This is an optimization exercise on Yosys and OpenROAD, whose aim is small area and a short achievable clock period, not a production implementation. Where RTL was checked, it was by simulation tests only, not by an equivalence proof against the original. Not every run is shown, and edits may drop behaviour that the tests do not exercise. No functional check of the RTL was part of runs 2 to 6. In runs 10 and 11 the design's own scripts or RTL, not TritonCTS, make the clock network. No driver is modelled on the clock port, so clock power and skew are understated where the tree is cut down; a real chip needs a root buffer or a tree.

run_1/pdn.png
Drawn at 2 px/um. Pins as bars on the die edge.
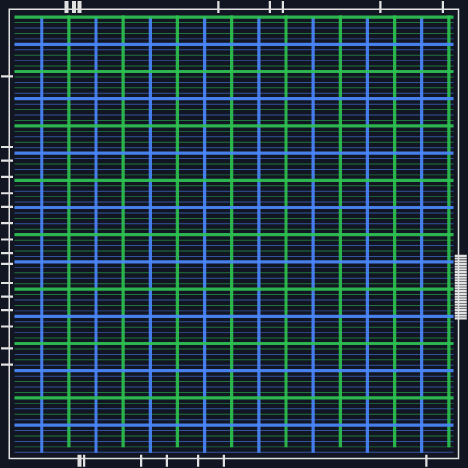
run_1/cell_classes.png
Drawn at 2 px/um.
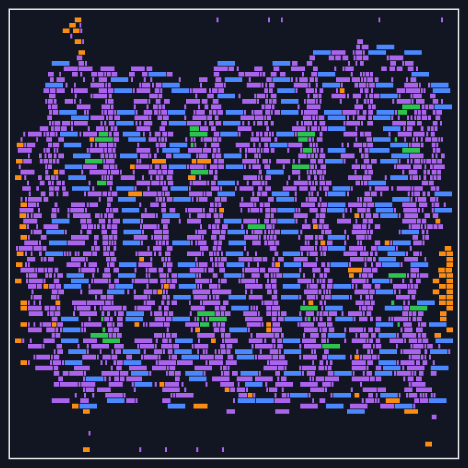
run_1/clock_map.png
Drawn at 2 px/um.
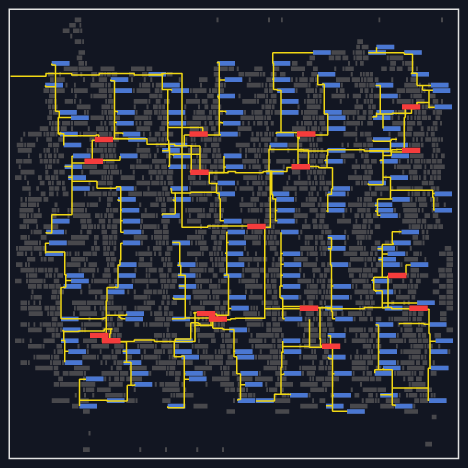
==> design.v <==
module sigma_delta_ADC(
    input clk,
    input reset,
    input [23:0] analog_in,
    output reg [32:0] digital_out
);
reg [23:0] integrator1;
reg [23:0] integrator2;
reg [23:0] integrator3;
reg [23:0] integrator4;
reg [23:0] integrator5;
reg [23:0] integrator6;
reg [23:0] integrator7;
reg [23:0] integrator8;
reg [23:0] feedback;
always @(posedge clk or posedge reset) begin
    if (reset) begin
        integrator1 <= 0;
        integrator2 <= 0;
        integrator3 <= 0;
        integrator4 <= 0;
        integrator5 <= 0;
        integrator6 <= 0;
        integrator7 <= 0;
        integrator8 <= 0;
        feedback <= 0;
        digital_out <= 0;
    end else begin
        integrator1 <= integrator1 + analog_in - feedback;
        integrator2 <= integrator2 + integrator1 - feedback;
        integrator3 <= integrator3 + integrator2 - feedback;
        integrator4 <= integrator4 + integrator3 - feedback;
        integrator5 <= integrator5 + integrator4 - feedback;
        integrator6 <= integrator6 + integrator5 - feedback;
        integrator7 <= integrator7 + integrator6 - feedback;
        integrator8 <= integrator8 + integrator7 - feedback;
        if (integrator8 > 23'd8388607) begin
            feedback <= 24'hFFFFFF;
        end else begin
            feedback <= 0;
        end
        digital_out <= {feedback, 8'b00000000};
    end
end
endmodule
==> run.sh <==
#!/bin/bash
# synth_recipe.tcl (not shown) runs the flow's synth.tcl, then flattens the netlist and writes it again
# the make line also repeats each setting of config.mk as NAME=value (left out here)
make -C /OpenROAD-flow-scripts/flow DESIGN_CONFIG=/design/flow/config.mk WORK_HOME=/design/flow/orfs CLKGATE_MAP_FILE= SYNTH_SCRIPT=/design/flow/synth_recipe.tcl finish
==> config.mk <==
export PLATFORM = sky130hd
export DESIGN_NAME = sigma_delta_ADC
export DESIGN_NICKNAME = sigma_delta_ADC
export VERILOG_FILES = /design/flow/design.v
export SDC_FILE = /design/flow/constraint.sdc
export NUM_CORES = 4
export LEC_CHECK = 0
export CAP_MARGIN = 20
export CORE_MARGIN = 2
export CORE_UTILIZATION = 40
export SLEW_MARGIN = 20
==> constraint.sdc <==
create_clock -name core_clock -period 4.0 [get_ports {clk}]
set_input_delay 0.8000 -clock core_clock [delete_from_list [all_inputs] [get_ports {clk}]]
set_output_delay 0.8000 -clock core_clock [all_outputs]
set_load 0.01 [all_outputs]
==> flow_summary.yaml, run 1 <==
synthesis:
  ys.flop_type: "dfrtp_1"
  ys_warn_count: 1
  synth-seq-cells: 194
  ys_top_cells_by_count: "inv_1, dfrtp_1, ha_1, fa_1, a21oi_1"
sta:
  clock.fmax_mhz: 261
  period_needed_ns: 3.83
  hold_violations: 0
  worst_pin_slew_ns: 0.568
setup_path:
  critPathKind: "flip-flop to flip-flop"
  critPathTopFamily: "compound AO/OA/AOI/OAI gates"
  critPathSlowestCell: "dfrtp_4"
worst_hold_path:
  hp-class: "flip-flop to flip-flop"
drt:
  wl_mm: 34.4
floorplanning:
  row_count: 80
  ioPinCount: 59
  die-height_um: 224
  core-area_um2: 47700
layout:
  inverters: 606
  seq_cell_count: 194
  final_net_count: 2589
  largest_cell_class: "multi-input gates"
  nNonClkBuffers: 87
  n_fill_cell: 4523
run_status:
  status: "complete, no violations"
clock_tree:
  cts_hold_buf: 0
  path_clk_slew_ns: 0.07
  post-cts-setup-buffer-count: 0
About pdn.png:
VSS: marked blue. VDD: marked green.
59 signal pins sit on the boundary. The core has 80 rows. 16 straps on met4.

About cell_classes.png:
clock drivers and dummy loads: marked green, cells 32, share of their area 2.6%. other buffers and delay cells: marked orange, cells 87, share of their area 4.0%. flip-flops: marked blue, cells 194, share of their area 23%. all other logic: marked purple, cells 1887, share of their area 71%.

About clock_map.png:
flip-flops: marked blue, count 194. clock wires: marked yellow, length 2890 um. cells driving clock nets: marked red, count 17.
There are 18 routed clock nets.

run 1: worst max-delay path by stage:
stage	end	cells after the start	start	slack, ns
4_1_cts	integrator6[22]	14	feedback[22]	0.07
3_3_place_gp	integrator1[20]	14	analog_in[1]	-0.11
5_1_grt	integrator6[22]	14	feedback[22]	0.003
6_report	integrator6[22]	14	feedback[22]	0.17
2_1_floorplan	integrator4[22]	12	feedback[22]	-2.98
3_5_place_dp	integrator1[20]	14	analog_in[1]	-0.15
run 1: registers in the layout, summed over array words and instances (netlist names):
register / cells
integrator1: 24
integrator2: 24
integrator3: 24
integrator4: 24
integrator5: 24
integrator6: 24
integrator7: 24
integrator8: 24
digital_out: 1
feedback: 1
run 1: per-stage QoR:
stage | instances | area (um^2) | setup TNS, ns | hold WS, ns
after floorplan | 2129 | 20300 | -400.01 | 0.448
after global placement | 2777 | 21600 | -0.193 | 0.466
after detailed placement | 2777 | 21600 | -0.275 | 0.451
after CTS | 2809 | 22100 | 0 | 0.487
after global routing | 2815 | 22200 | 0 | 0.477
final | 2815 | 22200 | 0 | 0.458
run 1: worst reg2reg max path, cell delays in order, from the launching register on:
cell and delay [ns]:
dfrtp_4 0.62, buf_4 0.26, ha_1 0.30, inv_2 0.04, ha_4 0.16, fa_1 0.45, a21o_1 0.19, a21o_1 0.19
a211oi_2 0.22, o21ai_1 0.09, a31oi_1 0.26, o21ai_1 0.19, a311oi_1 0.45, o21bai_1 0.13, xor2_1 0.15
run 1: routing by layer:
| layer | track usage | share of wire | vias to the layer above |
|---|---|---|---|
| met5 | 0 | 0 | - |
| met2 | 0.275 | 0.51 | 162 |
| met1 | 0.183 | 0.45 | 6296 |
| met3 | 0.0253 | 0.023 | 55 |
| met4 | 0.0428 | 0.020 | 0 |
| li1 | - | - | 6782 |
run 1: cells by family after synthesis:
group / count (synthesis)
multiplexers: 2
XOR/XNOR: 182
other: 1
adder cells (fa/ha/maj): 376
AND/OR/NAND/NOR: 272
flip-flops: 194
buffers and inverters: 654
AO/OA/AOI/OAI: 440
## Run 2: what changed since run 1
==> design.v (replaced) <==
module sigma_delta_ADC(
    input clk,
    input reset,
    input [23:0] analog_in,
    output [32:0] digital_out
);
wire [12*9-1:0] lo_all;   
wire [12*9-1:0] hi_all;
wire f;
reg [11:0] in_hi;         
reg        dout;
assign lo_all[11:0] = analog_in[11:0];
assign hi_all[11:0] = in_hi;
genvar k;
generate for (k = 1; k <= 8; k = k + 1) begin : integ
    reg [11:0] lo;    
    reg [11:0] hi;    
    reg        cy;    
    always @(posedge clk or posedge reset) begin
        if (reset) begin
            lo <= 12'd0;
            hi <= 12'd0;
            cy <= 1'b0;
        end else begin
            {cy, lo} <= {1'b0, lo} + {1'b0, lo_all[12*(k-1) +: 12]} + {12'd0, f};
            hi <= hi + hi_all[12*(k-1) +: 12] + {11'd0, cy};
        end
    end
    assign lo_all[12*k +: 12] = lo;
    assign hi_all[12*k +: 12] = hi;
end endgenerate
assign f = hi_all[12*8 + 11];    
always @(posedge clk or posedge reset) begin
    if (reset) begin
        in_hi <= 12'd0;
        dout <= 1'b0;
    end else begin
        in_hi <= analog_in[23:12];
        dout <= f;
    end
end
assign digital_out = {1'b0, {24{dout}}, 8'b0};
endmodule
run_2/final_congestion.png
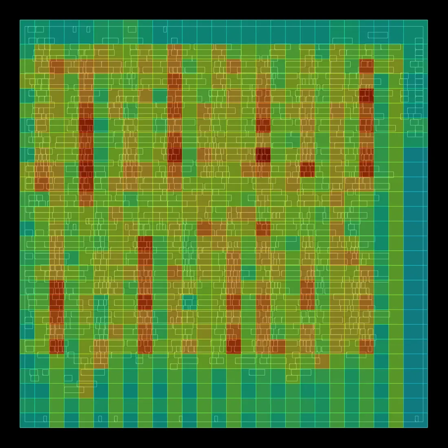
met2 Use GR: 0.244
global routing's busiest layer: met2
met1 Usage GRT: 0.189

run_2/clock_map.png
Drawn at 3 px/um.
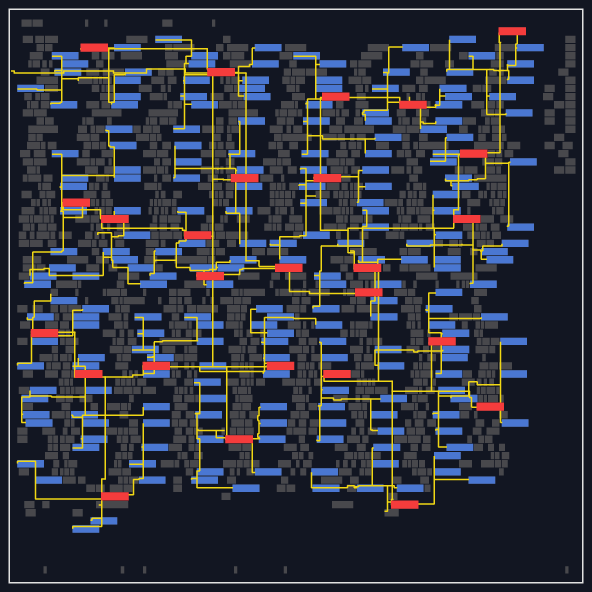
flip-flops: marked blue, count 213. cells driving clock nets: marked red, count 26. clock wires: marked yellow, length 3020 um.
Position of the flops: spread over the die. There are 27 routed clock nets.

==> run 2 against run 1 <==
Effect of this change:
- via count fell by 27%
- design area fell by 29%
- register-to-register slack improved by 0.94 ns
- clock skew fell by 0.0033 ns
- critical endpoint is now integ[2].lo[10]
- highest routed layer unchanged
==> flow_summary.yaml, run 2 <==
setup_path:
  worstSetupStartpoint: "integ[8].hi[11]"
  critPathCaptureType: "flip-flop"
  critPathTopFamily: "adder cells"
  crit_fanout: 10
  crit_top_cell: "fa_1"
  critPathKind: "flip-flop to flip-flop"
  critPathSlowestCell: "dfrtp_1"
  path_buf_inv: 0
synthesis:
  ys.flop_type: "dfrtp_1"
  synth_area_per_cell_um2: 10.8
  synth-seq-cells: 213
  synth_edf_count: 0
  ys_warn_count: 1
  ys_top_cells_by_count: "dfrtp_1, ha_1, xnor2_1, nor2_1, inv_1"
  synthDominantCellAreaShare: 0.382
clock_tree:
  cts_tree: "done"
  post-cts-setup-buffer-count: 0
  cts_hold_buf: 0
  cts-root-buf: "clkbuf_16"
  cts_resized: 0
  path_clk_slew_ns: 0.06
drt:
  top_layer: "met4"
  met2WireLength_mm: 12.0
  drc: 0
  wl_met3_um: 677
  drt-met1-wl_mm: 11.9
  wl_mm: 25.0
floorplanning:
  die_x_um: 191
  die-height_um: 191
  core-area_um2: 34500
  ioPinCount: 59
  row_count: 68
layout:
  fin_cells: 1825
  n_fill_cell: 3162
  syn2layout_area_growth_pct: 13.3
  post-route-util: 0.458
  final_cell_mix: "dfrtp_1, ha_1, xnor2_1"
  final_net_count: 1577
  top_regs: "integ.hi x96, integ.lo x96, in_hi x12"
run_status:
  status: "complete, no violations"
sta:
  clock.fmax_mhz: 346
  worst_pin_slew_ns: 0.705
  hold_violations: 0
  tns_ns: 0
  period_needed_ns: 2.89
placement:
  numPortBuffers: 49
  dp.cells: 1777
job:
  drv_cap: 0
grt:
  grt_pass1_wl_mm: 43.5
worst_hold_path:
  hp-class: "flip-flop to flip-flop"
run_2/cell_classes.png
Drawn at 3 px/um.
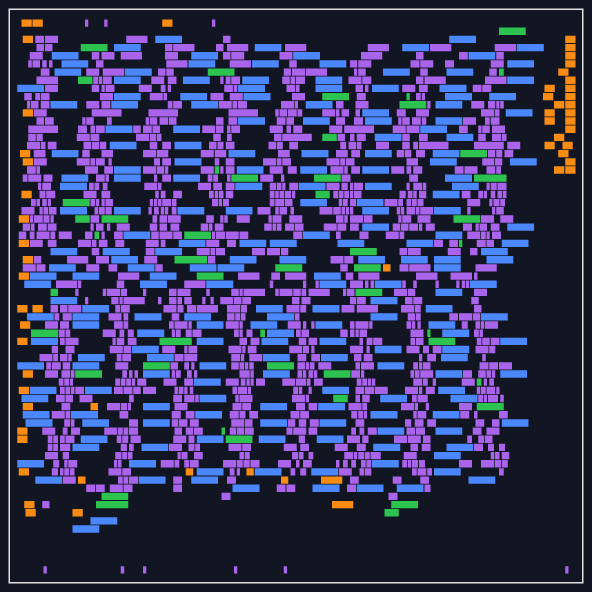
clock drivers and dummy loads: marked green, cells 47, share of their area 6.1%. other buffers and delay cells: marked orange, cells 57, share of their area 3.8%. flip-flops: marked blue, cells 213, share of their area 35%. all other logic: marked purple, cells 1053, share of their area 55%.

[run 2: changes by cell type after synthesis, moves of 17 or more]
| cell | previous run | this run |
|---|---|---|
| inv_1 | 606 | 82 |
| fa_1 | 184 | 32 |
| a21oi_1 | 148 | 76 |
| nand2_1 | 60 | 23 |
| a21o_1 | 76 | 43 |
| a211oi_1 | 11 | 38 |
| ha_1 | 192 | 168 |
| xnor2_1 | 127 | 103 |
| xor2_1 | 55 | 32 |
| nor2_1 | 68 | 90 |
| dfrtp_1 | 194 | 213 |
| nand2b_1 | 23 | 4 |
| nor3_1 | 14 | 32 |
| o21ai_0 | 70 | 53 |
[run 2: path summary, 6_finish.rpt]
kind                       cells past startpoint               to  slack [ns]
min in group asynchronous                      2        in_hi[11]        0.58
hold / removal                                 1   integ[7].hi[0]        0.52
setup / recovery                               7  integ[2].lo[10]        1.11
setup reg to reg                               7  integ[2].lo[10]        1.11
hold reg to reg                                1   integ[7].hi[0]        0.52
max in group asynchronous                      3   integ[5].lo[0]        2.81
[run 2: metal layers]
layer	global-route usage	vias to the layer above
li1	-	4935
met1	0.189	4564
met2	0.244	119
met3	0.0201	35
met4	0.0328	0
met5	0	-
[run 2: kinds of logic after synthesis]
group | synth area share
DFF | 0.382
buffers and inverters | 0.0401
adders and majority gates | 0.197
and+or+nand+nor | 0.0862
xor gates and xnor gates | 0.0848
other | 0.000269
AOI/OAI and AO/OA | 0.207
muxes | 0.00215
[run 2: layout make-up]
class	count	area (um^2)	share of cell area
Multi-Input combinational cell	971	8080	0.512
Sequential cell	213	5330	0.337
Clock buffer	37	773	0.0490
Timing Repair Buffer	57	576	0.0364
Tap cell	455	569	0.0360
Inverter	82	312	0.0197
Clock inverter	10	153	0.00966
[run 2: through the flow]
stage	setup WS, ns	hold slack (ns)	area, um^2
floorplan	0.430	0.496	14000
global placement	0.625	0.499	14800
detailed placement	0.604	0.508	14800
CTS	1.11	0.522	15800
global route	0.964	0.534	15800
finish	1.11	0.517	15800
## Run 3: what changed since run 2
--- a/config.mk
+++ b/config.mk
@@ -5,7 +5,9 @@
 export SDC_FILE = /design/flow/constraint.sdc
 export NUM_CORES = 4
 export LEC_CHECK = 0
+export ABC_CLOCK_PERIOD_IN_PS = 1500
 export CAP_MARGIN = 20
 export CORE_MARGIN = 2
 export CORE_UTILIZATION = 40
+export SETUP_SLACK_MARGIN = 2.4
 export SLEW_MARGIN = 20
==> run 3 against run 2 <==
Effect of this change:
- still clean on timing, DRC and antenna
- design area increased by 16%
- utilization increased by 7.5 points
- clock skew increased by 0.0017 ns
- global-route usage increased by 1.4 points
- fmax increased by 8.9%
- highest routed layer unchanged
==> flow_summary.yaml, run 3 <==
layout:
  top_regs: "integ.hi x96, integ.lo x96, in_hi x12"
  post-route-util: 0.534
  syn2layout_area_growth_pct: 31.9
  final_cell_mix: "dfrtp_1, ha_1, xnor2_1, buf_6, inv_1"
floorplanning:
  row_count: 68
  die_x_um: 191
  die-height_um: 191
clock_tree:
  path_clk_slew_ns: 0.06
  cts_tree: "done"
setup_path:
  path_buf_inv: 2
  r2r_cells: 9
  critPathTopFamily: "compound AO/OA/AOI/OAI gates"
  crit_fanout: 4
  critPathCaptureType: "flip-flop"
run_status:
  status: "complete, no violations"
synthesis:
  synth_edf_count: 0
  ys.flop_type: "dfrtp_1"
  ys_warn_count: 1
worst_hold_path:
  min_path_cells: 2
placement:
  dp.cells: 1776
sta:
  tns_ns: 0
  worst_pin_slew_ns: 0.728
drt:
  wl_mm: 28.8
==> run 3: cell count changes in the layout (fill, tap and decap cells not counted), sizes merged <==
cell / change
bufinv: -3
dlygate4sd2: +3
buf: +141
clkinv: -1
clkdlybuf4s50: -27
clkbuf: +5
==> run 3: final cells by class <==
class	count	area [um^2]
fillers	2854	16100
multi-input cells	971	9510
flip-flops and latches	213	5340
repair buffers	174	1780
clock buffers	42	822
well taps	455	569
inverters	82	312
clock inverters	5	50.0
repair inverters	1	5.00
==> run 3: worst paths after layout <==
path                                  from         endpoint  slack (ns)
setup / recovery           integ[8].hi[11]  integ[1].lo[10]        1.35
hold / removal                   in_hi[11]  integ[1].hi[11]        0.56
setup reg to reg           integ[8].hi[11]  integ[1].lo[10]        1.35
hold reg to reg                  in_hi[11]  integ[1].hi[11]        0.56
max in group asynchronous            reset  integ[8].hi[11]        2.64
min in group asynchronous            reset   integ[2].hi[5]        0.87
==> run 3: logic make-up (layout without fill, tap and decap cells) <==
group / Yosys count / after routing / synth area share
compound gates: 387 / 387 / 0.207
fa+ha+maj: 200 / 200 / 0.197
buf+inv: 116 / 304 / 0.0401
mux: 3 / 3 / 0.00215
flops: 213 / 213 / 0.382
xor+xnor: 135 / 135 / 0.0848
simple gates: 237 / 237 / 0.0862
other cells: 1 / 9 / 0.000269
==> run 3: metal layers <==
layer / global-route usage / share of wire / vias to the layer above / wire length [um]
met4: 0.0394 / 0.023 / 0 / 661
met5: 0 / 0 / - / 0
met2: 0.272 / 0.49 / 148 / 14200
met1: 0.205 / 0.46 / 4972 / 13300
met3: 0.0188 / 0.023 / 50 / 671
li1: - / - / 5147 / -
==> run 3: worst reg2reg max path: cells and delay by family, from the launching register on <==
family | cells | cell delay, ns
AOI/OAI and AO/OA | 4 | 0.95
xor gates and xnor gates | 1 | 0.12
DFF | 1 | 0.50
adders and majority gates | 2 | 0.75
buffers and inverters | 2 | 0.26
==> run 3: repair_timing <==
item	4_1_cts	5_1_grt
resized for setup	268	147
endpoints found under the setup margin	179	312
gates cloned	1	1
pin swaps	171	107
buffers inserted	74	44
run_3/clock_map.png
Drawn at 3 px/um.
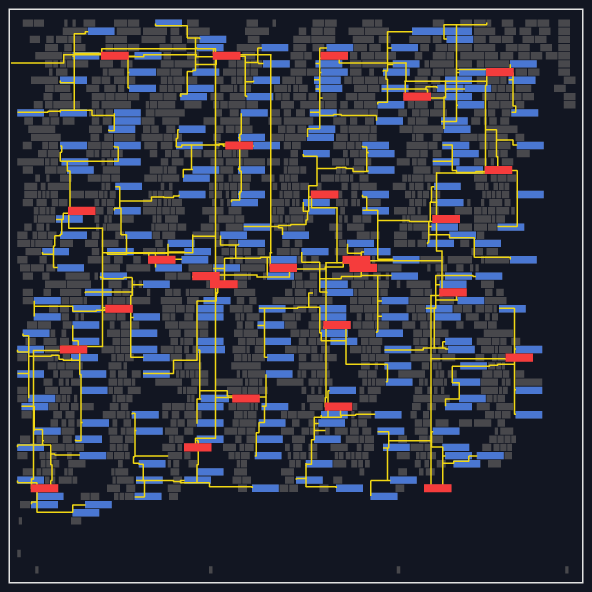
cells driving clock nets: marked red, count 26. flip-flops: marked blue, count 213. clock wires: marked yellow, length 3120 um.
Position of the flops: spread over the die.

run_3/pdn.png
Drawn at 2 px/um. Pins as bars on the die edge.
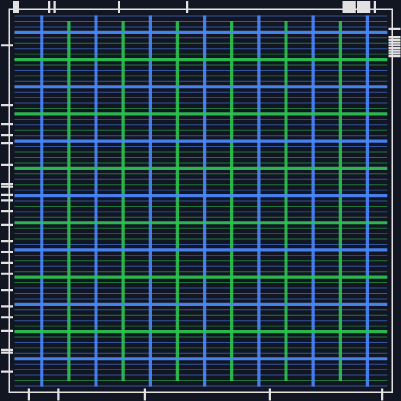
VDD: marked green. VSS: marked blue.
69 met1 rails follow the rows. The core has 68 rows. 13 straps on met4.

run_3/cell_classes.png
Drawn at 3 px/um.
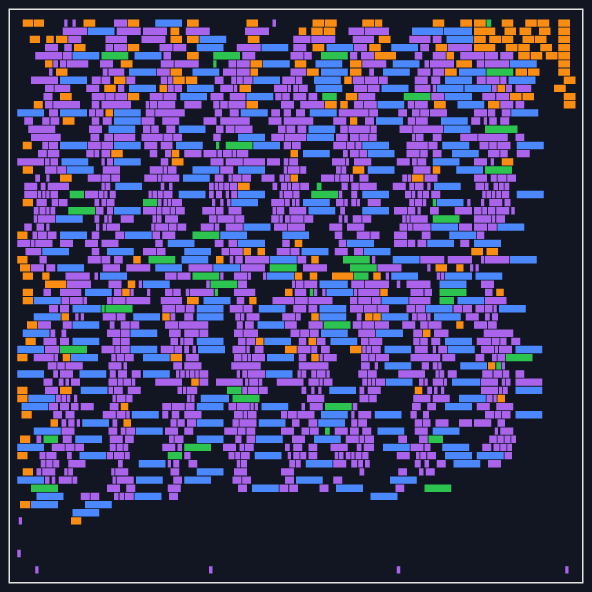
other buffers and delay cells: marked orange, cells 174, share of their area 10%. flip-flops: marked blue, cells 213, share of their area 30%. all other logic: marked purple, cells 1054, share of their area 55%. clock drivers and dummy loads: marked green, cells 47, share of their area 4.9%.

run_3/final_congestion.png
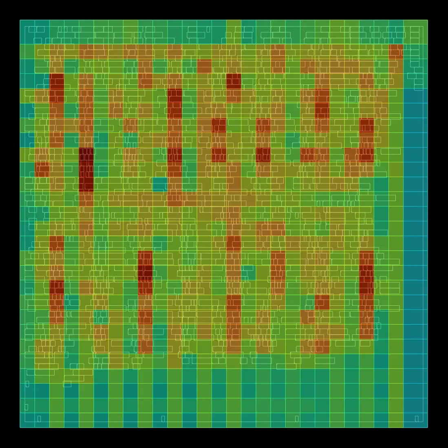

## Run 4: what changed since run 3
--- a/config.mk
+++ b/config.mk
@@ -8,6 +8,6 @@
 export ABC_CLOCK_PERIOD_IN_PS = 1500
 export CAP_MARGIN = 20
 export CORE_MARGIN = 2
-export CORE_UTILIZATION = 40
+export CORE_UTILIZATION = 65
 export SETUP_SLACK_MARGIN = 2.4
 export SLEW_MARGIN = 20
run_4/final_congestion.png
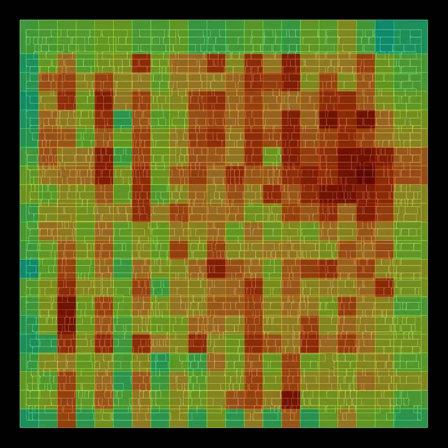
met1 Usage GRT: 0.335
wire per inst: 19.3 um
met2 Use GR: 0.462
final core utilization: 0.851

run_4/clock_map.png
Drawn at 4 px/um.
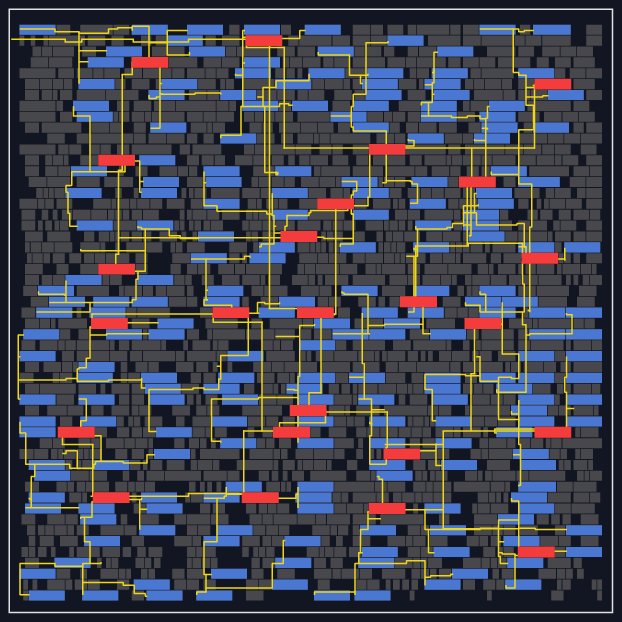
clock wires: marked yellow, length 2940 um. flip-flops: marked blue, count 213. cells driving clock nets: marked red, count 24.
Position of the flops: spread over the die.

==> run 4 against run 3 <==
Effect of this change:
- still clean on timing, DRC and antenna
- non-clock buffer count shrank 15
- sequential share of layout area grew 0.80 points
- count of clock-buffer cells in the layout shrank 4
- worst setup slack lost 0.22 ns
- critical path depth is the same
- die area shrank 38%
- final cell count shrank 10%
- register-to-register slack lost 0.22 ns
- first-iteration DRC count grew 50%
- critical path type unchanged
- largest cell class unchanged
- highest routed layer unchanged
==> flow_summary.yaml, run 4 <==
sta:
  whs_ns: 0.567
  clock.fmax_mhz: 348
  tns_ns: 0
  worst_pin_slew_ns: 0.933
  rsz0062_at_grt: "true"
layout:
  final_cell_mix: "dfrtp_1, ha_1, xnor2_1"
  n_fill_cell: 1087
  antennaDiodeCount: 0
  syn2layout_area_growth_pct: 28.3
  top_regs: "integ.hi x96, integ.lo x96, in_hi x12"
setup_path:
  crit_fanout: 5
  rrSetupSlack_ns: 1.13
  required_ns: 4.45
  crit_top_cell: "fa_2"
  critPathKind: "flip-flop to flip-flop"
  critPathCaptureType: "flip-flop"
synthesis:
  async_flop_share: 1.00
  yosysMostFrequentCell: "dfrtp_1"
  synth_area_per_cell_um2: 10.8
  synth_edf_count: 0
  synth-seq-cells: 213
  ys_types: 45
  ys_top_cells_by_area: "dfrtp_1, ha_1, xnor2_1"
  ys_warn_count: 1
  ys.flop_type: "dfrtp_1"
floorplanning:
  start_util: 0.663
  core-area_um2: 21000
  ioPinCount: 59
  die_x_um: 150
  row_count: 53
  die-height_um: 150
clock_tree:
  cts_sinks: 213
  cts_tree: "done"
  cts_hold_buf: 0
  path_clk_slew_ns: 0.06
placement:
  numPortBuffers: 49
drt:
  num_vias: 10900
  ant_nets: 0
  wl_mm: 33.8
grt:
  grt_overflow: 0
  grt_pass1_vias: 10400
  grt_usage: 0.260
run_status:
  status: "complete, no violations"
worst_hold_path:
  hp-class: "flip-flop to flip-flop"
run_4/pdn.png
Drawn at 3 px/um. Pins as bars on the die edge.
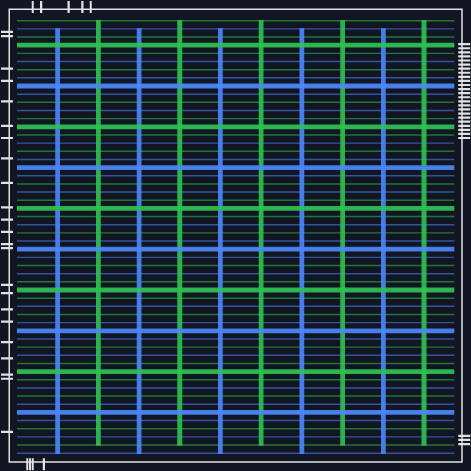
VDD: marked green. VSS: marked blue.
10 straps on met4. 10 straps on met5. 54 met1 rails follow the rows. 59 signal pins sit on the boundary. The core has 53 rows.

[run 4: cell families after synthesis]
family / synth area share
simple gates: 0.0862
other cells: 0.000269
buf+inv: 0.0401
compound gates: 0.207
mux: 0.00215
fa+ha+maj: 0.197
flops: 0.382
xor+xnor: 0.0848
[run 4: critical path: cells and delay by family (launching register included)]
family	cells	cell delay, ns
flip-flops	1	0.50
AO/OA/AOI/OAI	4	0.97
buffers and inverters	2	0.28
XOR/XNOR	1	0.15
adder cells (fa/ha/maj)	2	0.88
[run 4: stage by stage]
stage / instances / cell area, um^2 / util
2_1_floorplan: 1300 / 14400 / -
3_3_place_gp: 1598 / 15100 / 0.719
3_5_place_dp: 1598 / 15100 / 0.719
4_1_cts: 1702 / 16900 / 0.805
5_1_grt: 1745 / 17900 / 0.851
6_report: 1745 / 17900 / 0.851
[run 4: routing by layer]
metal	global-route usage	routed length, um
met5	0	0
met4	0.0825	1130
met3	0.0285	1370
met2	0.462	17300
met1	0.335	14000
[run 4: worst paths after layout]
| path | from | to | depth (start not counted) |
|---|---|---|---|
| setup reg to reg | integ[8].hi[11] | integ[8].lo[10] | 9 |
| max in group asynchronous | reset | integ[8].hi[11] | 3 |
| min in group asynchronous | reset | integ[5].hi[4] | 2 |
| hold / removal | in_hi[11] | integ[1].hi[11] | 2 |
| hold reg to reg | in_hi[11] | integ[1].hi[11] | 2 |
| setup / recovery | integ[8].hi[11] | integ[8].lo[10] | 9 |
[run 4: final cells by class]
cell class              instances  area [um^2]  share of cell area
inverters                      82          312              0.0174
repair buffers                159         1590              0.0887
flip-flops and latches        213         5340               0.298
well taps                     275          344              0.0192
clock inverters                 5          125             0.00699
repair inverters                2         10.0            0.000559
clock buffers                  38          744              0.0416
multi-input cells             971         9430               0.527
[run 4: timing repair]
item / 4_1_cts / 5_1_grt
gates cloned: 1 / 3
endpoints found under the setup margin: 292 / 188
gates resized for setup: 234 / 137
endpoints found under the hold margin: 0 / 0
pin swaps: 143 / 95
buffers inserted: 60 / 40
--- run 5 (changed files replaced; the others as in run 4) ---
==> design.v <==
module sigma_delta_ADC(
    input clk,
    input reset,
    input [23:0] analog_in,
    output [32:0] digital_out
);
wire [12*9-1:0] lo_all;   
wire [12*9-1:0] hi_all;
wire f;
reg [11:0] in_hi;         
reg        dout;
assign lo_all[11:0] = analog_in[11:0];
assign hi_all[11:0] = in_hi;
genvar k;
generate for (k = 1; k <= 8; k = k + 1) begin : integ
    reg [11:0] lo;    
    reg [11:0] hi;    
    reg        cy;    
    wire [11:0] lo_n, hi_n;
    wire cy_n;
    add_lo u_lo(.a(lo), .b(lo_all[12*(k-1) +: 12]), .ci(f), .s(lo_n), .co(cy_n));
    add_hi u_hi(.a(hi), .b(hi_all[12*(k-1) +: 12]), .ci(cy), .s(hi_n));
    always @(posedge clk or posedge reset) begin
        if (reset) begin
            lo <= 12'd0;
            hi <= 12'd0;
            cy <= 1'b0;
        end else begin
            lo <= lo_n;
            cy <= cy_n;
            hi <= hi_n;
        end
    end
    assign lo_all[12*k +: 12] = lo;
    assign hi_all[12*k +: 12] = hi;
end endgenerate
assign f = hi_all[12*8 + 11];    
always @(posedge clk or posedge reset) begin
    if (reset) begin
        in_hi <= 12'd0;
        dout <= 1'b0;
    end else begin
        in_hi <= analog_in[23:12];
        dout <= f;
    end
end
assign digital_out = {1'b0, {24{dout}}, 8'b0};
endmodule
module add_lo(input [11:0] a, input [11:0] b, input ci, output [11:0] s, output co);
wire [11:0] p = a ^ b;
wire [11:0] g0 = a & b;
wire [11:0] gl0, pl0;
assign gl0[0] = g0[0] | (p[0] & ci);
assign pl0[0] = 1'b0;
assign gl0[11:1] = g0[11:1];
assign pl0[11:1] = p[11:1];
wire [11:0] gl1, pl1;
assign gl1[0] = gl0[0];
assign pl1[0] = pl0[0];
assign gl1[1] = gl0[1] | (pl0[1] & gl0[0]);
assign pl1[1] = pl0[1] & pl0[0];
assign gl1[2] = gl0[2];
assign pl1[2] = pl0[2];
assign gl1[3] = gl0[3] | (pl0[3] & gl0[2]);
assign pl1[3] = pl0[3] & pl0[2];
assign gl1[4] = gl0[4];
assign pl1[4] = pl0[4];
assign gl1[5] = gl0[5] | (pl0[5] & gl0[4]);
assign pl1[5] = pl0[5] & pl0[4];
assign gl1[6] = gl0[6];
assign pl1[6] = pl0[6];
assign gl1[7] = gl0[7] | (pl0[7] & gl0[6]);
assign pl1[7] = pl0[7] & pl0[6];
assign gl1[8] = gl0[8];
assign pl1[8] = pl0[8];
assign gl1[9] = gl0[9] | (pl0[9] & gl0[8]);
assign pl1[9] = pl0[9] & pl0[8];
assign gl1[10] = gl0[10];
assign pl1[10] = pl0[10];
assign gl1[11] = gl0[11] | (pl0[11] & gl0[10]);
assign pl1[11] = pl0[11] & pl0[10];
wire [11:0] gl2, pl2;
assign gl2[0] = gl1[0];
assign pl2[0] = pl1[0];
assign gl2[1] = gl1[1];
assign pl2[1] = pl1[1];
assign gl2[2] = gl1[2] | (pl1[2] & gl1[1]);
assign pl2[2] = pl1[2] & pl1[1];
assign gl2[3] = gl1[3] | (pl1[3] & gl1[1]);
assign pl2[3] = pl1[3] & pl1[1];
assign gl2[4] = gl1[4];
assign pl2[4] = pl1[4];
assign gl2[5] = gl1[5];
assign pl2[5] = pl1[5];
assign gl2[6] = gl1[6] | (pl1[6] & gl1[5]);
assign pl2[6] = pl1[6] & pl1[5];
assign gl2[7] = gl1[7] | (pl1[7] & gl1[5]);
assign pl2[7] = pl1[7] & pl1[5];
assign gl2[8] = gl1[8];
assign pl2[8] = pl1[8];
assign gl2[9] = gl1[9];
assign pl2[9] = pl1[9];
assign gl2[10] = gl1[10] | (pl1[10] & gl1[9]);
assign pl2[10] = pl1[10] & pl1[9];
assign gl2[11] = gl1[11] | (pl1[11] & gl1[9]);
assign pl2[11] = pl1[11] & pl1[9];
wire [11:0] gl3, pl3;
assign gl3[0] = gl2[0];
assign pl3[0] = pl2[0];
assign gl3[1] = gl2[1];
assign pl3[1] = pl2[1];
assign gl3[2] = gl2[2];
assign pl3[2] = pl2[2];
assign gl3[3] = gl2[3];
assign pl3[3] = pl2[3];
assign gl3[4] = gl2[4] | (pl2[4] & gl2[3]);
assign pl3[4] = pl2[4] & pl2[3];
assign gl3[5] = gl2[5] | (pl2[5] & gl2[3]);
assign pl3[5] = pl2[5] & pl2[3];
assign gl3[6] = gl2[6] | (pl2[6] & gl2[3]);
assign pl3[6] = pl2[6] & pl2[3];
assign gl3[7] = gl2[7] | (pl2[7] & gl2[3]);
assign pl3[7] = pl2[7] & pl2[3];
assign gl3[8] = gl2[8];
assign pl3[8] = pl2[8];
assign gl3[9] = gl2[9];
assign pl3[9] = pl2[9];
assign gl3[10] = gl2[10];
assign pl3[10] = pl2[10];
assign gl3[11] = gl2[11];
assign pl3[11] = pl2[11];
wire [11:0] gl4, pl4;
assign gl4[0] = gl3[0];
assign pl4[0] = pl3[0];
assign gl4[1] = gl3[1];
assign pl4[1] = pl3[1];
assign gl4[2] = gl3[2];
assign pl4[2] = pl3[2];
assign gl4[3] = gl3[3];
assign pl4[3] = pl3[3];
assign gl4[4] = gl3[4];
assign pl4[4] = pl3[4];
assign gl4[5] = gl3[5];
assign pl4[5] = pl3[5];
assign gl4[6] = gl3[6];
assign pl4[6] = pl3[6];
assign gl4[7] = gl3[7];
assign pl4[7] = pl3[7];
assign gl4[8] = gl3[8] | (pl3[8] & gl3[7]);
assign pl4[8] = pl3[8] & pl3[7];
assign gl4[9] = gl3[9] | (pl3[9] & gl3[7]);
assign pl4[9] = pl3[9] & pl3[7];
assign gl4[10] = gl3[10] | (pl3[10] & gl3[7]);
assign pl4[10] = pl3[10] & pl3[7];
assign gl4[11] = gl3[11] | (pl3[11] & gl3[7]);
assign pl4[11] = pl3[11] & pl3[7];
assign s = p ^ {gl4[10:0], ci};
assign co = gl4[11];
endmodule
module add_hi(input [11:0] a, input [11:0] b, input ci, output [11:0] s);
wire [11:0] p = a ^ b;
wire [11:0] g0 = a & b;
wire [11:0] gl0, pl0;
assign gl0[0] = g0[0] | (p[0] & ci);
assign pl0[0] = 1'b0;
assign gl0[11:1] = g0[11:1];
assign pl0[11:1] = p[11:1];
wire [11:0] gl1, pl1;
assign gl1[0] = gl0[0];
assign pl1[0] = pl0[0];
assign gl1[1] = gl0[1] | (pl0[1] & gl0[0]);
assign pl1[1] = pl0[1] & pl0[0];
assign gl1[2] = gl0[2];
assign pl1[2] = pl0[2];
assign gl1[3] = gl0[3] | (pl0[3] & gl0[2]);
assign pl1[3] = pl0[3] & pl0[2];
assign gl1[4] = gl0[4];
assign pl1[4] = pl0[4];
assign gl1[5] = gl0[5] | (pl0[5] & gl0[4]);
assign pl1[5] = pl0[5] & pl0[4];
assign gl1[6] = gl0[6];
assign pl1[6] = pl0[6];
assign gl1[7] = gl0[7] | (pl0[7] & gl0[6]);
assign pl1[7] = pl0[7] & pl0[6];
assign gl1[8] = gl0[8];
assign pl1[8] = pl0[8];
assign gl1[9] = gl0[9] | (pl0[9] & gl0[8]);
assign pl1[9] = pl0[9] & pl0[8];
assign gl1[10] = gl0[10];
assign pl1[10] = pl0[10];
assign gl1[11] = gl0[11] | (pl0[11] & gl0[10]);
assign pl1[11] = pl0[11] & pl0[10];
wire [11:0] gl2, pl2;
assign gl2[0] = gl1[0];
assign pl2[0] = pl1[0];
assign gl2[1] = gl1[1];
assign pl2[1] = pl1[1];
assign gl2[2] = gl1[2] | (pl1[2] & gl1[1]);
assign pl2[2] = pl1[2] & pl1[1];
assign gl2[3] = gl1[3] | (pl1[3] & gl1[1]);
assign pl2[3] = pl1[3] & pl1[1];
assign gl2[4] = gl1[4];
assign pl2[4] = pl1[4];
assign gl2[5] = gl1[5];
assign pl2[5] = pl1[5];
assign gl2[6] = gl1[6] | (pl1[6] & gl1[5]);
assign pl2[6] = pl1[6] & pl1[5];
assign gl2[7] = gl1[7] | (pl1[7] & gl1[5]);
assign pl2[7] = pl1[7] & pl1[5];
assign gl2[8] = gl1[8];
assign pl2[8] = pl1[8];
assign gl2[9] = gl1[9];
assign pl2[9] = pl1[9];
assign gl2[10] = gl1[10] | (pl1[10] & gl1[9]);
assign pl2[10] = pl1[10] & pl1[9];
assign gl2[11] = gl1[11] | (pl1[11] & gl1[9]);
assign pl2[11] = pl1[11] & pl1[9];
wire [11:0] gl3, pl3;
assign gl3[0] = gl2[0];
assign pl3[0] = pl2[0];
assign gl3[1] = gl2[1];
assign pl3[1] = pl2[1];
assign gl3[2] = gl2[2];
assign pl3[2] = pl2[2];
assign gl3[3] = gl2[3];
assign pl3[3] = pl2[3];
assign gl3[4] = gl2[4] | (pl2[4] & gl2[3]);
assign pl3[4] = pl2[4] & pl2[3];
assign gl3[5] = gl2[5] | (pl2[5] & gl2[3]);
assign pl3[5] = pl2[5] & pl2[3];
assign gl3[6] = gl2[6] | (pl2[6] & gl2[3]);
assign pl3[6] = pl2[6] & pl2[3];
assign gl3[7] = gl2[7] | (pl2[7] & gl2[3]);
assign pl3[7] = pl2[7] & pl2[3];
assign gl3[8] = gl2[8];
assign pl3[8] = pl2[8];
assign gl3[9] = gl2[9];
assign pl3[9] = pl2[9];
assign gl3[10] = gl2[10];
assign pl3[10] = pl2[10];
assign gl3[11] = gl2[11];
assign pl3[11] = pl2[11];
wire [11:0] gl4, pl4;
assign gl4[0] = gl3[0];
assign pl4[0] = pl3[0];
assign gl4[1] = gl3[1];
assign pl4[1] = pl3[1];
assign gl4[2] = gl3[2];
assign pl4[2] = pl3[2];
assign gl4[3] = gl3[3];
assign pl4[3] = pl3[3];
assign gl4[4] = gl3[4];
assign pl4[4] = pl3[4];
assign gl4[5] = gl3[5];
assign pl4[5] = pl3[5];
assign gl4[6] = gl3[6];
assign pl4[6] = pl3[6];
assign gl4[7] = gl3[7];
assign pl4[7] = pl3[7];
assign gl4[8] = gl3[8] | (pl3[8] & gl3[7]);
assign pl4[8] = pl3[8] & pl3[7];
assign gl4[9] = gl3[9] | (pl3[9] & gl3[7]);
assign pl4[9] = pl3[9] & pl3[7];
assign gl4[10] = gl3[10] | (pl3[10] & gl3[7]);
assign pl4[10] = pl3[10] & pl3[7];
assign gl4[11] = gl3[11] | (pl3[11] & gl3[7]);
assign pl4[11] = pl3[11] & pl3[7];
assign s = p ^ {gl4[10:0], ci};
endmodule
==> config.mk <==
export PLATFORM = sky130hd
export DESIGN_NAME = sigma_delta_ADC
export DESIGN_NICKNAME = sigma_delta_ADC
export VERILOG_FILES = /design/flow/design.v
export SDC_FILE = /design/flow/constraint.sdc
export NUM_CORES = 4
export LEC_CHECK = 0
export ABC_CLOCK_PERIOD_IN_PS = 1200
export CAP_MARGIN = 20
export CORE_MARGIN = 2
export CORE_UTILIZATION = 40
export SETUP_SLACK_MARGIN = 2.4
export SLEW_MARGIN = 20
run_5/metal_stack.png
Drawn at 2 px/um.
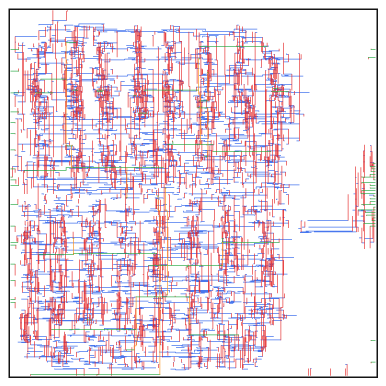
met2: marked red, wire length 11100 um. met3: marked green, wire length 690 um. met1: marked blue, wire length 9640 um. met4: marked orange, wire length 365 um.

run_5/pdn.png
Drawn at 2 px/um. Pins as bars on the die edge.
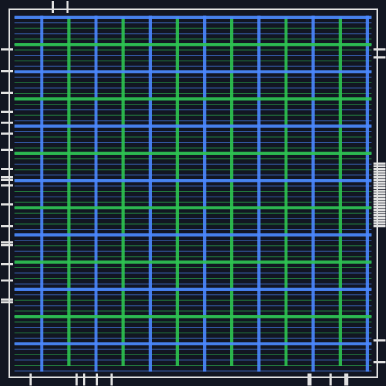
VDD: marked green. VSS: marked blue.
13 straps on met5. 66 met1 rails follow the rows.

run_5/final_congestion.png
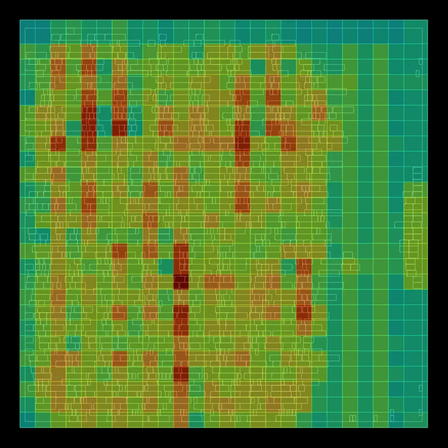
final core utilization: 0.513
gr usage total: 0.140

==> run 5 against run 4 <==
Effect of this change:
- critical endpoint is now integ[3].lo[4]
- first-iteration DRC count is 54% lower
- design area is 9.5% lower
- via count is 25% lower
- synthesized area is 7.9% lower
- worst setup slack better by 0.31 ns
- non-clock buffer count is 4 lower
- count of clock-buffer cells in the layout stayed put
- register-to-register slack better by 0.31 ns
- largest cell class unchanged
- utilization is 34 points lower
- critical path depth is 4 higher
==> flow_summary.yaml, run 5 <==
floorplanning:
  die-height_um: 183
  die_x_um: 183
  ioPinCount: 59
  start_util: 0.407
  core-area_um2: 31600
  row_count: 65
sta:
  whs_ns: 0.573
  worst_pin_slew_ns: 0.827
  tns_ns: 0
  clock.fmax_mhz: 391
synthesis:
  ys_warn_count: 1
  synth_area_per_cell_um2: 11.9
  ys_types: 33
  synth_edf_count: 0
  async_flop_share: 1.00
  ys.flop_type: "dfrtp_1"
  ys_top_cells_by_area: "dfrtp_1, ha_1, fa_1"
  synth-seq-cells: 213
  yosysMostFrequentCell: "dfrtp_1"
worst_hold_path:
  hp-class: "flip-flop to flip-flop"
setup_path:
  critPathCaptureType: "flip-flop"
  required_ns: 4.39
  rrSetupSlack_ns: 1.44
  critPathKind: "flip-flop to flip-flop"
drt:
  routedWlPerCell_um: 13.1
  wl_met3_um: 690
  wl_mm: 21.8
  num_vias: 8105
  drt-met1-wl_mm: 9.64
  top_layer: "met4"
grt:
  grt_pass1_vias: 8759
  grt_overflow: 0
placement:
  dp.cells: 1511
  postPlaceCellArea_um2: 14000
  numPortBuffers: 49
clock_tree:
  cts_tree: "done"
  path_clk_slew_ns: 0.06
  cts_sinks: 213
layout:
  final_cell_mix: "dfrtp_1, ha_1, inv_1"
  syn2layout_area_growth_pct: 26.0
  fin_cells: 1658
  top_regs: "integ.hi x96, integ.lo x96, in_hi x12"
  antennaDiodeCount: 0
run_status:
  status: "complete, no violations"
-- run 5: worst paths after layout --
check / start / to / cells after the start
setup / recovery: integ[8].hi[11] / integ[3].lo[4] / 13
hold / removal: integ[8].hi[11] / dout / 1
setup reg to reg: integ[8].hi[11] / integ[3].lo[4] / 13
hold reg to reg: integ[8].hi[11] / dout / 1
max in group asynchronous: reset / dout / 3
min in group asynchronous: reset / integ[5].lo[11] / 3
-- run 5: kinds of logic (layout without fill, tap and decap cells) --
group / count (synthesis) / after routing / share of synthesized area
DFF: 213 / 213 / 0.415
AOI/OAI and AO/OA: 206 / 206 / 0.116
adders and majority gates: 232 / 232 / 0.273
buffers and inverters: 179 / 346 / 0.0620
and+or+nand+nor: 130 / 130 / 0.0520
xor gates and xnor gates: 120 / 120 / 0.0818
other: 1 / 9 / 0.000292
-- run 5: layout make-up --
cell class	count	area, um^2	area share
Clock inverter	6	55.1	0.00340
Timing Repair Buffer	155	1620	0.100
Tap cell	402	503	0.0311
Inverter	146	568	0.0351
Timing Repair inverter	1	5.00	0.000309
Sequential cell	213	5330	0.329
Multi-Input combinational cell	697	7360	0.455
Clock buffer	38	744	0.0460
-- run 5: worst max-delay path, cell delays in order (launching register included) --
cell	delay [ns]
dfrtp_2	0.41
clkinvlp_4	0.11
buf_12	0.15
fa_2	0.33
inv_2	0.06
fa_2	0.23
a21oi_4	0.07
buf_4	0.13
buf_6	0.10
buf_6	0.10
buf_6	0.10
buf_6	0.10
o21bai_4	0.10
fa_2	0.43
-- run 5: metal layers --
layer / GRT usage / vias to the layer above
li1: - / 3978
met1: 0.174 / 3996
met2: 0.259 / 104
met3: 0.0179 / 27
met4: 0.0371 / 0
met5: 0 / -
-- run 5: what timing repair did --
| item | CTS | global route |
|---|---|---|
| pin swaps | 85 | 48 |
| setup buffers | 75 | 25 |
| gates cloned | 1 | 2 |
| endpoints found under the hold margin | 0 | 0 |
| hold buffers | 0 | 0 |
| gates resized for setup | 175 | 80 |
| setup endpoints to repair | 305 | 200 |
## Run 6: what changed since run 5
--- a/config.mk
+++ b/config.mk
@@ -5,9 +5,7 @@
 export SDC_FILE = /design/flow/constraint.sdc
 export NUM_CORES = 4
 export LEC_CHECK = 0
-export ABC_CLOCK_PERIOD_IN_PS = 1200
 export CAP_MARGIN = 20
 export CORE_MARGIN = 2
 export CORE_UTILIZATION = 40
-export SETUP_SLACK_MARGIN = 2.4
 export SLEW_MARGIN = 20
==> run 6 against run 5 <==
Effect of this change:
- still clean on timing, DRC and antenna
- critical endpoint is now integ[1].lo[9]
- largest cell class unchanged
- sequential share of layout area rose by 3.8 points
- die area unchanged
- via count shrank 7.4%
- global-route usage is 1.0 points lower
- clock skew is 0.0015 ns higher
==> flow_summary.yaml, run 6 <==
run_status:
  status: "complete, no violations"
setup_path:
  crit_chain: "inv_1 > fa_1 > inv_1 > fa_1 > a21oi_1 > o211ai_2 > a21o_1 > a21o_1 > fa_1 > xor2_1"
  cpPeakStageDelay_ns: 0.43
  r2r_cells: 10
  worstReg2RegStart: "integ[8].hi[11]"
  critPathTopFamily: "adder cells"
  critPathKind: "flip-flop to flip-flop"
  critPathSlowestCell: "dfrtp_1"
  rrSetupSlack_ns: 0.94
  timing.rr.end: "integ[1].lo[9]"
floorplanning:
  ioPinCount: 59
  row_count: 65
  die-height_um: 183
  core-area_um2: 31600
  start_util: 0.407
placement:
  dp.cells: 1512
  numPortBuffers: 49
  postPlaceCellArea_um2: 13700
synthesis:
  synth_area_per_cell_um2: 11.9
  async_flop_share: 1.00
  synth_edf_count: 0
  ys.flop_type: "dfrtp_1"
  ys_top_cells_by_area: "dfrtp_1, ha_1, fa_1"
  yosysMostFrequentCell: "dfrtp_1"
sta:
  tns_ns: 0
  whs_ns: 0.486
  clock.fmax_mhz: 326
  worst_pin_slew_ns: 0.816
drt:
  num_vias: 7507
  routedWlPerCell_um: 12.7
layout:
  top_regs: "integ.hi x96, integ.lo x96, in_hi x12"
  final_cell_mix: "dfrtp_1, ha_1, inv_1"
  antennaDiodeCount: 0
clock_tree:
  post-cts-setup-buffer-count: 0
  cts_resized: 0
  path_clk_slew_ns: 0.06
  cts_tree: "done"
  cts_hold_buf: 0
worst_hold_path:
  min_path_cells: 0
  hp-class: "flip-flop to flip-flop"
  hp-start: "integ[8].hi[11]"
  worstHoldEndpoint: "dout"
grt:
  grt_usage: 0.130
  grt_pass1_vias: 8120
  grt_busiest_layer: "met2"
run 6: changes by cell type in the layout (fill, tap and decap cells not counted), sizes merged:
cell / before / now
buf: 130 / 5
clkdlybuf4s50: 24 / 49
clkinvlp: 3 / 1
bufinv: 1 / 2
clkbuf: 38 / 39
clkinv: 5 / 4
dlygate4sd2: 1 / 0
inv: 144 / 145
run 6: per-layer routing:
metal / routed length [um] / share of wire / vias up
met2: 9860 / 0.50 / 82
met4: 315 / 0.016 / 0
met1: 8840 / 0.45 / 3623
met5: 0 / 0 / -
met3: 684 / 0.035 / 24
li1: - / - / 3778
run 6: cell families (layout without fill, tap and decap cells):
family / after synthesis / in the layout / share of synthesized area
buffers and inverters: 179 / 245 / 0.0620
DFF: 213 / 213 / 0.415
AOI/OAI and AO/OA: 206 / 206 / 0.116
adders and majority gates: 232 / 232 / 0.273
and+or+nand+nor: 130 / 130 / 0.0520
other: 1 / 9 / 0.000292
xor gates and xnor gates: 120 / 120 / 0.0818
run 6: final cells by class:
cell class	count	area (um^2)	area share
clock buffer	39	738	0.0509
clock inverter	6	80.1	0.00552
inverter	146	552	0.0380
multi-input combinational	697	6750	0.465
sequential	213	5330	0.367
tap	402	503	0.0347
timing repair buffer	54	553	0.0381
run 6: how the worst max path moves through the flow:
| stage | start | endpoint | slack, ns | cells after the start |
|---|---|---|---|---|
| after floorplan | reset | dout | 0.43 | 1 |
| after global placement | analog_in[0] | integ[1].lo[9] | 0.62 | 11 |
| after detailed placement | analog_in[0] | integ[1].lo[9] | 0.57 | 11 |
| after CTS | integ[8].hi[11] | integ[5].lo[9] | 0.87 | 10 |
| after global routing | integ[8].hi[11] | integ[1].lo[9] | 0.66 | 10 |
| final | integ[8].hi[11] | integ[1].lo[9] | 0.94 | 10 |
run_6/pdn.png
Drawn at 2 px/um. Pins as bars on the die edge.
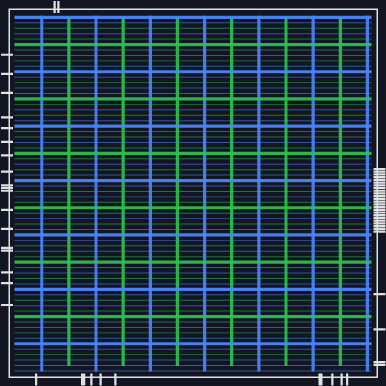
VSS: marked blue. VDD: marked green.
The core has 65 rows. 66 met1 rails follow the rows. 13 straps on met5.

run_6/final_congestion.png
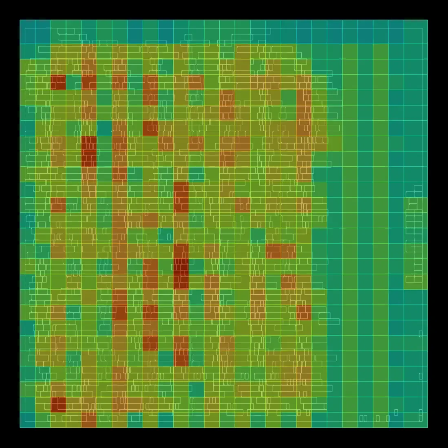
met3 Track Usage GR: 0.0203
met2 Use GR: 0.238

run_6/metal_stack.png
Drawn at 2 px/um.
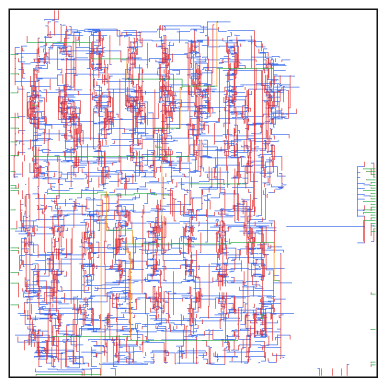
met1: marked blue, wire length 8840 um. met3: marked green, wire length 685 um. met4: marked orange, wire length 315 um. met2: marked red, wire length 9860 um.

## Run 7: files that changed since run 6, shown whole
==> design.v <==
module sigma_delta_ADC(
    input clk,
    input reset,
    input [23:0] analog_in,
    output [32:0] digital_out
);
wire [12*9-1:0] lo_all;   
wire [12*9-1:0] hi_all;
wire f;
reg [12-1:0] in_hi;       
reg          dout;
assign lo_all[12-1:0] = analog_in[12-1:0];
assign hi_all[12-1:0] = in_hi;
genvar k;
generate for (k = 1; k <= 8; k = k + 1) begin : integ
    reg [12-1:0] lo;    
    reg [12-1:0] hi;    
    reg          cy;    
    wire [12-1:0] lo_n;
    wire [12-1:0] hi_n;
    wire cy_n;
    add_lo u_lo(.a(lo), .b(lo_all[12*(k-1) +: 12]), .ci(f), .s(lo_n), .co(cy_n));
    add_hi u_hi(.a(hi), .b(hi_all[12*(k-1) +: 12]), .ci(cy), .s(hi_n));
    always @(posedge clk or posedge reset) begin
        if (reset) begin
            lo <= 0;
            hi <= 0;
            cy <= 1'b0;
        end else begin
            lo <= lo_n;
            cy <= cy_n;
            hi <= hi_n;
        end
    end
    assign lo_all[12*k +: 12] = lo;
    assign hi_all[12*k +: 12] = hi;
end endgenerate
assign f = hi_all[12*8 + 12-1];    
always @(posedge clk or posedge reset) begin
    if (reset) begin
        in_hi <= 0;
        dout <= 1'b0;
    end else begin
        in_hi <= analog_in[23:12];
        dout <= f;
    end
end
assign digital_out = {1'b0, {24{dout}}, 8'b0};
endmodule
module add_lo(input [11:0] a, input [11:0] b, input ci, output [11:0] s, output co);
wire n1;
g_xor2 u1(.a(a[0]), .b(b[0]), .y(n1));
wire n2;
g_nand2 u2(.a(a[0]), .b(b[0]), .y(n2));
wire n3;
g_nor2 u3(.a(a[0]), .b(b[0]), .y(n3));
wire n4;
g_xor2 u4(.a(a[1]), .b(b[1]), .y(n4));
wire n5;
g_nand2 u5(.a(a[1]), .b(b[1]), .y(n5));
wire n6;
g_nor2 u6(.a(a[1]), .b(b[1]), .y(n6));
wire n7;
g_xor2 u7(.a(a[2]), .b(b[2]), .y(n7));
wire n8;
g_nand2 u8(.a(a[2]), .b(b[2]), .y(n8));
wire n9;
g_nor2 u9(.a(a[2]), .b(b[2]), .y(n9));
wire n10;
g_xor2 u10(.a(a[3]), .b(b[3]), .y(n10));
wire n11;
g_nand2 u11(.a(a[3]), .b(b[3]), .y(n11));
wire n12;
g_nor2 u12(.a(a[3]), .b(b[3]), .y(n12));
wire n13;
g_xor2 u13(.a(a[4]), .b(b[4]), .y(n13));
wire n14;
g_nand2 u14(.a(a[4]), .b(b[4]), .y(n14));
wire n15;
g_nor2 u15(.a(a[4]), .b(b[4]), .y(n15));
wire n16;
g_xor2 u16(.a(a[5]), .b(b[5]), .y(n16));
wire n17;
g_nand2 u17(.a(a[5]), .b(b[5]), .y(n17));
wire n18;
g_nor2 u18(.a(a[5]), .b(b[5]), .y(n18));
wire n19;
g_xor2 u19(.a(a[6]), .b(b[6]), .y(n19));
wire n20;
g_nand2 u20(.a(a[6]), .b(b[6]), .y(n20));
wire n21;
g_nor2 u21(.a(a[6]), .b(b[6]), .y(n21));
wire n22;
g_xor2 u22(.a(a[7]), .b(b[7]), .y(n22));
wire n23;
g_nand2 u23(.a(a[7]), .b(b[7]), .y(n23));
wire n24;
g_nor2 u24(.a(a[7]), .b(b[7]), .y(n24));
wire n25;
g_xor2 u25(.a(a[8]), .b(b[8]), .y(n25));
wire n26;
g_nand2 u26(.a(a[8]), .b(b[8]), .y(n26));
wire n27;
g_nor2 u27(.a(a[8]), .b(b[8]), .y(n27));
wire n28;
g_xor2 u28(.a(a[9]), .b(b[9]), .y(n28));
wire n29;
g_nand2 u29(.a(a[9]), .b(b[9]), .y(n29));
wire n30;
g_nor2 u30(.a(a[9]), .b(b[9]), .y(n30));
wire n31;
g_xor2 u31(.a(a[10]), .b(b[10]), .y(n31));
wire n32;
g_nand2 u32(.a(a[10]), .b(b[10]), .y(n32));
wire n33;
g_nor2 u33(.a(a[10]), .b(b[10]), .y(n33));
wire n34;
g_xor2 u34(.a(a[11]), .b(b[11]), .y(n34));
wire n35;
g_nand2 u35(.a(a[11]), .b(b[11]), .y(n35));
wire n36;
g_nor2 u36(.a(a[11]), .b(b[11]), .y(n36));
wire n37;
g_inv u37(.a(ci), .y(n37));
wire n38;
g_oai21 u38(.a1(n3), .a2(n37), .b1(n2), .y(n38));
wire n39;
g_oai21 u39(.a1(n9), .a2(n5), .b1(n8), .y(n39));
wire n40;
g_nor2 u40(.a(n9), .b(n6), .y(n40));
wire n41;
g_oai21 u41(.a1(n15), .a2(n11), .b1(n14), .y(n41));
wire n42;
g_nor2 u42(.a(n15), .b(n12), .y(n42));
wire n43;
g_oai21 u43(.a1(n21), .a2(n17), .b1(n20), .y(n43));
wire n44;
g_nor2 u44(.a(n21), .b(n18), .y(n44));
wire n45;
g_oai21 u45(.a1(n27), .a2(n23), .b1(n26), .y(n45));
wire n46;
g_nor2 u46(.a(n27), .b(n24), .y(n46));
wire n47;
g_oai21 u47(.a1(n33), .a2(n29), .b1(n32), .y(n47));
wire n48;
g_nor2 u48(.a(n33), .b(n30), .y(n48));
wire n49;
g_inv u49(.a(n38), .y(n49));
wire n50;
g_oai21 u50(.a1(n6), .a2(n49), .b1(n5), .y(n50));
wire n51;
g_aoi21 u51(.a1(n40), .a2(n38), .b1(n39), .y(n51));
wire n52;
g_inv u52(.a(n41), .y(n52));
wire n53;
g_oai21 u53(.a1(n18), .a2(n52), .b1(n17), .y(n53));
wire n54;
g_inv u54(.a(n42), .y(n54));
wire n55;
g_nor2 u55(.a(n18), .b(n54), .y(n55));
wire n56;
g_aoi21 u56(.a1(n44), .a2(n41), .b1(n43), .y(n56));
wire n57;
g_nand2 u57(.a(n44), .b(n42), .y(n57));
wire n58;
g_inv u58(.a(n45), .y(n58));
wire n59;
g_oai21 u59(.a1(n30), .a2(n58), .b1(n29), .y(n59));
wire n60;
g_inv u60(.a(n46), .y(n60));
wire n61;
g_nor2 u61(.a(n30), .b(n60), .y(n61));
wire n62;
g_aoi21 u62(.a1(n48), .a2(n45), .b1(n47), .y(n62));
wire n63;
g_nand2 u63(.a(n48), .b(n46), .y(n63));
wire n64;
g_oai21 u64(.a1(n12), .a2(n51), .b1(n11), .y(n64));
wire n65;
g_oai21 u65(.a1(n54), .a2(n51), .b1(n52), .y(n65));
wire n66;
g_inv u66(.a(n51), .y(n66));
wire n67;
g_aoi21 u67(.a1(n55), .a2(n66), .b1(n53), .y(n67));
wire n68;
g_oai21 u68(.a1(n57), .a2(n51), .b1(n56), .y(n68));
wire n69;
g_oai21 u69(.a1(n36), .a2(n62), .b1(n35), .y(n69));
wire n70;
g_nor2 u70(.a(n36), .b(n63), .y(n70));
wire n71;
g_inv u71(.a(n68), .y(n71));
wire n72;
g_oai21 u72(.a1(n24), .a2(n71), .b1(n23), .y(n72));
wire n73;
g_oai21 u73(.a1(n60), .a2(n71), .b1(n58), .y(n73));
wire n74;
g_aoi21 u74(.a1(n61), .a2(n68), .b1(n59), .y(n74));
wire n75;
g_oai21 u75(.a1(n63), .a2(n71), .b1(n62), .y(n75));
wire n76;
g_aoi21 u76(.a1(n70), .a2(n68), .b1(n69), .y(n76));
wire n77;
g_xor2 u77(.a(n1), .b(ci), .y(n77));
wire n78;
g_xor2 u78(.a(n4), .b(n38), .y(n78));
wire n79;
g_xor2 u79(.a(n7), .b(n50), .y(n79));
wire n80;
g_xor2 u80(.a(n10), .b(n66), .y(n80));
wire n81;
g_xor2 u81(.a(n13), .b(n64), .y(n81));
wire n82;
g_xor2 u82(.a(n16), .b(n65), .y(n82));
wire n83;
g_xnor2 u83(.a(n19), .b(n67), .y(n83));
wire n84;
g_xor2 u84(.a(n22), .b(n68), .y(n84));
wire n85;
g_xor2 u85(.a(n25), .b(n72), .y(n85));
wire n86;
g_xor2 u86(.a(n28), .b(n73), .y(n86));
wire n87;
g_xnor2 u87(.a(n31), .b(n74), .y(n87));
wire n88;
g_xor2 u88(.a(n34), .b(n75), .y(n88));
wire n89;
g_inv u89(.a(n76), .y(n89));
assign s[0] = n77;
assign s[1] = n78;
assign s[2] = n79;
assign s[3] = n80;
assign s[4] = n81;
assign s[5] = n82;
assign s[6] = n83;
assign s[7] = n84;
assign s[8] = n85;
assign s[9] = n86;
assign s[10] = n87;
assign s[11] = n88;
assign co = n89;
endmodule
module add_hi(input [11:0] a, input [11:0] b, input ci, output [11:0] s);
wire n1;
g_xor2 u1(.a(a[0]), .b(b[0]), .y(n1));
wire n2;
g_nand2 u2(.a(a[0]), .b(b[0]), .y(n2));
wire n3;
g_nor2 u3(.a(a[0]), .b(b[0]), .y(n3));
wire n4;
g_xor2 u4(.a(a[1]), .b(b[1]), .y(n4));
wire n5;
g_nand2 u5(.a(a[1]), .b(b[1]), .y(n5));
wire n6;
g_nor2 u6(.a(a[1]), .b(b[1]), .y(n6));
wire n7;
g_xor2 u7(.a(a[2]), .b(b[2]), .y(n7));
wire n8;
g_nand2 u8(.a(a[2]), .b(b[2]), .y(n8));
wire n9;
g_nor2 u9(.a(a[2]), .b(b[2]), .y(n9));
wire n10;
g_xor2 u10(.a(a[3]), .b(b[3]), .y(n10));
wire n11;
g_nand2 u11(.a(a[3]), .b(b[3]), .y(n11));
wire n12;
g_nor2 u12(.a(a[3]), .b(b[3]), .y(n12));
wire n13;
g_xor2 u13(.a(a[4]), .b(b[4]), .y(n13));
wire n14;
g_nand2 u14(.a(a[4]), .b(b[4]), .y(n14));
wire n15;
g_nor2 u15(.a(a[4]), .b(b[4]), .y(n15));
wire n16;
g_xor2 u16(.a(a[5]), .b(b[5]), .y(n16));
wire n17;
g_nand2 u17(.a(a[5]), .b(b[5]), .y(n17));
wire n18;
g_nor2 u18(.a(a[5]), .b(b[5]), .y(n18));
wire n19;
g_xor2 u19(.a(a[6]), .b(b[6]), .y(n19));
wire n20;
g_nand2 u20(.a(a[6]), .b(b[6]), .y(n20));
wire n21;
g_nor2 u21(.a(a[6]), .b(b[6]), .y(n21));
wire n22;
g_xor2 u22(.a(a[7]), .b(b[7]), .y(n22));
wire n23;
g_nand2 u23(.a(a[7]), .b(b[7]), .y(n23));
wire n24;
g_nor2 u24(.a(a[7]), .b(b[7]), .y(n24));
wire n25;
g_xor2 u25(.a(a[8]), .b(b[8]), .y(n25));
wire n26;
g_nand2 u26(.a(a[8]), .b(b[8]), .y(n26));
wire n27;
g_nor2 u27(.a(a[8]), .b(b[8]), .y(n27));
wire n28;
g_xor2 u28(.a(a[9]), .b(b[9]), .y(n28));
wire n29;
g_nand2 u29(.a(a[9]), .b(b[9]), .y(n29));
wire n30;
g_nor2 u30(.a(a[9]), .b(b[9]), .y(n30));
wire n31;
g_xor2 u31(.a(a[10]), .b(b[10]), .y(n31));
wire n32;
g_nand2 u32(.a(a[10]), .b(b[10]), .y(n32));
wire n33;
g_nor2 u33(.a(a[10]), .b(b[10]), .y(n33));
wire n34;
g_xor2 u34(.a(a[11]), .b(b[11]), .y(n34));
wire n35;
g_inv u35(.a(ci), .y(n35));
wire n36;
g_oai21 u36(.a1(n3), .a2(n35), .b1(n2), .y(n36));
wire n37;
g_oai21 u37(.a1(n9), .a2(n5), .b1(n8), .y(n37));
wire n38;
g_nor2 u38(.a(n9), .b(n6), .y(n38));
wire n39;
g_oai21 u39(.a1(n15), .a2(n11), .b1(n14), .y(n39));
wire n40;
g_nor2 u40(.a(n15), .b(n12), .y(n40));
wire n41;
g_oai21 u41(.a1(n21), .a2(n17), .b1(n20), .y(n41));
wire n42;
g_nor2 u42(.a(n21), .b(n18), .y(n42));
wire n43;
g_oai21 u43(.a1(n27), .a2(n23), .b1(n26), .y(n43));
wire n44;
g_nor2 u44(.a(n27), .b(n24), .y(n44));
wire n45;
g_oai21 u45(.a1(n33), .a2(n29), .b1(n32), .y(n45));
wire n46;
g_nor2 u46(.a(n33), .b(n30), .y(n46));
wire n47;
g_inv u47(.a(n36), .y(n47));
wire n48;
g_oai21 u48(.a1(n6), .a2(n47), .b1(n5), .y(n48));
wire n49;
g_aoi21 u49(.a1(n38), .a2(n36), .b1(n37), .y(n49));
wire n50;
g_inv u50(.a(n39), .y(n50));
wire n51;
g_oai21 u51(.a1(n18), .a2(n50), .b1(n17), .y(n51));
wire n52;
g_inv u52(.a(n40), .y(n52));
wire n53;
g_nor2 u53(.a(n18), .b(n52), .y(n53));
wire n54;
g_aoi21 u54(.a1(n42), .a2(n39), .b1(n41), .y(n54));
wire n55;
g_nand2 u55(.a(n42), .b(n40), .y(n55));
wire n56;
g_inv u56(.a(n43), .y(n56));
wire n57;
g_oai21 u57(.a1(n30), .a2(n56), .b1(n29), .y(n57));
wire n58;
g_inv u58(.a(n44), .y(n58));
wire n59;
g_nor2 u59(.a(n30), .b(n58), .y(n59));
wire n60;
g_aoi21 u60(.a1(n46), .a2(n43), .b1(n45), .y(n60));
wire n61;
g_nand2 u61(.a(n46), .b(n44), .y(n61));
wire n62;
g_oai21 u62(.a1(n12), .a2(n49), .b1(n11), .y(n62));
wire n63;
g_oai21 u63(.a1(n52), .a2(n49), .b1(n50), .y(n63));
wire n64;
g_inv u64(.a(n49), .y(n64));
wire n65;
g_aoi21 u65(.a1(n53), .a2(n64), .b1(n51), .y(n65));
wire n66;
g_oai21 u66(.a1(n55), .a2(n49), .b1(n54), .y(n66));
wire n67;
g_inv u67(.a(n66), .y(n67));
wire n68;
g_oai21 u68(.a1(n24), .a2(n67), .b1(n23), .y(n68));
wire n69;
g_oai21 u69(.a1(n58), .a2(n67), .b1(n56), .y(n69));
wire n70;
g_aoi21 u70(.a1(n59), .a2(n66), .b1(n57), .y(n70));
wire n71;
g_oai21 u71(.a1(n61), .a2(n67), .b1(n60), .y(n71));
wire n72;
g_xor2 u72(.a(n1), .b(ci), .y(n72));
wire n73;
g_xor2 u73(.a(n4), .b(n36), .y(n73));
wire n74;
g_xor2 u74(.a(n7), .b(n48), .y(n74));
wire n75;
g_xor2 u75(.a(n10), .b(n64), .y(n75));
wire n76;
g_xor2 u76(.a(n13), .b(n62), .y(n76));
wire n77;
g_xor2 u77(.a(n16), .b(n63), .y(n77));
wire n78;
g_xnor2 u78(.a(n19), .b(n65), .y(n78));
wire n79;
g_xor2 u79(.a(n22), .b(n66), .y(n79));
wire n80;
g_xor2 u80(.a(n25), .b(n68), .y(n80));
wire n81;
g_xor2 u81(.a(n28), .b(n69), .y(n81));
wire n82;
g_xnor2 u82(.a(n31), .b(n70), .y(n82));
wire n83;
g_xor2 u83(.a(n34), .b(n71), .y(n83));
assign s[0] = n72;
assign s[1] = n73;
assign s[2] = n74;
assign s[3] = n75;
assign s[4] = n76;
assign s[5] = n77;
assign s[6] = n78;
assign s[7] = n79;
assign s[8] = n80;
assign s[9] = n81;
assign s[10] = n82;
assign s[11] = n83;
endmodule
module g_inv(input a, output y);            assign y = ~a;              endmodule
module g_nand2(input a, input b, output y); assign y = ~(a & b);        endmodule
module g_nor2(input a, input b, output y);  assign y = ~(a | b);        endmodule
module g_xor2(input a, input b, output y);  assign y = a ^ b;           endmodule
module g_xnor2(input a, input b, output y); assign y = ~(a ^ b);        endmodule
module g_aoi21(input a1, input a2, input b1, output y); assign y = ~((a1 & a2) | b1); endmodule
module g_oai21(input a1, input a2, input b1, output y); assign y = ~((a1 | a2) & b1); endmodule
==> config.mk <==
export PLATFORM = sky130hd
export DESIGN_NAME = sigma_delta_ADC
export DESIGN_NICKNAME = sigma_delta_ADC
export VERILOG_FILES = /design/flow/design.v
export SDC_FILE = /design/flow/constraint.sdc
export NUM_CORES = 4
export LEC_CHECK = 0
export CAP_MARGIN = 20
export CORE_MARGIN = 2
export CORE_UTILIZATION = 40
export SLEW_MARGIN = 20
export SYNTH_HIERARCHICAL = 1
export SYNTH_MINIMUM_KEEP_SIZE = 0
run_7/final_congestion.png
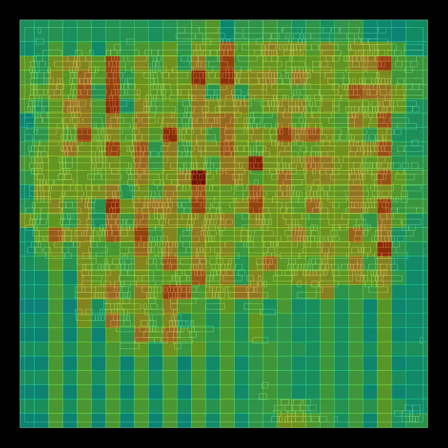
met1 Usage GRT: 0.159
wire per inst: 10.8 um
met2 Use GR: 0.216
gr usage total: 0.123
final core utilization: 0.416

run_7/clock_map.png
Drawn at 3 px/um.
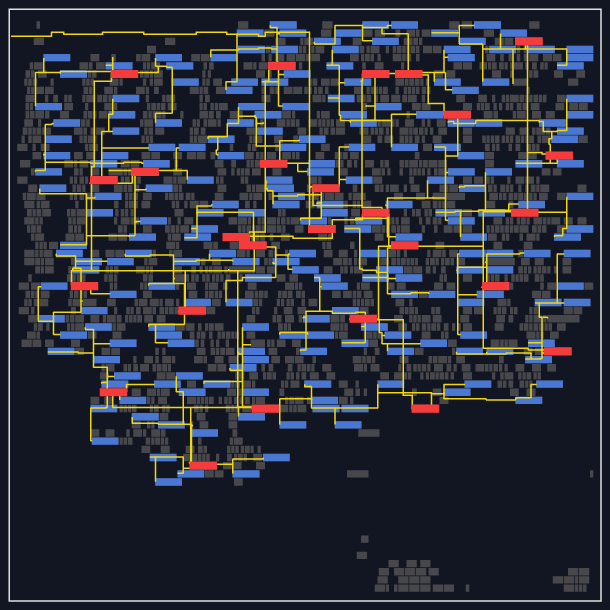
flip-flops: marked blue, count 213. clock wires: marked yellow, length 3190 um. cells driving clock nets: marked red, count 26.
There are 27 routed clock nets.

run_7/metal_stack.png
Drawn at 2 px/um.
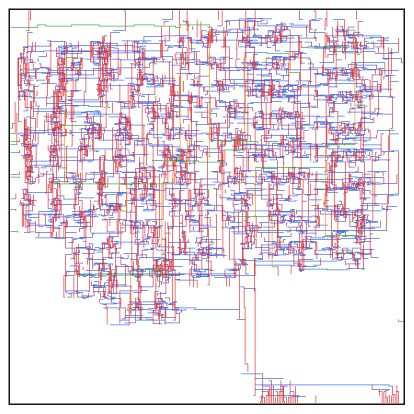
met4: marked orange, wire length 490 um. met1: marked blue, wire length 11400 um. met3: marked green, wire length 507 um. met2: marked red, wire length 11000 um.

==> run 7 against run 6 <==
Effect of this change:
- die area up 15%
- hold slack worse by 0.027 ns
- worst setup slack better by 0.31 ns
- highest routed layer unchanged
- fmax is 11% higher
- global-route usage shrank 0.73 points
- non-clock buffer count shrank 3
- critical endpoint is now digital_out[24]
- synthesized cell count rose by 68%
- synthesized area up 16%
- utilization down 4.4 points
- sequential cell count unchanged
- final cell count is 39% higher
- critical path type is now flip-flop to output port
==> flow_summary.yaml, run 7 <==
run_status:
  status: "complete, no violations"
floorplanning:
  core-area_um2: 36600
  row_count: 70
  start_util: 0.406
synthesis:
  yosysMostFrequentCell: "xor2_1"
  synthDominantCellAreaShare: 0.359
  yosysTopAreaCell: "dfrtp_1"
  ys.flop_type: "dfrtp_1"
  syn-cell-area_um2: 14900
  ys_top_cells_by_area: "dfrtp_1, xor2_1, buf_4"
  ys_types: 10
  synth_edf_count: 0
setup_path:
  cpPeakStageDelay_ns: 0.76
  rrSetupSlack_ns: 1.57
  timing.rr.end: "integ[6].lo[9]"
  critPathKind: "flip-flop to output port"
  crit_chain: "clkdlybuf4s50_1"
  r2r_cells: 7
  critical_path_depth: 1
  critPathTopFamily: "flip-flops"
  critPathSlowestCell: "dfrtp_1"
  worstSetupEndpoint: "digital_out[24]"
  worstSetupStartpoint: "dout"
layout:
  top_regs: "integ.hi x96, integ.lo x96, in_hi x12"
  antennaDiodeCount: 0
  final_cell_mix: "xor2_1, nor2_1, o21ai_1"
worst_hold_path:
  hp-class: "flip-flop to flip-flop"
  min_path_cells: 1
drt:
  drc: 0
  drt-met1-wl_mm: 11.4
  wl_met3_um: 507
  num_vias: 9727
  top_layer: "met4"
  met2WireLength_mm: 11.0
placement:
  dp.cells: 2118
  hpwlAfterDp_mm: 16.5
  postPlaceCellArea_um2: 14300
  numPortBuffers: 49
sta:
  whs_ns: 0.458
  clock.fmax_mhz: 363
  worst_pin_slew_ns: 0.854
clock_tree:
  cts_hold_buf: 0
  cts_tree: "done"
  path_clk_slew_ns: 0.06
  post-cts-setup-buffer-count: 0
grt:
  grt_pass1_vias: 9346
run 7: cell types whose count changed after synthesis, moves of 26 or more:
| cell | delta |
|---|---|
| a21o_1 | -30 |
| ha_1 | -152 |
| nor2_1 | +278 |
| buf_4 | +192 |
| o21ai_1 | +225 |
| a21oi_2 | +80 |
| a21oi_1 | -50 |
| xnor2_1 | -26 |
| xor2_1 | +290 |
| nand2_1 | +200 |
| nand3_1 | -32 |
| fa_1 | -80 |
run 7: modules after synthesis, one instance, submodules excluded:
module	flip-flops and latches	area, um^2	copies in the design
g_nand2	0	3.75	216
g_xor2	0	8.76	352
add_lo	0	90.1	8
g_xnor2	0	8.76	32
g_oai21	0	5.00	248
add_hi	0	90.1	8
g_inv	0	3.75	136
sigma_delta_ADC	213	5590	1
g_nor2	0	3.75	304
g_aoi21	0	8.76	88
run 7: worst min-delay path by stage:
stage | to | startpoint | slack (ns)
final | integ[3].hi[0] | integ[3].cy | 0.46
after global placement | integ[7].hi[0] | integ[7].cy | 0.45
after detailed placement | integ[8].hi[0] | integ[8].cy | 0.45
after floorplan | integ[1].hi[0] | integ[1].cy | 0.56
after CTS | integ[8].hi[0] | integ[8].cy | 0.45
after global routing | integ[8].hi[0] | integ[8].cy | 0.47
run 7: layer usage:
layer,track usage,vias to the layer above
met1,0.159,4406
met2,0.216,61
li1,-,5227
met3,0.0181,33
met5,0,-
met4,0.0281,0
run 7: logic make-up after synthesis:
group | share of synthesized area
simple gates | 0.131
xor+xnor | 0.226
buf+inv | 0.148
compound gates | 0.135
flops | 0.359
other cells | 0.000252
run 7: area by class of cell:
class,instances,area [um^2]
Fill cell,3562,21400
Multi-Input combinational cell,1249,7360
Sequential cell,213,5330
Clock buffer,36,759
Tap cell,468,586
Timing Repair Buffer,51,531
Inverter,137,518
Clock inverter,11,133
run 7: worst reg2reg max path, stage by stage (launching register included):
cell and delay [ns]:
dfrtp_1 0.89, inv_1 0.10, o21ai_1 0.29, a21oi_2 0.13
o21ai_1 0.43, inv_1 0.14, o21ai_1 0.19, xor2_1 0.17
## Run 8: what changed since run 7
--- a/config.mk
+++ b/config.mk
@@ -8,6 +8,7 @@
 export CAP_MARGIN = 20
 export CORE_MARGIN = 2
 export CORE_UTILIZATION = 40
+export SETUP_SLACK_MARGIN = 2.4
 export SLEW_MARGIN = 20
 export SYNTH_HIERARCHICAL = 1
 export SYNTH_MINIMUM_KEEP_SIZE = 0
run_8/metal_stack.png
Drawn at 2 px/um.
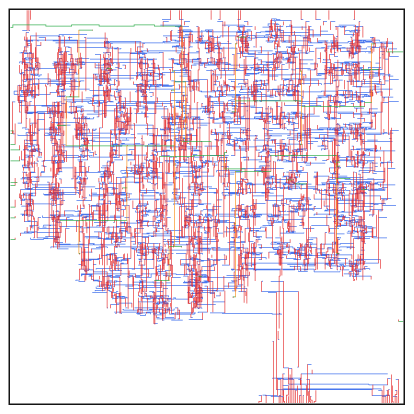
met3: marked green, wire length 480 um. met4: marked orange, wire length 521 um. met2: marked red, wire length 12900 um. met1: marked blue, wire length 11900 um.

run_8/final_congestion.png
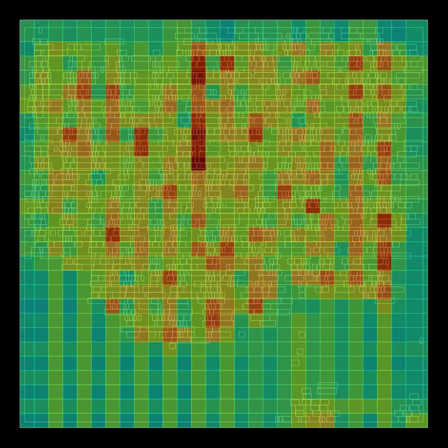
gr usage total: 0.129
wire per inst: 11.5 um

run_8/pdn.png
Drawn at 2 px/um. Pins as bars on the die edge.
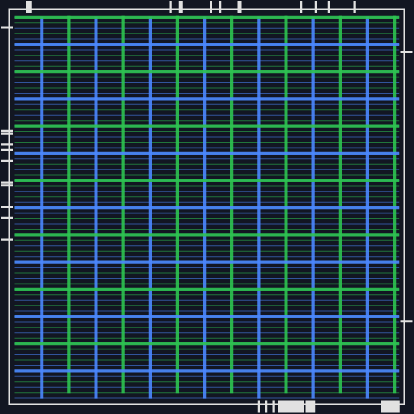
VDD: marked green. VSS: marked blue.
71 met1 rails follow the rows. The core has 70 rows. 14 straps on met4. 14 straps on met5.

==> run 8 against run 7 <==
Effect of this change:
- critical path depth grew 1
- sequential share of layout area shrank 2.7 points
- final cell count grew 3.5%
- clock skew shrank 0.0023 ns
- sequential cell count is the same
- hold slack lost 0.015 ns
==> flow_summary.yaml, run 8 <==
setup_path:
  worstPathArrival_ns: 1.35
  critPathKind: "flip-flop to output port"
  critPathSlowestCell: "dfrtp_4"
  critPathTopFamily: "flip-flops"
  worstSetupStartpoint: "dout"
layout:
  fin_cells: 2241
  post-route-util: 0.459
  antennaDiodeCount: 0
  top_regs: "integ.hi x96, integ.lo x96, in_hi x12"
  final_cell_mix: "xor2_1, nor2_1, nand2_1"
worst_hold_path:
  hp-class: "flip-flop to flip-flop"
  hp-start: "integ[4].cy"
floorplanning:
  row_count: 70
  core-area_um2: 36600
  start_util: 0.406
clock_tree:
  cts_sinks: 213
  cts_tree: "done"
  path_clk_slew_ns: 0.06
  cts-root-buf: "clkbuf_16"
run_status:
  status: "complete, no violations"
drt:
  num_vias: 10300
  drc: 0
synthesis:
  synth_edf_count: 0
  ys_types: 10
  yosysMostFrequentCell: "xor2_1"
  syn-cell-area_um2: 14900
  ys.flop_type: "dfrtp_1"
  yosysTopAreaCell: "dfrtp_1"
  synthDominantCellAreaShare: 0.359
  ys_top_cells_by_area: "dfrtp_1, xor2_1, buf_4"
sta:
  period_needed_ns: 2.15
  rsz0062_at_grt: "true"
  whs_ns: 0.443
  clock.fmax_mhz: 465
  fin_crit_sh: 0.538
placement:
  numPortBuffers: 49
  hpwlAfterDp_mm: 17.2
  dp.cells: 2122
  postPlaceCellArea_um2: 14400
grt:
  antenna_found_initial: 0
-- run 8: routing by layer --
metal,global-route usage,share of wire,up-vias
met3,0.0159,0.019,38
met4,0.0309,0.020,0
met5,0,0,-
li1,-,-,5395
met1,0.165,0.46,4834
met2,0.230,0.50,61
-- run 8: per-module statistics from Yosys (local to each module, per instance) --
module	flops+latches	area [um^2]
sigma_delta_ADC	213	5590
add_hi	0	90.1
add_lo	0	90.1
g_aoi21	0	8.76
g_xnor2	0	8.76
g_xor2	0	8.76
g_oai21	0	5.00
g_inv	0	3.75
g_nand2	0	3.75
g_nor2	0	3.75
-- run 8: kinds of logic (layout without fill, tap and decap cells) --
logic type,after synthesis,after routing,synth area share
other cells,1,9,0.000252
flops,213,213,0.359
simple gates,520,520,0.131
compound gates,336,336,0.135
xor+xnor,384,384,0.226
buf+inv,362,311,0.148
-- run 8: worst reg2reg max path: stages (launching register included) --
cell	delay, ns
dfrtp_4	0.49
buf_6	0.15
buf_6	0.13
inv_4	0.05
o21ai_4	0.06
a21oi_4	0.20
o21ai_4	0.09
buf_6	0.14
a21oi_2	0.12
xnor2_1	0.12
-- run 8: timing repair --
action / 4_1_cts / 5_1_grt
pin swaps: 26 / 81
endpoints found under the setup margin: 137 / 95
resized for setup: 164 / 229
buffers inserted: 27 / 45
hold buffers: 0 / 0
cloned: 0 / 2
-- run 8: area by class of cell --
| class | count | area, um^2 |
|---|---|---|
| clock buffers | 30 | 684 |
| clock inverters | 15 | 228 |
| fillers | 3512 | 19800 |
| inverters | 137 | 551 |
| multi-input cells | 1249 | 8040 |
| flip-flops and latches | 213 | 5430 |
| well taps | 468 | 586 |
| repair buffers | 129 | 1280 |
-- run 8: final timing paths --
path	slack, ns	cells after the start	to
setup / recovery	1.85	2	digital_out[12]
hold / removal	0.44	1	integ[4].hi[0]
setup reg to reg	2.39	9	integ[1].lo[10]
hold reg to reg	0.44	1	integ[4].hi[0]
max in group asynchronous	2.79	4	integ[1].lo[6]
min in group asynchronous	0.69	3	integ[8].hi[3]
## Run 9: large edit since run 8, in outline
design.v: 429 -> 666 lines; modules unchanged: 7
  sigma_delta_ADC: edited, 49 -> 57 lines
  add_lo: edited, 193 -> 207 lines
  add_hi: edited, 180 -> 192 lines
  add_hi8: new, 201 lines
  g_and2: new, 1 lines
  g_or2: new, 1 lines
==> module g_or2 as of run 9 <==
module g_or2(input a, input b, output y);   assign y = a | b;           endmodule
==> module add_lo as of run 9 <==
module add_lo(input [11:0] a, input [11:0] b, input ci, output [11:0] s, output co);
wire n1;
g_xor2 u1(.a(a[0]), .b(b[0]), .y(n1));
wire n2;
g_and2 u2(.a(a[0]), .b(b[0]), .y(n2));
wire n3;
g_or2 u3(.a(a[0]), .b(b[0]), .y(n3));
wire n4;
g_xor2 u4(.a(a[1]), .b(b[1]), .y(n4));
wire n5;
g_nand2 u5(.a(a[1]), .b(b[1]), .y(n5));
wire n6;
g_nor2 u6(.a(a[1]), .b(b[1]), .y(n6));
wire n7;
g_xor2 u7(.a(a[2]), .b(b[2]), .y(n7));
wire n8;
g_nand2 u8(.a(a[2]), .b(b[2]), .y(n8));
wire n9;
g_nor2 u9(.a(a[2]), .b(b[2]), .y(n9));
wire n10;
g_xor2 u10(.a(a[3]), .b(b[3]), .y(n10));
wire n11;
g_nand2 u11(.a(a[3]), .b(b[3]), .y(n11));
wire n12;
g_nor2 u12(.a(a[3]), .b(b[3]), .y(n12));
wire n13;
g_xor2 u13(.a(a[4]), .b(b[4]), .y(n13));
wire n14;
g_nand2 u14(.a(a[4]), .b(b[4]), .y(n14));
wire n15;
g_nor2 u15(.a(a[4]), .b(b[4]), .y(n15));
wire n16;
g_xor2 u16(.a(a[5]), .b(b[5]), .y(n16));
wire n17;
g_nand2 u17(.a(a[5]), .b(b[5]), .y(n17));
wire n18;
g_nor2 u18(.a(a[5]), .b(b[5]), .y(n18));
wire n19;
g_xor2 u19(.a(a[6]), .b(b[6]), .y(n19));
wire n20;
g_nand2 u20(.a(a[6]), .b(b[6]), .y(n20));
wire n21;
g_nor2 u21(.a(a[6]), .b(b[6]), .y(n21));
wire n22;
g_xor2 u22(.a(a[7]), .b(b[7]), .y(n22));
wire n23;
g_nand2 u23(.a(a[7]), .b(b[7]), .y(n23));
wire n24;
g_nor2 u24(.a(a[7]), .b(b[7]), .y(n24));
wire n25;
g_xor2 u25(.a(a[8]), .b(b[8]), .y(n25));
wire n26;
g_nand2 u26(.a(a[8]), .b(b[8]), .y(n26));
wire n27;
g_nor2 u27(.a(a[8]), .b(b[8]), .y(n27));
wire n28;
g_xor2 u28(.a(a[9]), .b(b[9]), .y(n28));
wire n29;
g_nand2 u29(.a(a[9]), .b(b[9]), .y(n29));
wire n30;
g_nor2 u30(.a(a[9]), .b(b[9]), .y(n30));
wire n31;
g_xor2 u31(.a(a[10]), .b(b[10]), .y(n31));
wire n32;
g_nand2 u32(.a(a[10]), .b(b[10]), .y(n32));
wire n33;
g_nor2 u33(.a(a[10]), .b(b[10]), .y(n33));
wire n34;
g_xor2 u34(.a(a[11]), .b(b[11]), .y(n34));
wire n35;
g_nand2 u35(.a(a[11]), .b(b[11]), .y(n35));
wire n36;
g_nor2 u36(.a(a[11]), .b(b[11]), .y(n36));
wire n37;
g_aoi21 u37(.a1(n3), .a2(ci), .b1(n2), .y(n37));
wire n38;
g_oai21 u38(.a1(n9), .a2(n5), .b1(n8), .y(n38));
wire n39;
g_nor2 u39(.a(n9), .b(n6), .y(n39));
wire n40;
g_oai21 u40(.a1(n15), .a2(n11), .b1(n14), .y(n40));
wire n41;
g_nor2 u41(.a(n15), .b(n12), .y(n41));
wire n42;
g_oai21 u42(.a1(n21), .a2(n17), .b1(n20), .y(n42));
wire n43;
g_nor2 u43(.a(n21), .b(n18), .y(n43));
wire n44;
g_oai21 u44(.a1(n27), .a2(n23), .b1(n26), .y(n44));
wire n45;
g_nor2 u45(.a(n27), .b(n24), .y(n45));
wire n46;
g_oai21 u46(.a1(n33), .a2(n29), .b1(n32), .y(n46));
wire n47;
g_nor2 u47(.a(n33), .b(n30), .y(n47));
wire n48;
g_oai21 u48(.a1(n6), .a2(n37), .b1(n5), .y(n48));
wire n49;
g_inv u49(.a(n39), .y(n49));
wire n50;
g_inv u50(.a(n38), .y(n50));
wire n51;
g_oai21 u51(.a1(n49), .a2(n37), .b1(n50), .y(n51));
wire n52;
g_inv u52(.a(n18), .y(n52));
wire n53;
g_inv u53(.a(n17), .y(n53));
wire n54;
g_aoi21 u54(.a1(n52), .a2(n40), .b1(n53), .y(n54));
wire n55;
g_nand2 u55(.a(n52), .b(n41), .y(n55));
wire n56;
g_aoi21 u56(.a1(n43), .a2(n40), .b1(n42), .y(n56));
wire n57;
g_nand2 u57(.a(n43), .b(n41), .y(n57));
wire n58;
g_inv u58(.a(n30), .y(n58));
wire n59;
g_inv u59(.a(n29), .y(n59));
wire n60;
g_aoi21 u60(.a1(n58), .a2(n44), .b1(n59), .y(n60));
wire n61;
g_nand2 u61(.a(n58), .b(n45), .y(n61));
wire n62;
g_aoi21 u62(.a1(n47), .a2(n44), .b1(n46), .y(n62));
wire n63;
g_nand2 u63(.a(n47), .b(n45), .y(n63));
wire n64;
g_inv u64(.a(n12), .y(n64));
wire n65;
g_inv u65(.a(n11), .y(n65));
wire n66;
g_aoi21 u66(.a1(n64), .a2(n51), .b1(n65), .y(n66));
wire n67;
g_aoi21 u67(.a1(n41), .a2(n51), .b1(n40), .y(n67));
wire n68;
g_inv u68(.a(n55), .y(n68));
wire n69;
g_inv u69(.a(n54), .y(n69));
wire n70;
g_aoi21 u70(.a1(n68), .a2(n51), .b1(n69), .y(n70));
wire n71;
g_inv u71(.a(n57), .y(n71));
wire n72;
g_inv u72(.a(n56), .y(n72));
wire n73;
g_aoi21 u73(.a1(n71), .a2(n51), .b1(n72), .y(n73));
wire n74;
g_oai21 u74(.a1(n36), .a2(n62), .b1(n35), .y(n74));
wire n75;
g_nor2 u75(.a(n36), .b(n63), .y(n75));
wire n76;
g_oai21 u76(.a1(n24), .a2(n73), .b1(n23), .y(n76));
wire n77;
g_inv u77(.a(n45), .y(n77));
wire n78;
g_inv u78(.a(n44), .y(n78));
wire n79;
g_oai21 u79(.a1(n77), .a2(n73), .b1(n78), .y(n79));
wire n80;
g_oai21 u80(.a1(n61), .a2(n73), .b1(n60), .y(n80));
wire n81;
g_oai21 u81(.a1(n63), .a2(n73), .b1(n62), .y(n81));
wire n82;
g_inv u82(.a(n75), .y(n82));
wire n83;
g_inv u83(.a(n74), .y(n83));
wire n84;
g_oai21 u84(.a1(n82), .a2(n73), .b1(n83), .y(n84));
wire n85;
g_xor2 u85(.a(n1), .b(ci), .y(n85));
wire n86;
g_xnor2 u86(.a(n4), .b(n37), .y(n86));
wire n87;
g_xor2 u87(.a(n7), .b(n48), .y(n87));
wire n88;
g_xor2 u88(.a(n10), .b(n51), .y(n88));
wire n89;
g_xnor2 u89(.a(n13), .b(n66), .y(n89));
wire n90;
g_xnor2 u90(.a(n16), .b(n67), .y(n90));
wire n91;
g_xnor2 u91(.a(n19), .b(n70), .y(n91));
wire n92;
g_xnor2 u92(.a(n22), .b(n73), .y(n92));
wire n93;
g_xor2 u93(.a(n25), .b(n76), .y(n93));
wire n94;
g_xor2 u94(.a(n28), .b(n79), .y(n94));
wire n95;
g_xor2 u95(.a(n31), .b(n80), .y(n95));
wire n96;
g_xor2 u96(.a(n34), .b(n81), .y(n96));
assign s[0] = n85;
assign s[1] = n86;
assign s[2] = n87;
assign s[3] = n88;
assign s[4] = n89;
assign s[5] = n90;
assign s[6] = n91;
assign s[7] = n92;
assign s[8] = n93;
assign s[9] = n94;
assign s[10] = n95;
assign s[11] = n96;
assign co = n84;
endmodule
==> module g_and2 as of run 9 <==
module g_and2(input a, input b, output y);  assign y = a & b;           endmodule
==> module sigma_delta_ADC as of run 9 <==
module sigma_delta_ADC(
    input clk,
    input reset,
    input [23:0] analog_in,
    output [32:0] digital_out
);
wire [12*9-1:0] lo_all;   
wire [12*9-1:0] hi_all;
wire [4-1:0] f;           
wire [4-1:1] f_n;         
reg [12-1:0] in_hi;        
reg [4-1:1] fcp;          
reg [4-1:0] dout;         
assign lo_all[12-1:0] = analog_in[12-1:0];
assign hi_all[12-1:0] = in_hi;
genvar k;
generate for (k = 1; k <= 8; k = k + 1) begin : integ
    reg [12-1:0] lo;    
    reg [12-1:0] hi;    
    reg          cy;    
    wire [12-1:0] lo_n;
    wire [12-1:0] hi_n;
    wire cy_n;
    add_lo u_lo(.a(lo), .b(lo_all[12*(k-1) +: 12]), .ci(f[(k-1)*4/8]), .s(lo_n), .co(cy_n));
    if (k == 8) begin : last
        add_hi8 u_hi(.a(hi), .b(hi_all[12*(k-1) +: 12]), .ci(cy), .s(hi_n), .st(f_n[4-1:1]));
    end else begin : mid
        add_hi u_hi(.a(hi), .b(hi_all[12*(k-1) +: 12]), .ci(cy), .s(hi_n));
    end
    always @(posedge clk or posedge reset) begin
        if (reset) begin
            lo <= 0;
            hi <= 0;
            cy <= 1'b0;
        end else begin
            lo <= lo_n;
            cy <= cy_n;
            hi <= hi_n;
        end
    end
    assign lo_all[12*k +: 12] = lo;
    assign hi_all[12*k +: 12] = hi;
end endgenerate
assign f = {fcp[4-1:1], hi_all[12*8 + 12-1]};
always @(posedge clk or posedge reset) begin
    if (reset) begin
        in_hi <= 0;
        fcp <= 0;
        dout <= 0;
    end else begin
        in_hi <= analog_in[23:12];
        fcp <= f_n;
        dout <= f;
    end
end
assign digital_out = {1'b0, dout[3], dout[3], dout[3], dout[3], dout[3], dout[3], dout[2], dout[2], dout[2], dout[2], dout[2], dout[2], dout[1], dout[1], dout[1], dout[1], dout[1], dout[1], dout[0], dout[0], dout[0], dout[0], dout[0], dout[0], 8'b0};
endmodule
==> run 9 against run 8 <==
Effect of this change:
- die area grew 5.6%
- still clean on timing, DRC and antenna
- hold slack better by 0.068 ns
- final cell count grew 9.0%
- fmax up 6.7%
- synthesized cell count is 6.2% higher
- critical path depth unchanged
- largest cell class unchanged
- count of clock-buffer cells in the layout rose by 13
- synthesized area rose by 5.7%
==> flow_summary.yaml, run 9 <==
setup_path:
  worstPathArrival_ns: 1.22
  r2r_cells: 6
  critPathSlowestCell: "dfrtp_1"
  timing.rr.end: "integ[3].lo[8]"
  rrSetupSlack_ns: 2.33
  critPathTopFamily: "flip-flops"
synthesis:
  synthDominantCellAreaShare: 0.349
  yosysTopAreaCell: "dfrtp_1"
  ys_types: 12
  synth_edf_count: 0
  syn-cell-area_um2: 15700
  ys.flop_type: "dfrtp_1"
floorplanning:
  start_util: 0.406
  core-area_um2: 38700
  row_count: 72
placement:
  place.gp.congestion: 0.720
  hpwlAfterDp_mm: 18.0
layout:
  n_fill_cell: 3676
  post-route-util: 0.461
  final_cell_mix: "xor2_1, nor2_1, inv_1"
  multi_input_area_um2: 8570
  antennaDiodeCount: 0
  top_regs: "integ.hi x96, integ.lo x96, in_hi x12"
grt:
  grt_usage: 0.130
  antenna_found_initial: 0
  grt_busiest_layer: "met2"
  met1_usage: 0.161
drt:
  wl_met3_um: 862
  met2WireLength_mm: 13.3
  drc: 0
  num_vias: 11000
  drt-met1-wl_mm: 12.4
  routedWlPerCell_um: 11.1
clock_tree:
  path_clk_slew_ns: 0.06
  cts-root-buf: "clkbuf_16"
  cts_hold_buf: 0
  htreeDepth: 1
  cts_tree: "done"
run_status:
  status: "complete, no violations"
sta:
  clock.fmax_mhz: 496
  period_needed_ns: 2.02
worst_hold_path:
  hp-class: "flip-flop to flip-flop"
  min_path_cells: 1
run 9: changes by cell type after synthesis, sizes merged:
cell   before  now
inv       137  241
a21oi      88  144
o21ai     248  192
nor2      304  256
xnor2      32   80
xor2      352  307
and2        0   16
nand2     216  232
or2         0   16
dfrtp     213  219
buf       225  224
run 9: metrics by stage:
step	hold slack (ns)	instances	cell area (um^2)
2_1_floorplan	0.544	1936	16200
3_3_place_gp	0.509	2281	15700
3_5_place_dp	0.517	2281	15700
4_1_cts	0.511	2390	17000
5_1_grt	0.546	2442	17800
6_report	0.511	2442	17800
run 9: layout make-up:
class                           instances  share of cell area
Multi-Input combinational cell       1252               0.480
Clock inverter                          2             0.00140
Timing Repair Buffer                  167              0.0801
Inverter                              241              0.0509
Sequential cell                       219               0.309
Tap cell                              518              0.0363
Clock buffer                           43              0.0424
run 9: cell families after synthesis:
kind of cell / count (synthesis) / synth area share
AO/OA/AOI/OAI: 336 / 0.141
XOR/XNOR: 387 / 0.216
buffers and inverters: 465 / 0.165
flip-flops: 219 / 0.349
other: 1 / 0.000239
AND/OR/NAND/NOR: 520 / 0.129
run 9: timing repair:
| action | in CTS | in global routing |
|---|---|---|
| resized for setup | 144 | 141 |
| endpoints found under the setup margin | 98 | 120 |
| pin swaps | 51 | 75 |
| buffers inserted | 64 | 52 |
run 9: per-module statistics from Yosys (local to each module, per instance), a selection:
module           cells  copies in the design
g_inv                1                   240
sigma_delta_ADC    250                     1
g_nor2               1                   256
add_lo              12                     8
g_oai21              1                   192
g_aoi21              1                   144
g_and2               1                    16
g_nand2              1                   232
g_or2                1                    16
run 9: how the worst max path moves through the flow:
stage	cells after the start	from	slack [ns]	to
floorplan	1	reset	0.35	dout[0]
global placement	7	analog_in[0]	1.51	integ[1].lo[11]
detailed placement	7	analog_in[0]	1.48	integ[1].lo[10]
CTS	2	dout[1]	1.94	digital_out[17]
global route	2	dout[1]	1.93	digital_out[17]
finish	2	dout[1]	1.98	digital_out[17]
run_9/final_congestion.png
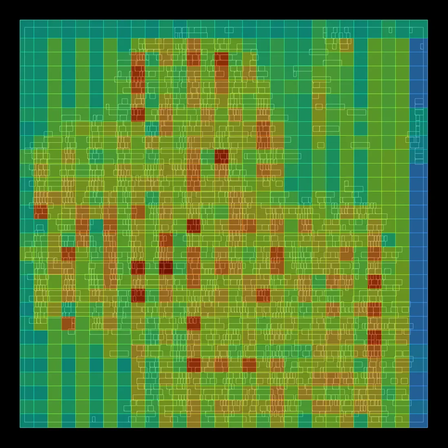
met2 Use GR: 0.234
met3 Track Usage GR: 0.0206

run_9/cell_classes.png
Drawn at 3 px/um.
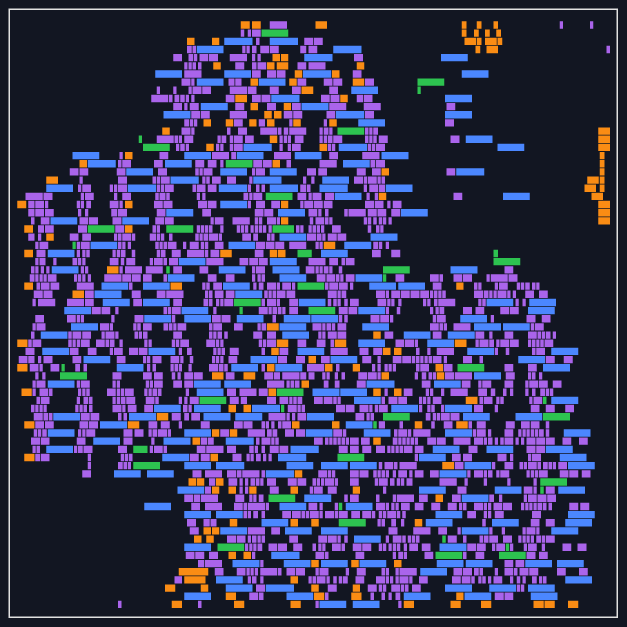
other buffers and delay cells: marked orange, cells 167, share of their area 8.3%. flip-flops: marked blue, cells 219, share of their area 32%. clock drivers and dummy loads: marked green, cells 45, share of their area 4.5%. all other logic: marked purple, cells 1493, share of their area 55%.

run_9/metal_stack.png
Drawn at 2 px/um.
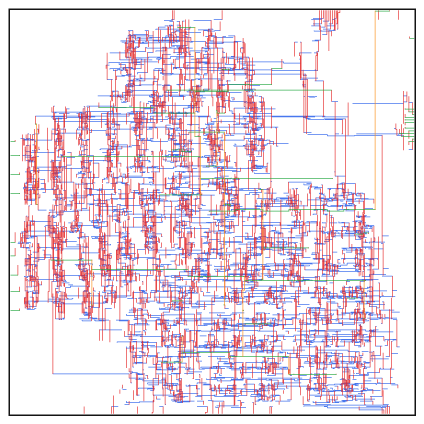
met1: marked blue, wire length 12400 um. met3: marked green, wire length 862 um. met4: marked orange, wire length 485 um. met2: marked red, wire length 13300 um.

run_9/pdn.png
Drawn at 2 px/um. Pins as bars on the die edge.
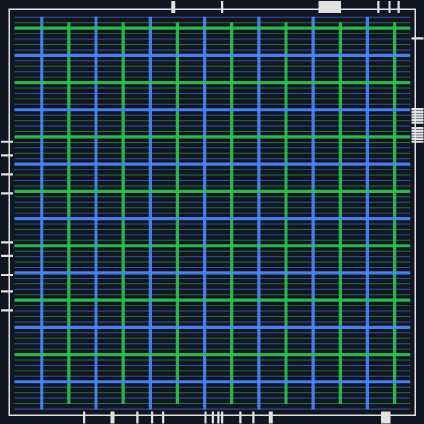

## Run 10: what changed since run 9
==> flow/run.sh (new file) <==
#!/bin/bash
# The standard layout (standard.sh: its synthesis, floorplan, power grid,
# placement, CTS, routing), with one addition: after CTS, flow/clock_tree.tcl
# rebuilds the clock tree as two balanced buffer levels (the port drives
# CT_ROOTS root buffers, which drive CT_LEAVES leaf buffers at k-means centres
# of the flip-flops). The make output goes to make.log; each ORFS step's tool
# output is in orfs/logs/.
set -euo pipefail
here=$(pwd)
export CT_ROOTS=4
export CT_LEAVES=12
bash standard.sh POST_CTS_TCL="$here/flow/clock_tree.tcl" CT_ROOTS=$CT_ROOTS CT_LEAVES=$CT_LEAVES finish > "$here/make.log" 2>&1
==> flow/clock_tree.tcl (new file) <==
# Rebuild the clock tree after CTS as two balanced levels: the clock port drives
# ROOTS root buffers, each driving its share of LEAVES leaf buffers placed at the
# centres of k-means clusters of the flip-flops. Every flip-flop is one leaf level
# below the port, so the tree stays balanced; it only has fewer levels than
# TritonCTS builds.
set nleaves [expr {[info exists ::env(CT_LEAVES)] ? $::env(CT_LEAVES) : 8}]
set nroots  [expr {[info exists ::env(CT_ROOTS)] ? $::env(CT_ROOTS) : 1}]
set leafcell [expr {[info exists ::env(CT_LEAF_CELL)] ? $::env(CT_LEAF_CELL) : "sky130_fd_sc_hd__clkbuf_16"}]
set rootcell [expr {[info exists ::env(CT_ROOT_CELL)] ? $::env(CT_ROOT_CELL) : "sky130_fd_sc_hd__clkbuf_16"}]

set block [ord::get_db_block]
set db [ord::get_db]
set clk_bterm [$block findBTerm clk]
set clk_net [$clk_bterm getNet]

# walk the existing tree from the port: buffers to delete, register clock pins to keep
set sinks {}
set bufs {}
set todo [list $clk_net]
while {[llength $todo]} {
  set net [lindex $todo 0]
  set todo [lrange $todo 1 end]
  foreach it [$net getITerms] {
    if {![$it isInputSignal]} { continue }
    set inst [$it getInst]
    set m [[$inst getMaster] getName]
    if {[string match "*clkbuf*" $m] || [string match "*__buf_*" $m] || [string match "*clkinv*" $m]} {
      lappend bufs $inst
      if {[string match "*clkinv*" $m]} {
        # a dummy load that CTS added for balance: it must drive nothing
        foreach o [$inst getITerms] {
          if {[$o isOutputSignal] && [$o getNet] ne "NULL" && [llength [[$o getNet] getITerms]] > 1} { error "inverter in clock tree: [$inst getName]" }
        }
        continue
      }
      foreach o [$inst getITerms] {
        if {[$o isOutputSignal] && [$o getNet] ne "NULL"} { lappend todo [$o getNet] }
      }
    } else {
      lappend sinks $it
    }
  }
}
puts "clock_tree: [llength $sinks] sinks, removing [llength $bufs] buffers"

# remove the old buffers and their output nets
foreach inst $bufs {
  foreach it [$inst getITerms] {
    set n [$it getNet]
    if {$n eq "NULL"} { continue }
    if {[$it isOutputSignal]} {
      foreach s [$n getITerms] { $s disconnect }
      odb::dbNet_destroy $n
    } else {
      $it disconnect
    }
  }
  odb::dbInst_destroy $inst
}
foreach s $sinks { if {[$s getNet] ne "NULL"} { $s disconnect } }

# k-means on the sink locations
set pts {}
foreach s $sinks {
  set b [[$s getInst] getBBox]
  lappend pts [list [expr {([$b xMin] + [$b xMax]) / 2.0}] [expr {([$b yMin] + [$b yMax]) / 2.0}]]
}
proc kmeans {pts k iters} {
  set n [llength $pts]
  set sorted [lsort -real -index 0 $pts]
  set cents {}
  # seed: spread along a space-filling order (sort by x, then stripes by y)
  for {set i 0} {$i < $k} {incr i} {
    lappend cents [lindex $sorted [expr {int(($i + 0.5) * $n / $k)}]]
  }
  set asg {}
  for {set it 0} {$it < $iters} {incr it} {
    set asg {}
    foreach p $pts {
      set best 0; set bd 1e30
      for {set c 0} {$c < $k} {incr c} {
        set cc [lindex $cents $c]
        set d [expr {pow([lindex $p 0]-[lindex $cc 0],2) + pow([lindex $p 1]-[lindex $cc 1],2)}]
        if {$d < $bd} { set bd $d; set best $c }
      }
      lappend asg $best
    }
    set sx {}; set sy {}; set cnt {}
    for {set c 0} {$c < $k} {incr c} { lappend sx 0.0; lappend sy 0.0; lappend cnt 0 }
    foreach p $pts a $asg {
      lset sx $a [expr {[lindex $sx $a] + [lindex $p 0]}]
      lset sy $a [expr {[lindex $sy $a] + [lindex $p 1]}]
      lset cnt $a [expr {[lindex $cnt $a] + 1}]
    }
    for {set c 0} {$c < $k} {incr c} {
      if {[lindex $cnt $c] > 0} {
        lset cents $c [list [expr {[lindex $sx $c] / [lindex $cnt $c]}] [expr {[lindex $sy $c] / [lindex $cnt $c]}]]
      }
    }
  }
  return [list $cents $asg]
}
lassign [kmeans $pts $nleaves 30] lcents lasg
set lcentpts {}
foreach c $lcents { lappend lcentpts $c }
if {$nroots > 1} {
  lassign [kmeans $lcentpts $nroots 30] rcents rasg
} else {
  set sx 0; set sy 0
  foreach c $lcents { set sx [expr {$sx + [lindex $c 0]}]; set sy [expr {$sy + [lindex $c 1]}] }
  set rcents [list [list [expr {$sx / $nleaves}] [expr {$sy / $nleaves}]]]
  set rasg {}
  foreach c $lcents { lappend rasg 0 }
}

set lm [$db findMaster $leafcell]
set rm [$db findMaster $rootcell]
proc place_at {inst x y} {
  $inst setLocation [expr {int($x)}] [expr {int($y)}]
  $inst setPlacementStatus PLACED
}
set roots {}
for {set r 0} {$r < $nroots} {incr r} {
  set inst [odb::dbInst_create $block $rm "ctroot_$r"]
  set net [odb::dbNet_create $block "ctroot_net_$r"]
  $net setSigType CLOCK
  [$inst findITerm A] connect $clk_net
  [$inst findITerm X] connect $net
  set c [lindex $rcents $r]
  place_at $inst [lindex $c 0] [lindex $c 1]
  lappend roots $net
}
for {set l 0} {$l < $nleaves} {incr l} {
  set inst [odb::dbInst_create $block $lm "ctleaf_$l"]
  set net [odb::dbNet_create $block "ctleaf_net_$l"]
  $net setSigType CLOCK
  [$inst findITerm A] connect [lindex $roots [lindex $rasg $l]]
  [$inst findITerm X] connect $net
  set c [lindex $lcents $l]
  place_at $inst [lindex $c 0] [lindex $c 1]
  set leafnet($l) $net
}
foreach s $sinks a $lasg { $s connect $leafnet($a) }
$clk_net setSigType CLOCK

detailed_placement
check_placement -verbose
estimate_parasitics -placement
set_propagated_clock [all_clocks]
report_clock_skew
report_clock_latency
puts "clock_tree: done"
==> standard.sh (new file) <==
#!/bin/bash
# synth_recipe.tcl (not shown) runs the flow's synth.tcl, then flattens the netlist and writes it again
# the make line also repeats each setting of config.mk as NAME=value (left out here)
make -C /OpenROAD-flow-scripts/flow DESIGN_CONFIG=/design/flow/config.mk WORK_HOME=/design/flow/orfs CLKGATE_MAP_FILE= SYNTH_SCRIPT=/design/flow/synth_recipe.tcl "${@:-finish}"
--- a/config.mk
+++ b/config.mk
@@ -8,7 +8,7 @@
 export CAP_MARGIN = 20
 export CORE_MARGIN = 2
 export CORE_UTILIZATION = 40
-export SETUP_SLACK_MARGIN = 2.4
+export SETUP_SLACK_MARGIN = 2.3
 export SLEW_MARGIN = 20
 export SYNTH_HIERARCHICAL = 1
 export SYNTH_MINIMUM_KEEP_SIZE = 0
removed: run.sh
run_10/pdn.png
Drawn at 2 px/um. Pins as bars on the die edge.
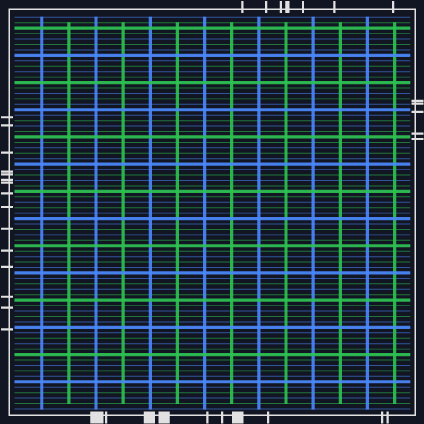
VSS: marked blue. VDD: marked green.
14 straps on met5. 59 signal pins sit on the boundary. The core has 72 rows.

run_10/final_congestion.png
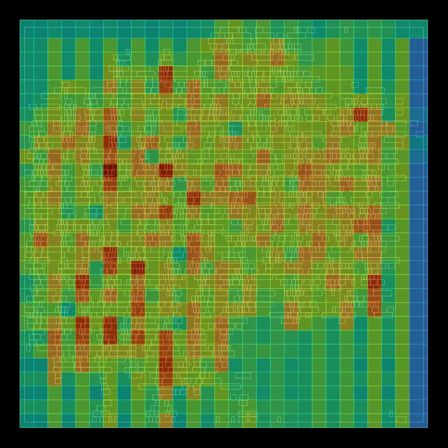
met3 Track Usage GR: 0.0156
wire per inst: 11.2 um
met2 Use GR: 0.230

==> run 10 against run 9 <==
Effect of this change:
- still clean
- sequential share of layout area increased by 0.56 points
- design area decreased by 1.8%
- register-to-register slack got worse by 0.05 ns
- die area unchanged
- routed wire length increased by 0.47%
- fmax increased by 15%
- first-iteration DRC count increased by 38%
- synthesized cell count unchanged
- synthesized area unchanged
- final cell count decreased by 0.61%
- largest cell class unchanged
==> flow_summary.yaml, run 10 <==
synthesis:
  synthDominantCellAreaShare: 0.349
  synth_edf_count: 0
  yosysTopAreaCell: "dfrtp_1"
  ys.flop_type: "dfrtp_1"
  ys_types: 12
layout:
  post-route-util: 0.452
  multi_input_area_um2: 8450
  antennaDiodeCount: 0
  n_fill_cell: 3752
  final_cell_mix: "xor2_1, inv_1, nor2_1"
  top_regs: "integ.hi x96, integ.lo x96, in_hi x12"
sta:
  whs_ns: 0.502
  clock.fmax_mhz: 572
  period_needed_ns: 1.75
worst_hold_path:
  min_path_cells: 1
run_status:
  status: "complete, no violations"
placement:
  postPlaceCellArea_um2: 15600
  place.gp.congestion: 0.734
grt:
  met1_usage: 0.163
  grt_usage: 0.128
  grt_busiest_layer: "met2"
drt:
  drc: 0
  num_vias: 10800
setup_path:
  r2r_cells: 6
  worstSetupStartpoint: "dout[1]"
  worstPathArrival_ns: 0.95
floorplanning:
  start_util: 0.406
  core-area_um2: 38700
  row_count: 72
clock_tree:
  path_clk_slew_ns: 0.08
run_10/cell_classes.png
Drawn at 3 px/um.
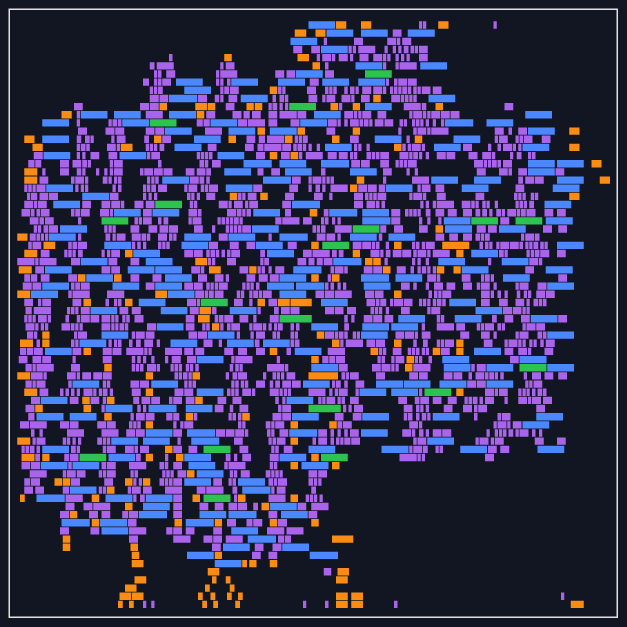
flip-flops: marked blue, cells 219, share of their area 33%. other buffers and delay cells: marked orange, cells 178, share of their area 9.1%. clock drivers and dummy loads: marked green, cells 18, share of their area 2.7%. all other logic: marked purple, cells 1494, share of their area 56%.

==> run 10: final timing paths <==
check	to	slack [ns]
worst min register to register	integ[2].hi[0]	0.50
worst max-delay path	digital_out[17]	2.25
min in group asynchronous	dout[3]	0.53
worst min-delay path	integ[2].hi[0]	0.50
worst max register to register	fcp[3]	2.28
max in group asynchronous	integ[2].hi[6]	2.73
==> run 10: cell type report <==
| type | instances | share of cell area |
|---|---|---|
| plain buffers | 16 | 0.0229 |
| clock inverters | 2 | 0.00343 |
| inverters | 241 | 0.0518 |
| multi-input cells | 1252 | 0.482 |
| flip-flops and latches | 219 | 0.315 |
| well taps | 518 | 0.0370 |
| repair buffers | 178 | 0.0876 |
| repair inverters | 1 | 0.000286 |
==> run 10: kinds of logic (layout without fill, tap and decap cells) <==
kind of cell              count (synthesis)  after routing  synth area share
buffers and inverters                   465            438             0.165
AOI/OAI and AO/OA                       336            336             0.141
DFF                                     219            219             0.349
and+or+nand+nor                         520            520             0.129
other                                     1              9          0.000239
xor gates and xnor gates                387            387             0.216
==> run 10: per-module statistics from Yosys, one instance, submodules excluded, excerpt <==
module           area [um^2]  cells inside  times used  flip-flops and latches
sigma_delta_ADC         5710           250           1                     219
add_lo                  90.1            12           8                       0
add_hi                  90.1            12           7                       0
g_xnor2                 8.76             1          80                       0
g_and2                  6.26             1          16                       0
g_oai21                 5.00             1         192                       0
g_inv                   3.75             1         240                       0
==> run 10: critical path, stage by stage, from the launching register on <==
cell	delay, ns
dfrtp_1	0.41
buf_6	0.14
buf_6	0.11
==> run 10: layer usage <==
layer,part of all wire,routed length [um]
met3,0.020,539
met5,0,0
met2,0.50,13700
met4,0.014,372
met1,0.46,12500
==> run 10: through the flow <==
| stage | worst slack (ns) | std cells |
|---|---|---|
| after floorplan | 0.346 | 1936 |
| after global placement | 1.58 | 2284 |
| after detailed placement | 1.57 | 2284 |
| after global routing | 2.20 | 2427 |
| final | 2.25 | 2427 |
## Run 11: large edit since run 10, in outline
design.v: 666 -> 775 lines; modules unchanged: 9
  sigma_delta_ADC: edited, 57 -> 61 lines
  add_lo1: new, 219 lines
  add_lo: edited, 207 -> 167 lines
  add_hi: edited, 192 -> 156 lines
  add_hi8: edited, 201 -> 163 lines
==> module sigma_delta_ADC as of run 11 <==
module sigma_delta_ADC(
    input clk,
    input reset,
    input [23:0] analog_in,
    output [32:0] digital_out
);
wire [12*9-1:0] lo_all;   
wire [12*9-1:0] hi_all;
wire [8-1:0] f;           
wire [8-1:1] f_n;         
reg [12-1:0] in_hi;        
reg [8-1:1] fcp;          
reg [8-1:0] dout;         
assign lo_all[12-1:0] = analog_in[12-1:0];
assign hi_all[12-1:0] = in_hi;
genvar k;
generate for (k = 1; k <= 8; k = k + 1) begin : integ
    reg [12-1:0] lo;    
    reg [12-1:0] hi;    
    reg          cy;    
    wire [12-1:0] lo_n;
    wire [12-1:0] hi_n;
    wire cy_n;
    if (k == 1) begin : first
        add_lo1 u_lo(.a(lo), .b(lo_all[12*(k-1) +: 12]), .ci(f[(k-1)*8/8]), .s(lo_n), .co(cy_n));
    end else begin : rest
        add_lo u_lo(.a(lo), .b(lo_all[12*(k-1) +: 12]), .ci(f[(k-1)*8/8]), .s(lo_n), .co(cy_n));
    end
    if (k == 8) begin : last
        add_hi8 u_hi(.a(hi), .b(hi_all[12*(k-1) +: 12]), .ci(cy), .s(hi_n), .st(f_n[8-1:1]));
    end else begin : mid
        add_hi u_hi(.a(hi), .b(hi_all[12*(k-1) +: 12]), .ci(cy), .s(hi_n));
    end
    always @(posedge clk or posedge reset) begin
        if (reset) begin
            lo <= 0;
            hi <= 0;
            cy <= 1'b0;
        end else begin
            lo <= lo_n;
            cy <= cy_n;
            hi <= hi_n;
        end
    end
    assign lo_all[12*k +: 12] = lo;
    assign hi_all[12*k +: 12] = hi;
end endgenerate
assign f = {fcp[8-1:1], hi_all[12*8 + 12-1]};
always @(posedge clk or posedge reset) begin
    if (reset) begin
        in_hi <= 0;
        fcp <= 0;
        dout <= 0;
    end else begin
        in_hi <= analog_in[23:12];
        fcp <= f_n;
        dout <= f;
    end
end
assign digital_out = {1'b0, dout[7], dout[7], dout[7], dout[6], dout[6], dout[6], dout[5], dout[5], dout[5], dout[4], dout[4], dout[4], dout[3], dout[3], dout[3], dout[2], dout[2], dout[2], dout[1], dout[1], dout[1], dout[0], dout[0], dout[0], 8'b0};
endmodule
==> run 11 against run 10 <==
Effect of this change:
- die area fell by 10%
- sequential cell count rose by 8
- via count fell by 4.3%
- still clean on timing, DRC and antenna
- global-route usage rose by 1.9 points
- utilization rose by 2.7 points
- sequential share of layout area rose by 3.5 points
- synthesized cell count fell by 14%
- highest routed layer unchanged
- worst setup slack improved by 0.087 ns
- critical path depth rose by 5
- register-to-register slack improved by 0.06 ns
==> flow_summary.yaml, run 11 <==
clock_tree:
  cts_sinks: 227
  path_clk_slew_ns: 0.10
setup_path:
  critPathTopFamily: "compound AO/OA/AOI/OAI gates"
  worstPathArrival_ns: 1.88
  rrSetupSlack_ns: 2.34
  path_buf_inv: 1
  crit_top_cell: "o21ai_2"
  crit_fanout: 6
  cpPeakStageDelay_ns: 0.43
  critPathSlowestCell: "dfrtp_2"
  crit_chain: "nor2_1 > o21ai_2 > a21oi_2 > o21ai_2 > inv_1 > o21ai_1 > xor2_1"
layout:
  n_fill_cell: 3269
  top_regs: "integ.hi x96, integ.lo x96, in_hi x12"
  post-route-util: 0.479
  antennaDiodeCount: 0
  final_cell_mix: "xor2_1, nor2_1, nand2_1"
synthesis:
  ys_types: 10
  synth_edf_count: 0
  synth_area_per_cell_um2: 8.44
  syn-instance-count: 1663
  synthDominantCellAreaShare: 0.405
  yosysTopAreaCell: "dfrtp_1"
  synth-seq-cells: 227
  ys.flop_type: "dfrtp_1"
drt:
  drc: 0
  num_vias: 10400
  wl_mm: 26.6
  routedWlPerCell_um: 11.9
run_status:
  status: "complete, no violations"
sta:
  fin_skew_ns: 0.0464
  period_needed_ns: 1.66
  slew_viol_final: 0
  clock.fmax_mhz: 602
  whs_ns: 0.423
floorplanning:
  core-area_um2: 34500
  die-height_um: 191
  start_util: 0.406
  row_count: 68
job:
  drv_cap: 0
placement:
  place.gp.congestion: 0.793
grt:
  grt_pass1_wl_mm: 45.2
  grt_usage: 0.147
[run 11: area by class of cell]
cell class / count / area [um^2] / area share
multi-input combinational: 1286 / 8220 / 0.497
timing repair buffer: 110 / 933 / 0.0564
clock inverter: 5 / 129 / 0.00779
sequential: 227 / 5790 / 0.350
buffer: 16 / 400 / 0.0242
tap: 455 / 569 / 0.0344
timing repair inverter: 1 / 7.51 / 0.000454
inverter: 133 / 503 / 0.0304
[run 11: logic make-up after synthesis]
| logic type | synth area share |
|---|---|
| and+or+nand+nor | 0.143 |
| xor gates and xnor gates | 0.244 |
| AOI/OAI and AO/OA | 0.159 |
| DFF | 0.405 |
| buffers and inverters | 0.0489 |
| other | 0.000267 |
[run 11: through the flow]
step / cells / cell area, um^2 / setup slack [ns]
detailed placement: 2157 / 15100 / 1.65
global placement: 2157 / 15100 / 1.65
finish: 2233 / 16500 / 2.34
floorplan: 1671 / 14100 / 0.234
global route: 2233 / 16500 / 2.23
[run 11: worst reg2reg max path: cells and delay by family (launching register included)]
family,cells,cell delay [ns]
AO/OA/AOI/OAI,4,0.79
XOR/XNOR,1,0.16
buffers and inverters,1,0.13
flip-flops,1,0.43
AND/OR/NAND/NOR,1,0.07
[run 11: worst paths after layout]
path	cells after the start	from	end
max	7	integ[1].hi[0]	integ[2].hi[11]
min	0	fcp[5]	dout[5]
max reg2reg	7	integ[1].hi[0]	integ[2].hi[11]
min reg2reg	0	fcp[5]	dout[5]
max in group asynchronous	4	reset	integ[7].lo[1]
min in group asynchronous	2	reset	integ[5].hi[7]
[run 11: Yosys stat by module (local to each module, per instance), excerpt]
module	area [um^2]	copies in the design	flip-flops and latches	cells
g_aoi21	8.76	128	0	1
g_inv	3.75	132	0	1
g_nand2	3.75	245	0	1
g_nor2	3.75	290	0	1
g_oai21	5.00	223	0	1
g_xnor2	8.76	42	0	1
g_xor2	8.76	349	0	1
sigma_delta_ADC	5880	1	227	254
[run 11: routing by layer]
metal	wire (um)	GRT usage	vias to the layer above
li1	-	-	5474
met1	12500	0.189	4787
met2	13100	0.260	92
met3	653	0.0229	20
met4	371	0.0296	0
met5	0	0	-
run_11/clock_map.png
Drawn at 3 px/um.
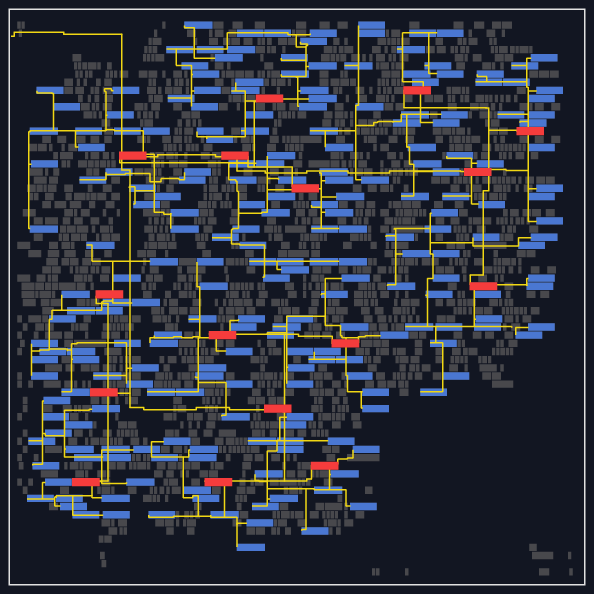
flip-flops: marked blue, count 227. clock wires: marked yellow, length 2890 um. cells driving clock nets: marked red, count 16.
Position of the flops: spread over the die. There are 17 routed clock nets.

run_11/pdn.png
Drawn at 2 px/um. Pins as bars on the die edge.
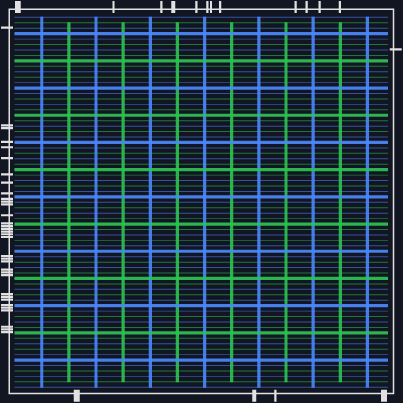
VSS: marked blue. VDD: marked green.
13 straps on met5. 59 signal pins sit on the boundary.

run_11/metal_stack.png
Drawn at 2 px/um.
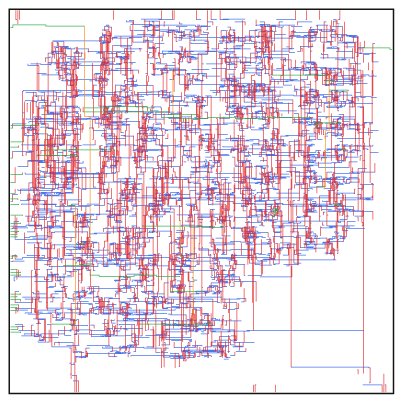
met3: marked green, wire length 654 um. met1: marked blue, wire length 12500 um. met2: marked red, wire length 13100 um. met4: marked orange, wire length 372 um.

separate check: timing with driven ports:
Ports are ideal in the flow. The routed layouts listed here were re-timed in OpenROAD. Step 1 assumes that a clkbuf_16 drives the clock port and a buf_2 every other input. Step 2 moves the port delays by t, midway between the first and last clock arrival at a register: inputs arrive t later, outputs are due t later. That takes back most of the time a late clock gives input paths. a / b / c = ideal ports / drivers / drivers and shift; a / b = the first two.
run | shift t [ns] | setup WS [ns] | hold WS [ns] | slew at the worst register clock pin (ns) | pins driven straight from the clock port
run 1 | 0.506 | 0.174 / 0.174 / -0.135 | 0.458 / 0.458 / 0.458 | 0.07 / 0.07 | 1
run 2 | 0.569 | 1.111 / 1.111 / 0.606 | 0.517 / 0.517 / 0.517 | 0.06 / 0.06 | 1
run 3 | 0.572 | 1.348 / 1.348 / 1.018 | 0.562 / 0.562 / 0.562 | 0.06 / 0.06 | 1
run 4 | 0.569 | 1.128 / 1.128 / 1.099 | 0.567 / 0.567 / 0.567 | 0.06 / 0.06 | 1
run 5 | 0.559 | 1.442 / 1.442 / 0.929 | 0.573 / 0.573 / 0.573 | 0.06 / 0.06 | 1
run 6 | 0.554 | 0.936 / 0.936 / 0.587 | 0.486 / 0.486 / 0.486 | 0.06 / 0.06 | 1
run 7 | 0.570 | 1.248 / 1.200 / 1.250 | 0.458 / 0.458 / 0.458 | 0.06 / 0.06 | 1
run 8 | 0.566 | 1.850 / 1.801 / 1.874 | 0.443 / 0.443 / 0.443 | 0.06 / 0.06 | 1
run 9 | 0.601 | 1.984 / 1.933 / 1.800 | 0.511 / 0.511 / 0.511 | 0.06 / 0.06 | 1
run 10 | 0.395 | 2.252 / 2.158 / 2.006 | 0.502 / 0.452 / 0.502 | 0.10 / 0.10 | 4
run 11 | 0.401 | 2.340 / 2.261 / 2.061 | 0.423 / 0.423 / 0.423 | 0.12 / 0.12 | 4
Met with ideal ports but missed after step 2: setup timing in run 1. The setup slack of run 5, which loses most, moves by 0.000 ns with the drivers and by -0.513 ns with both steps.
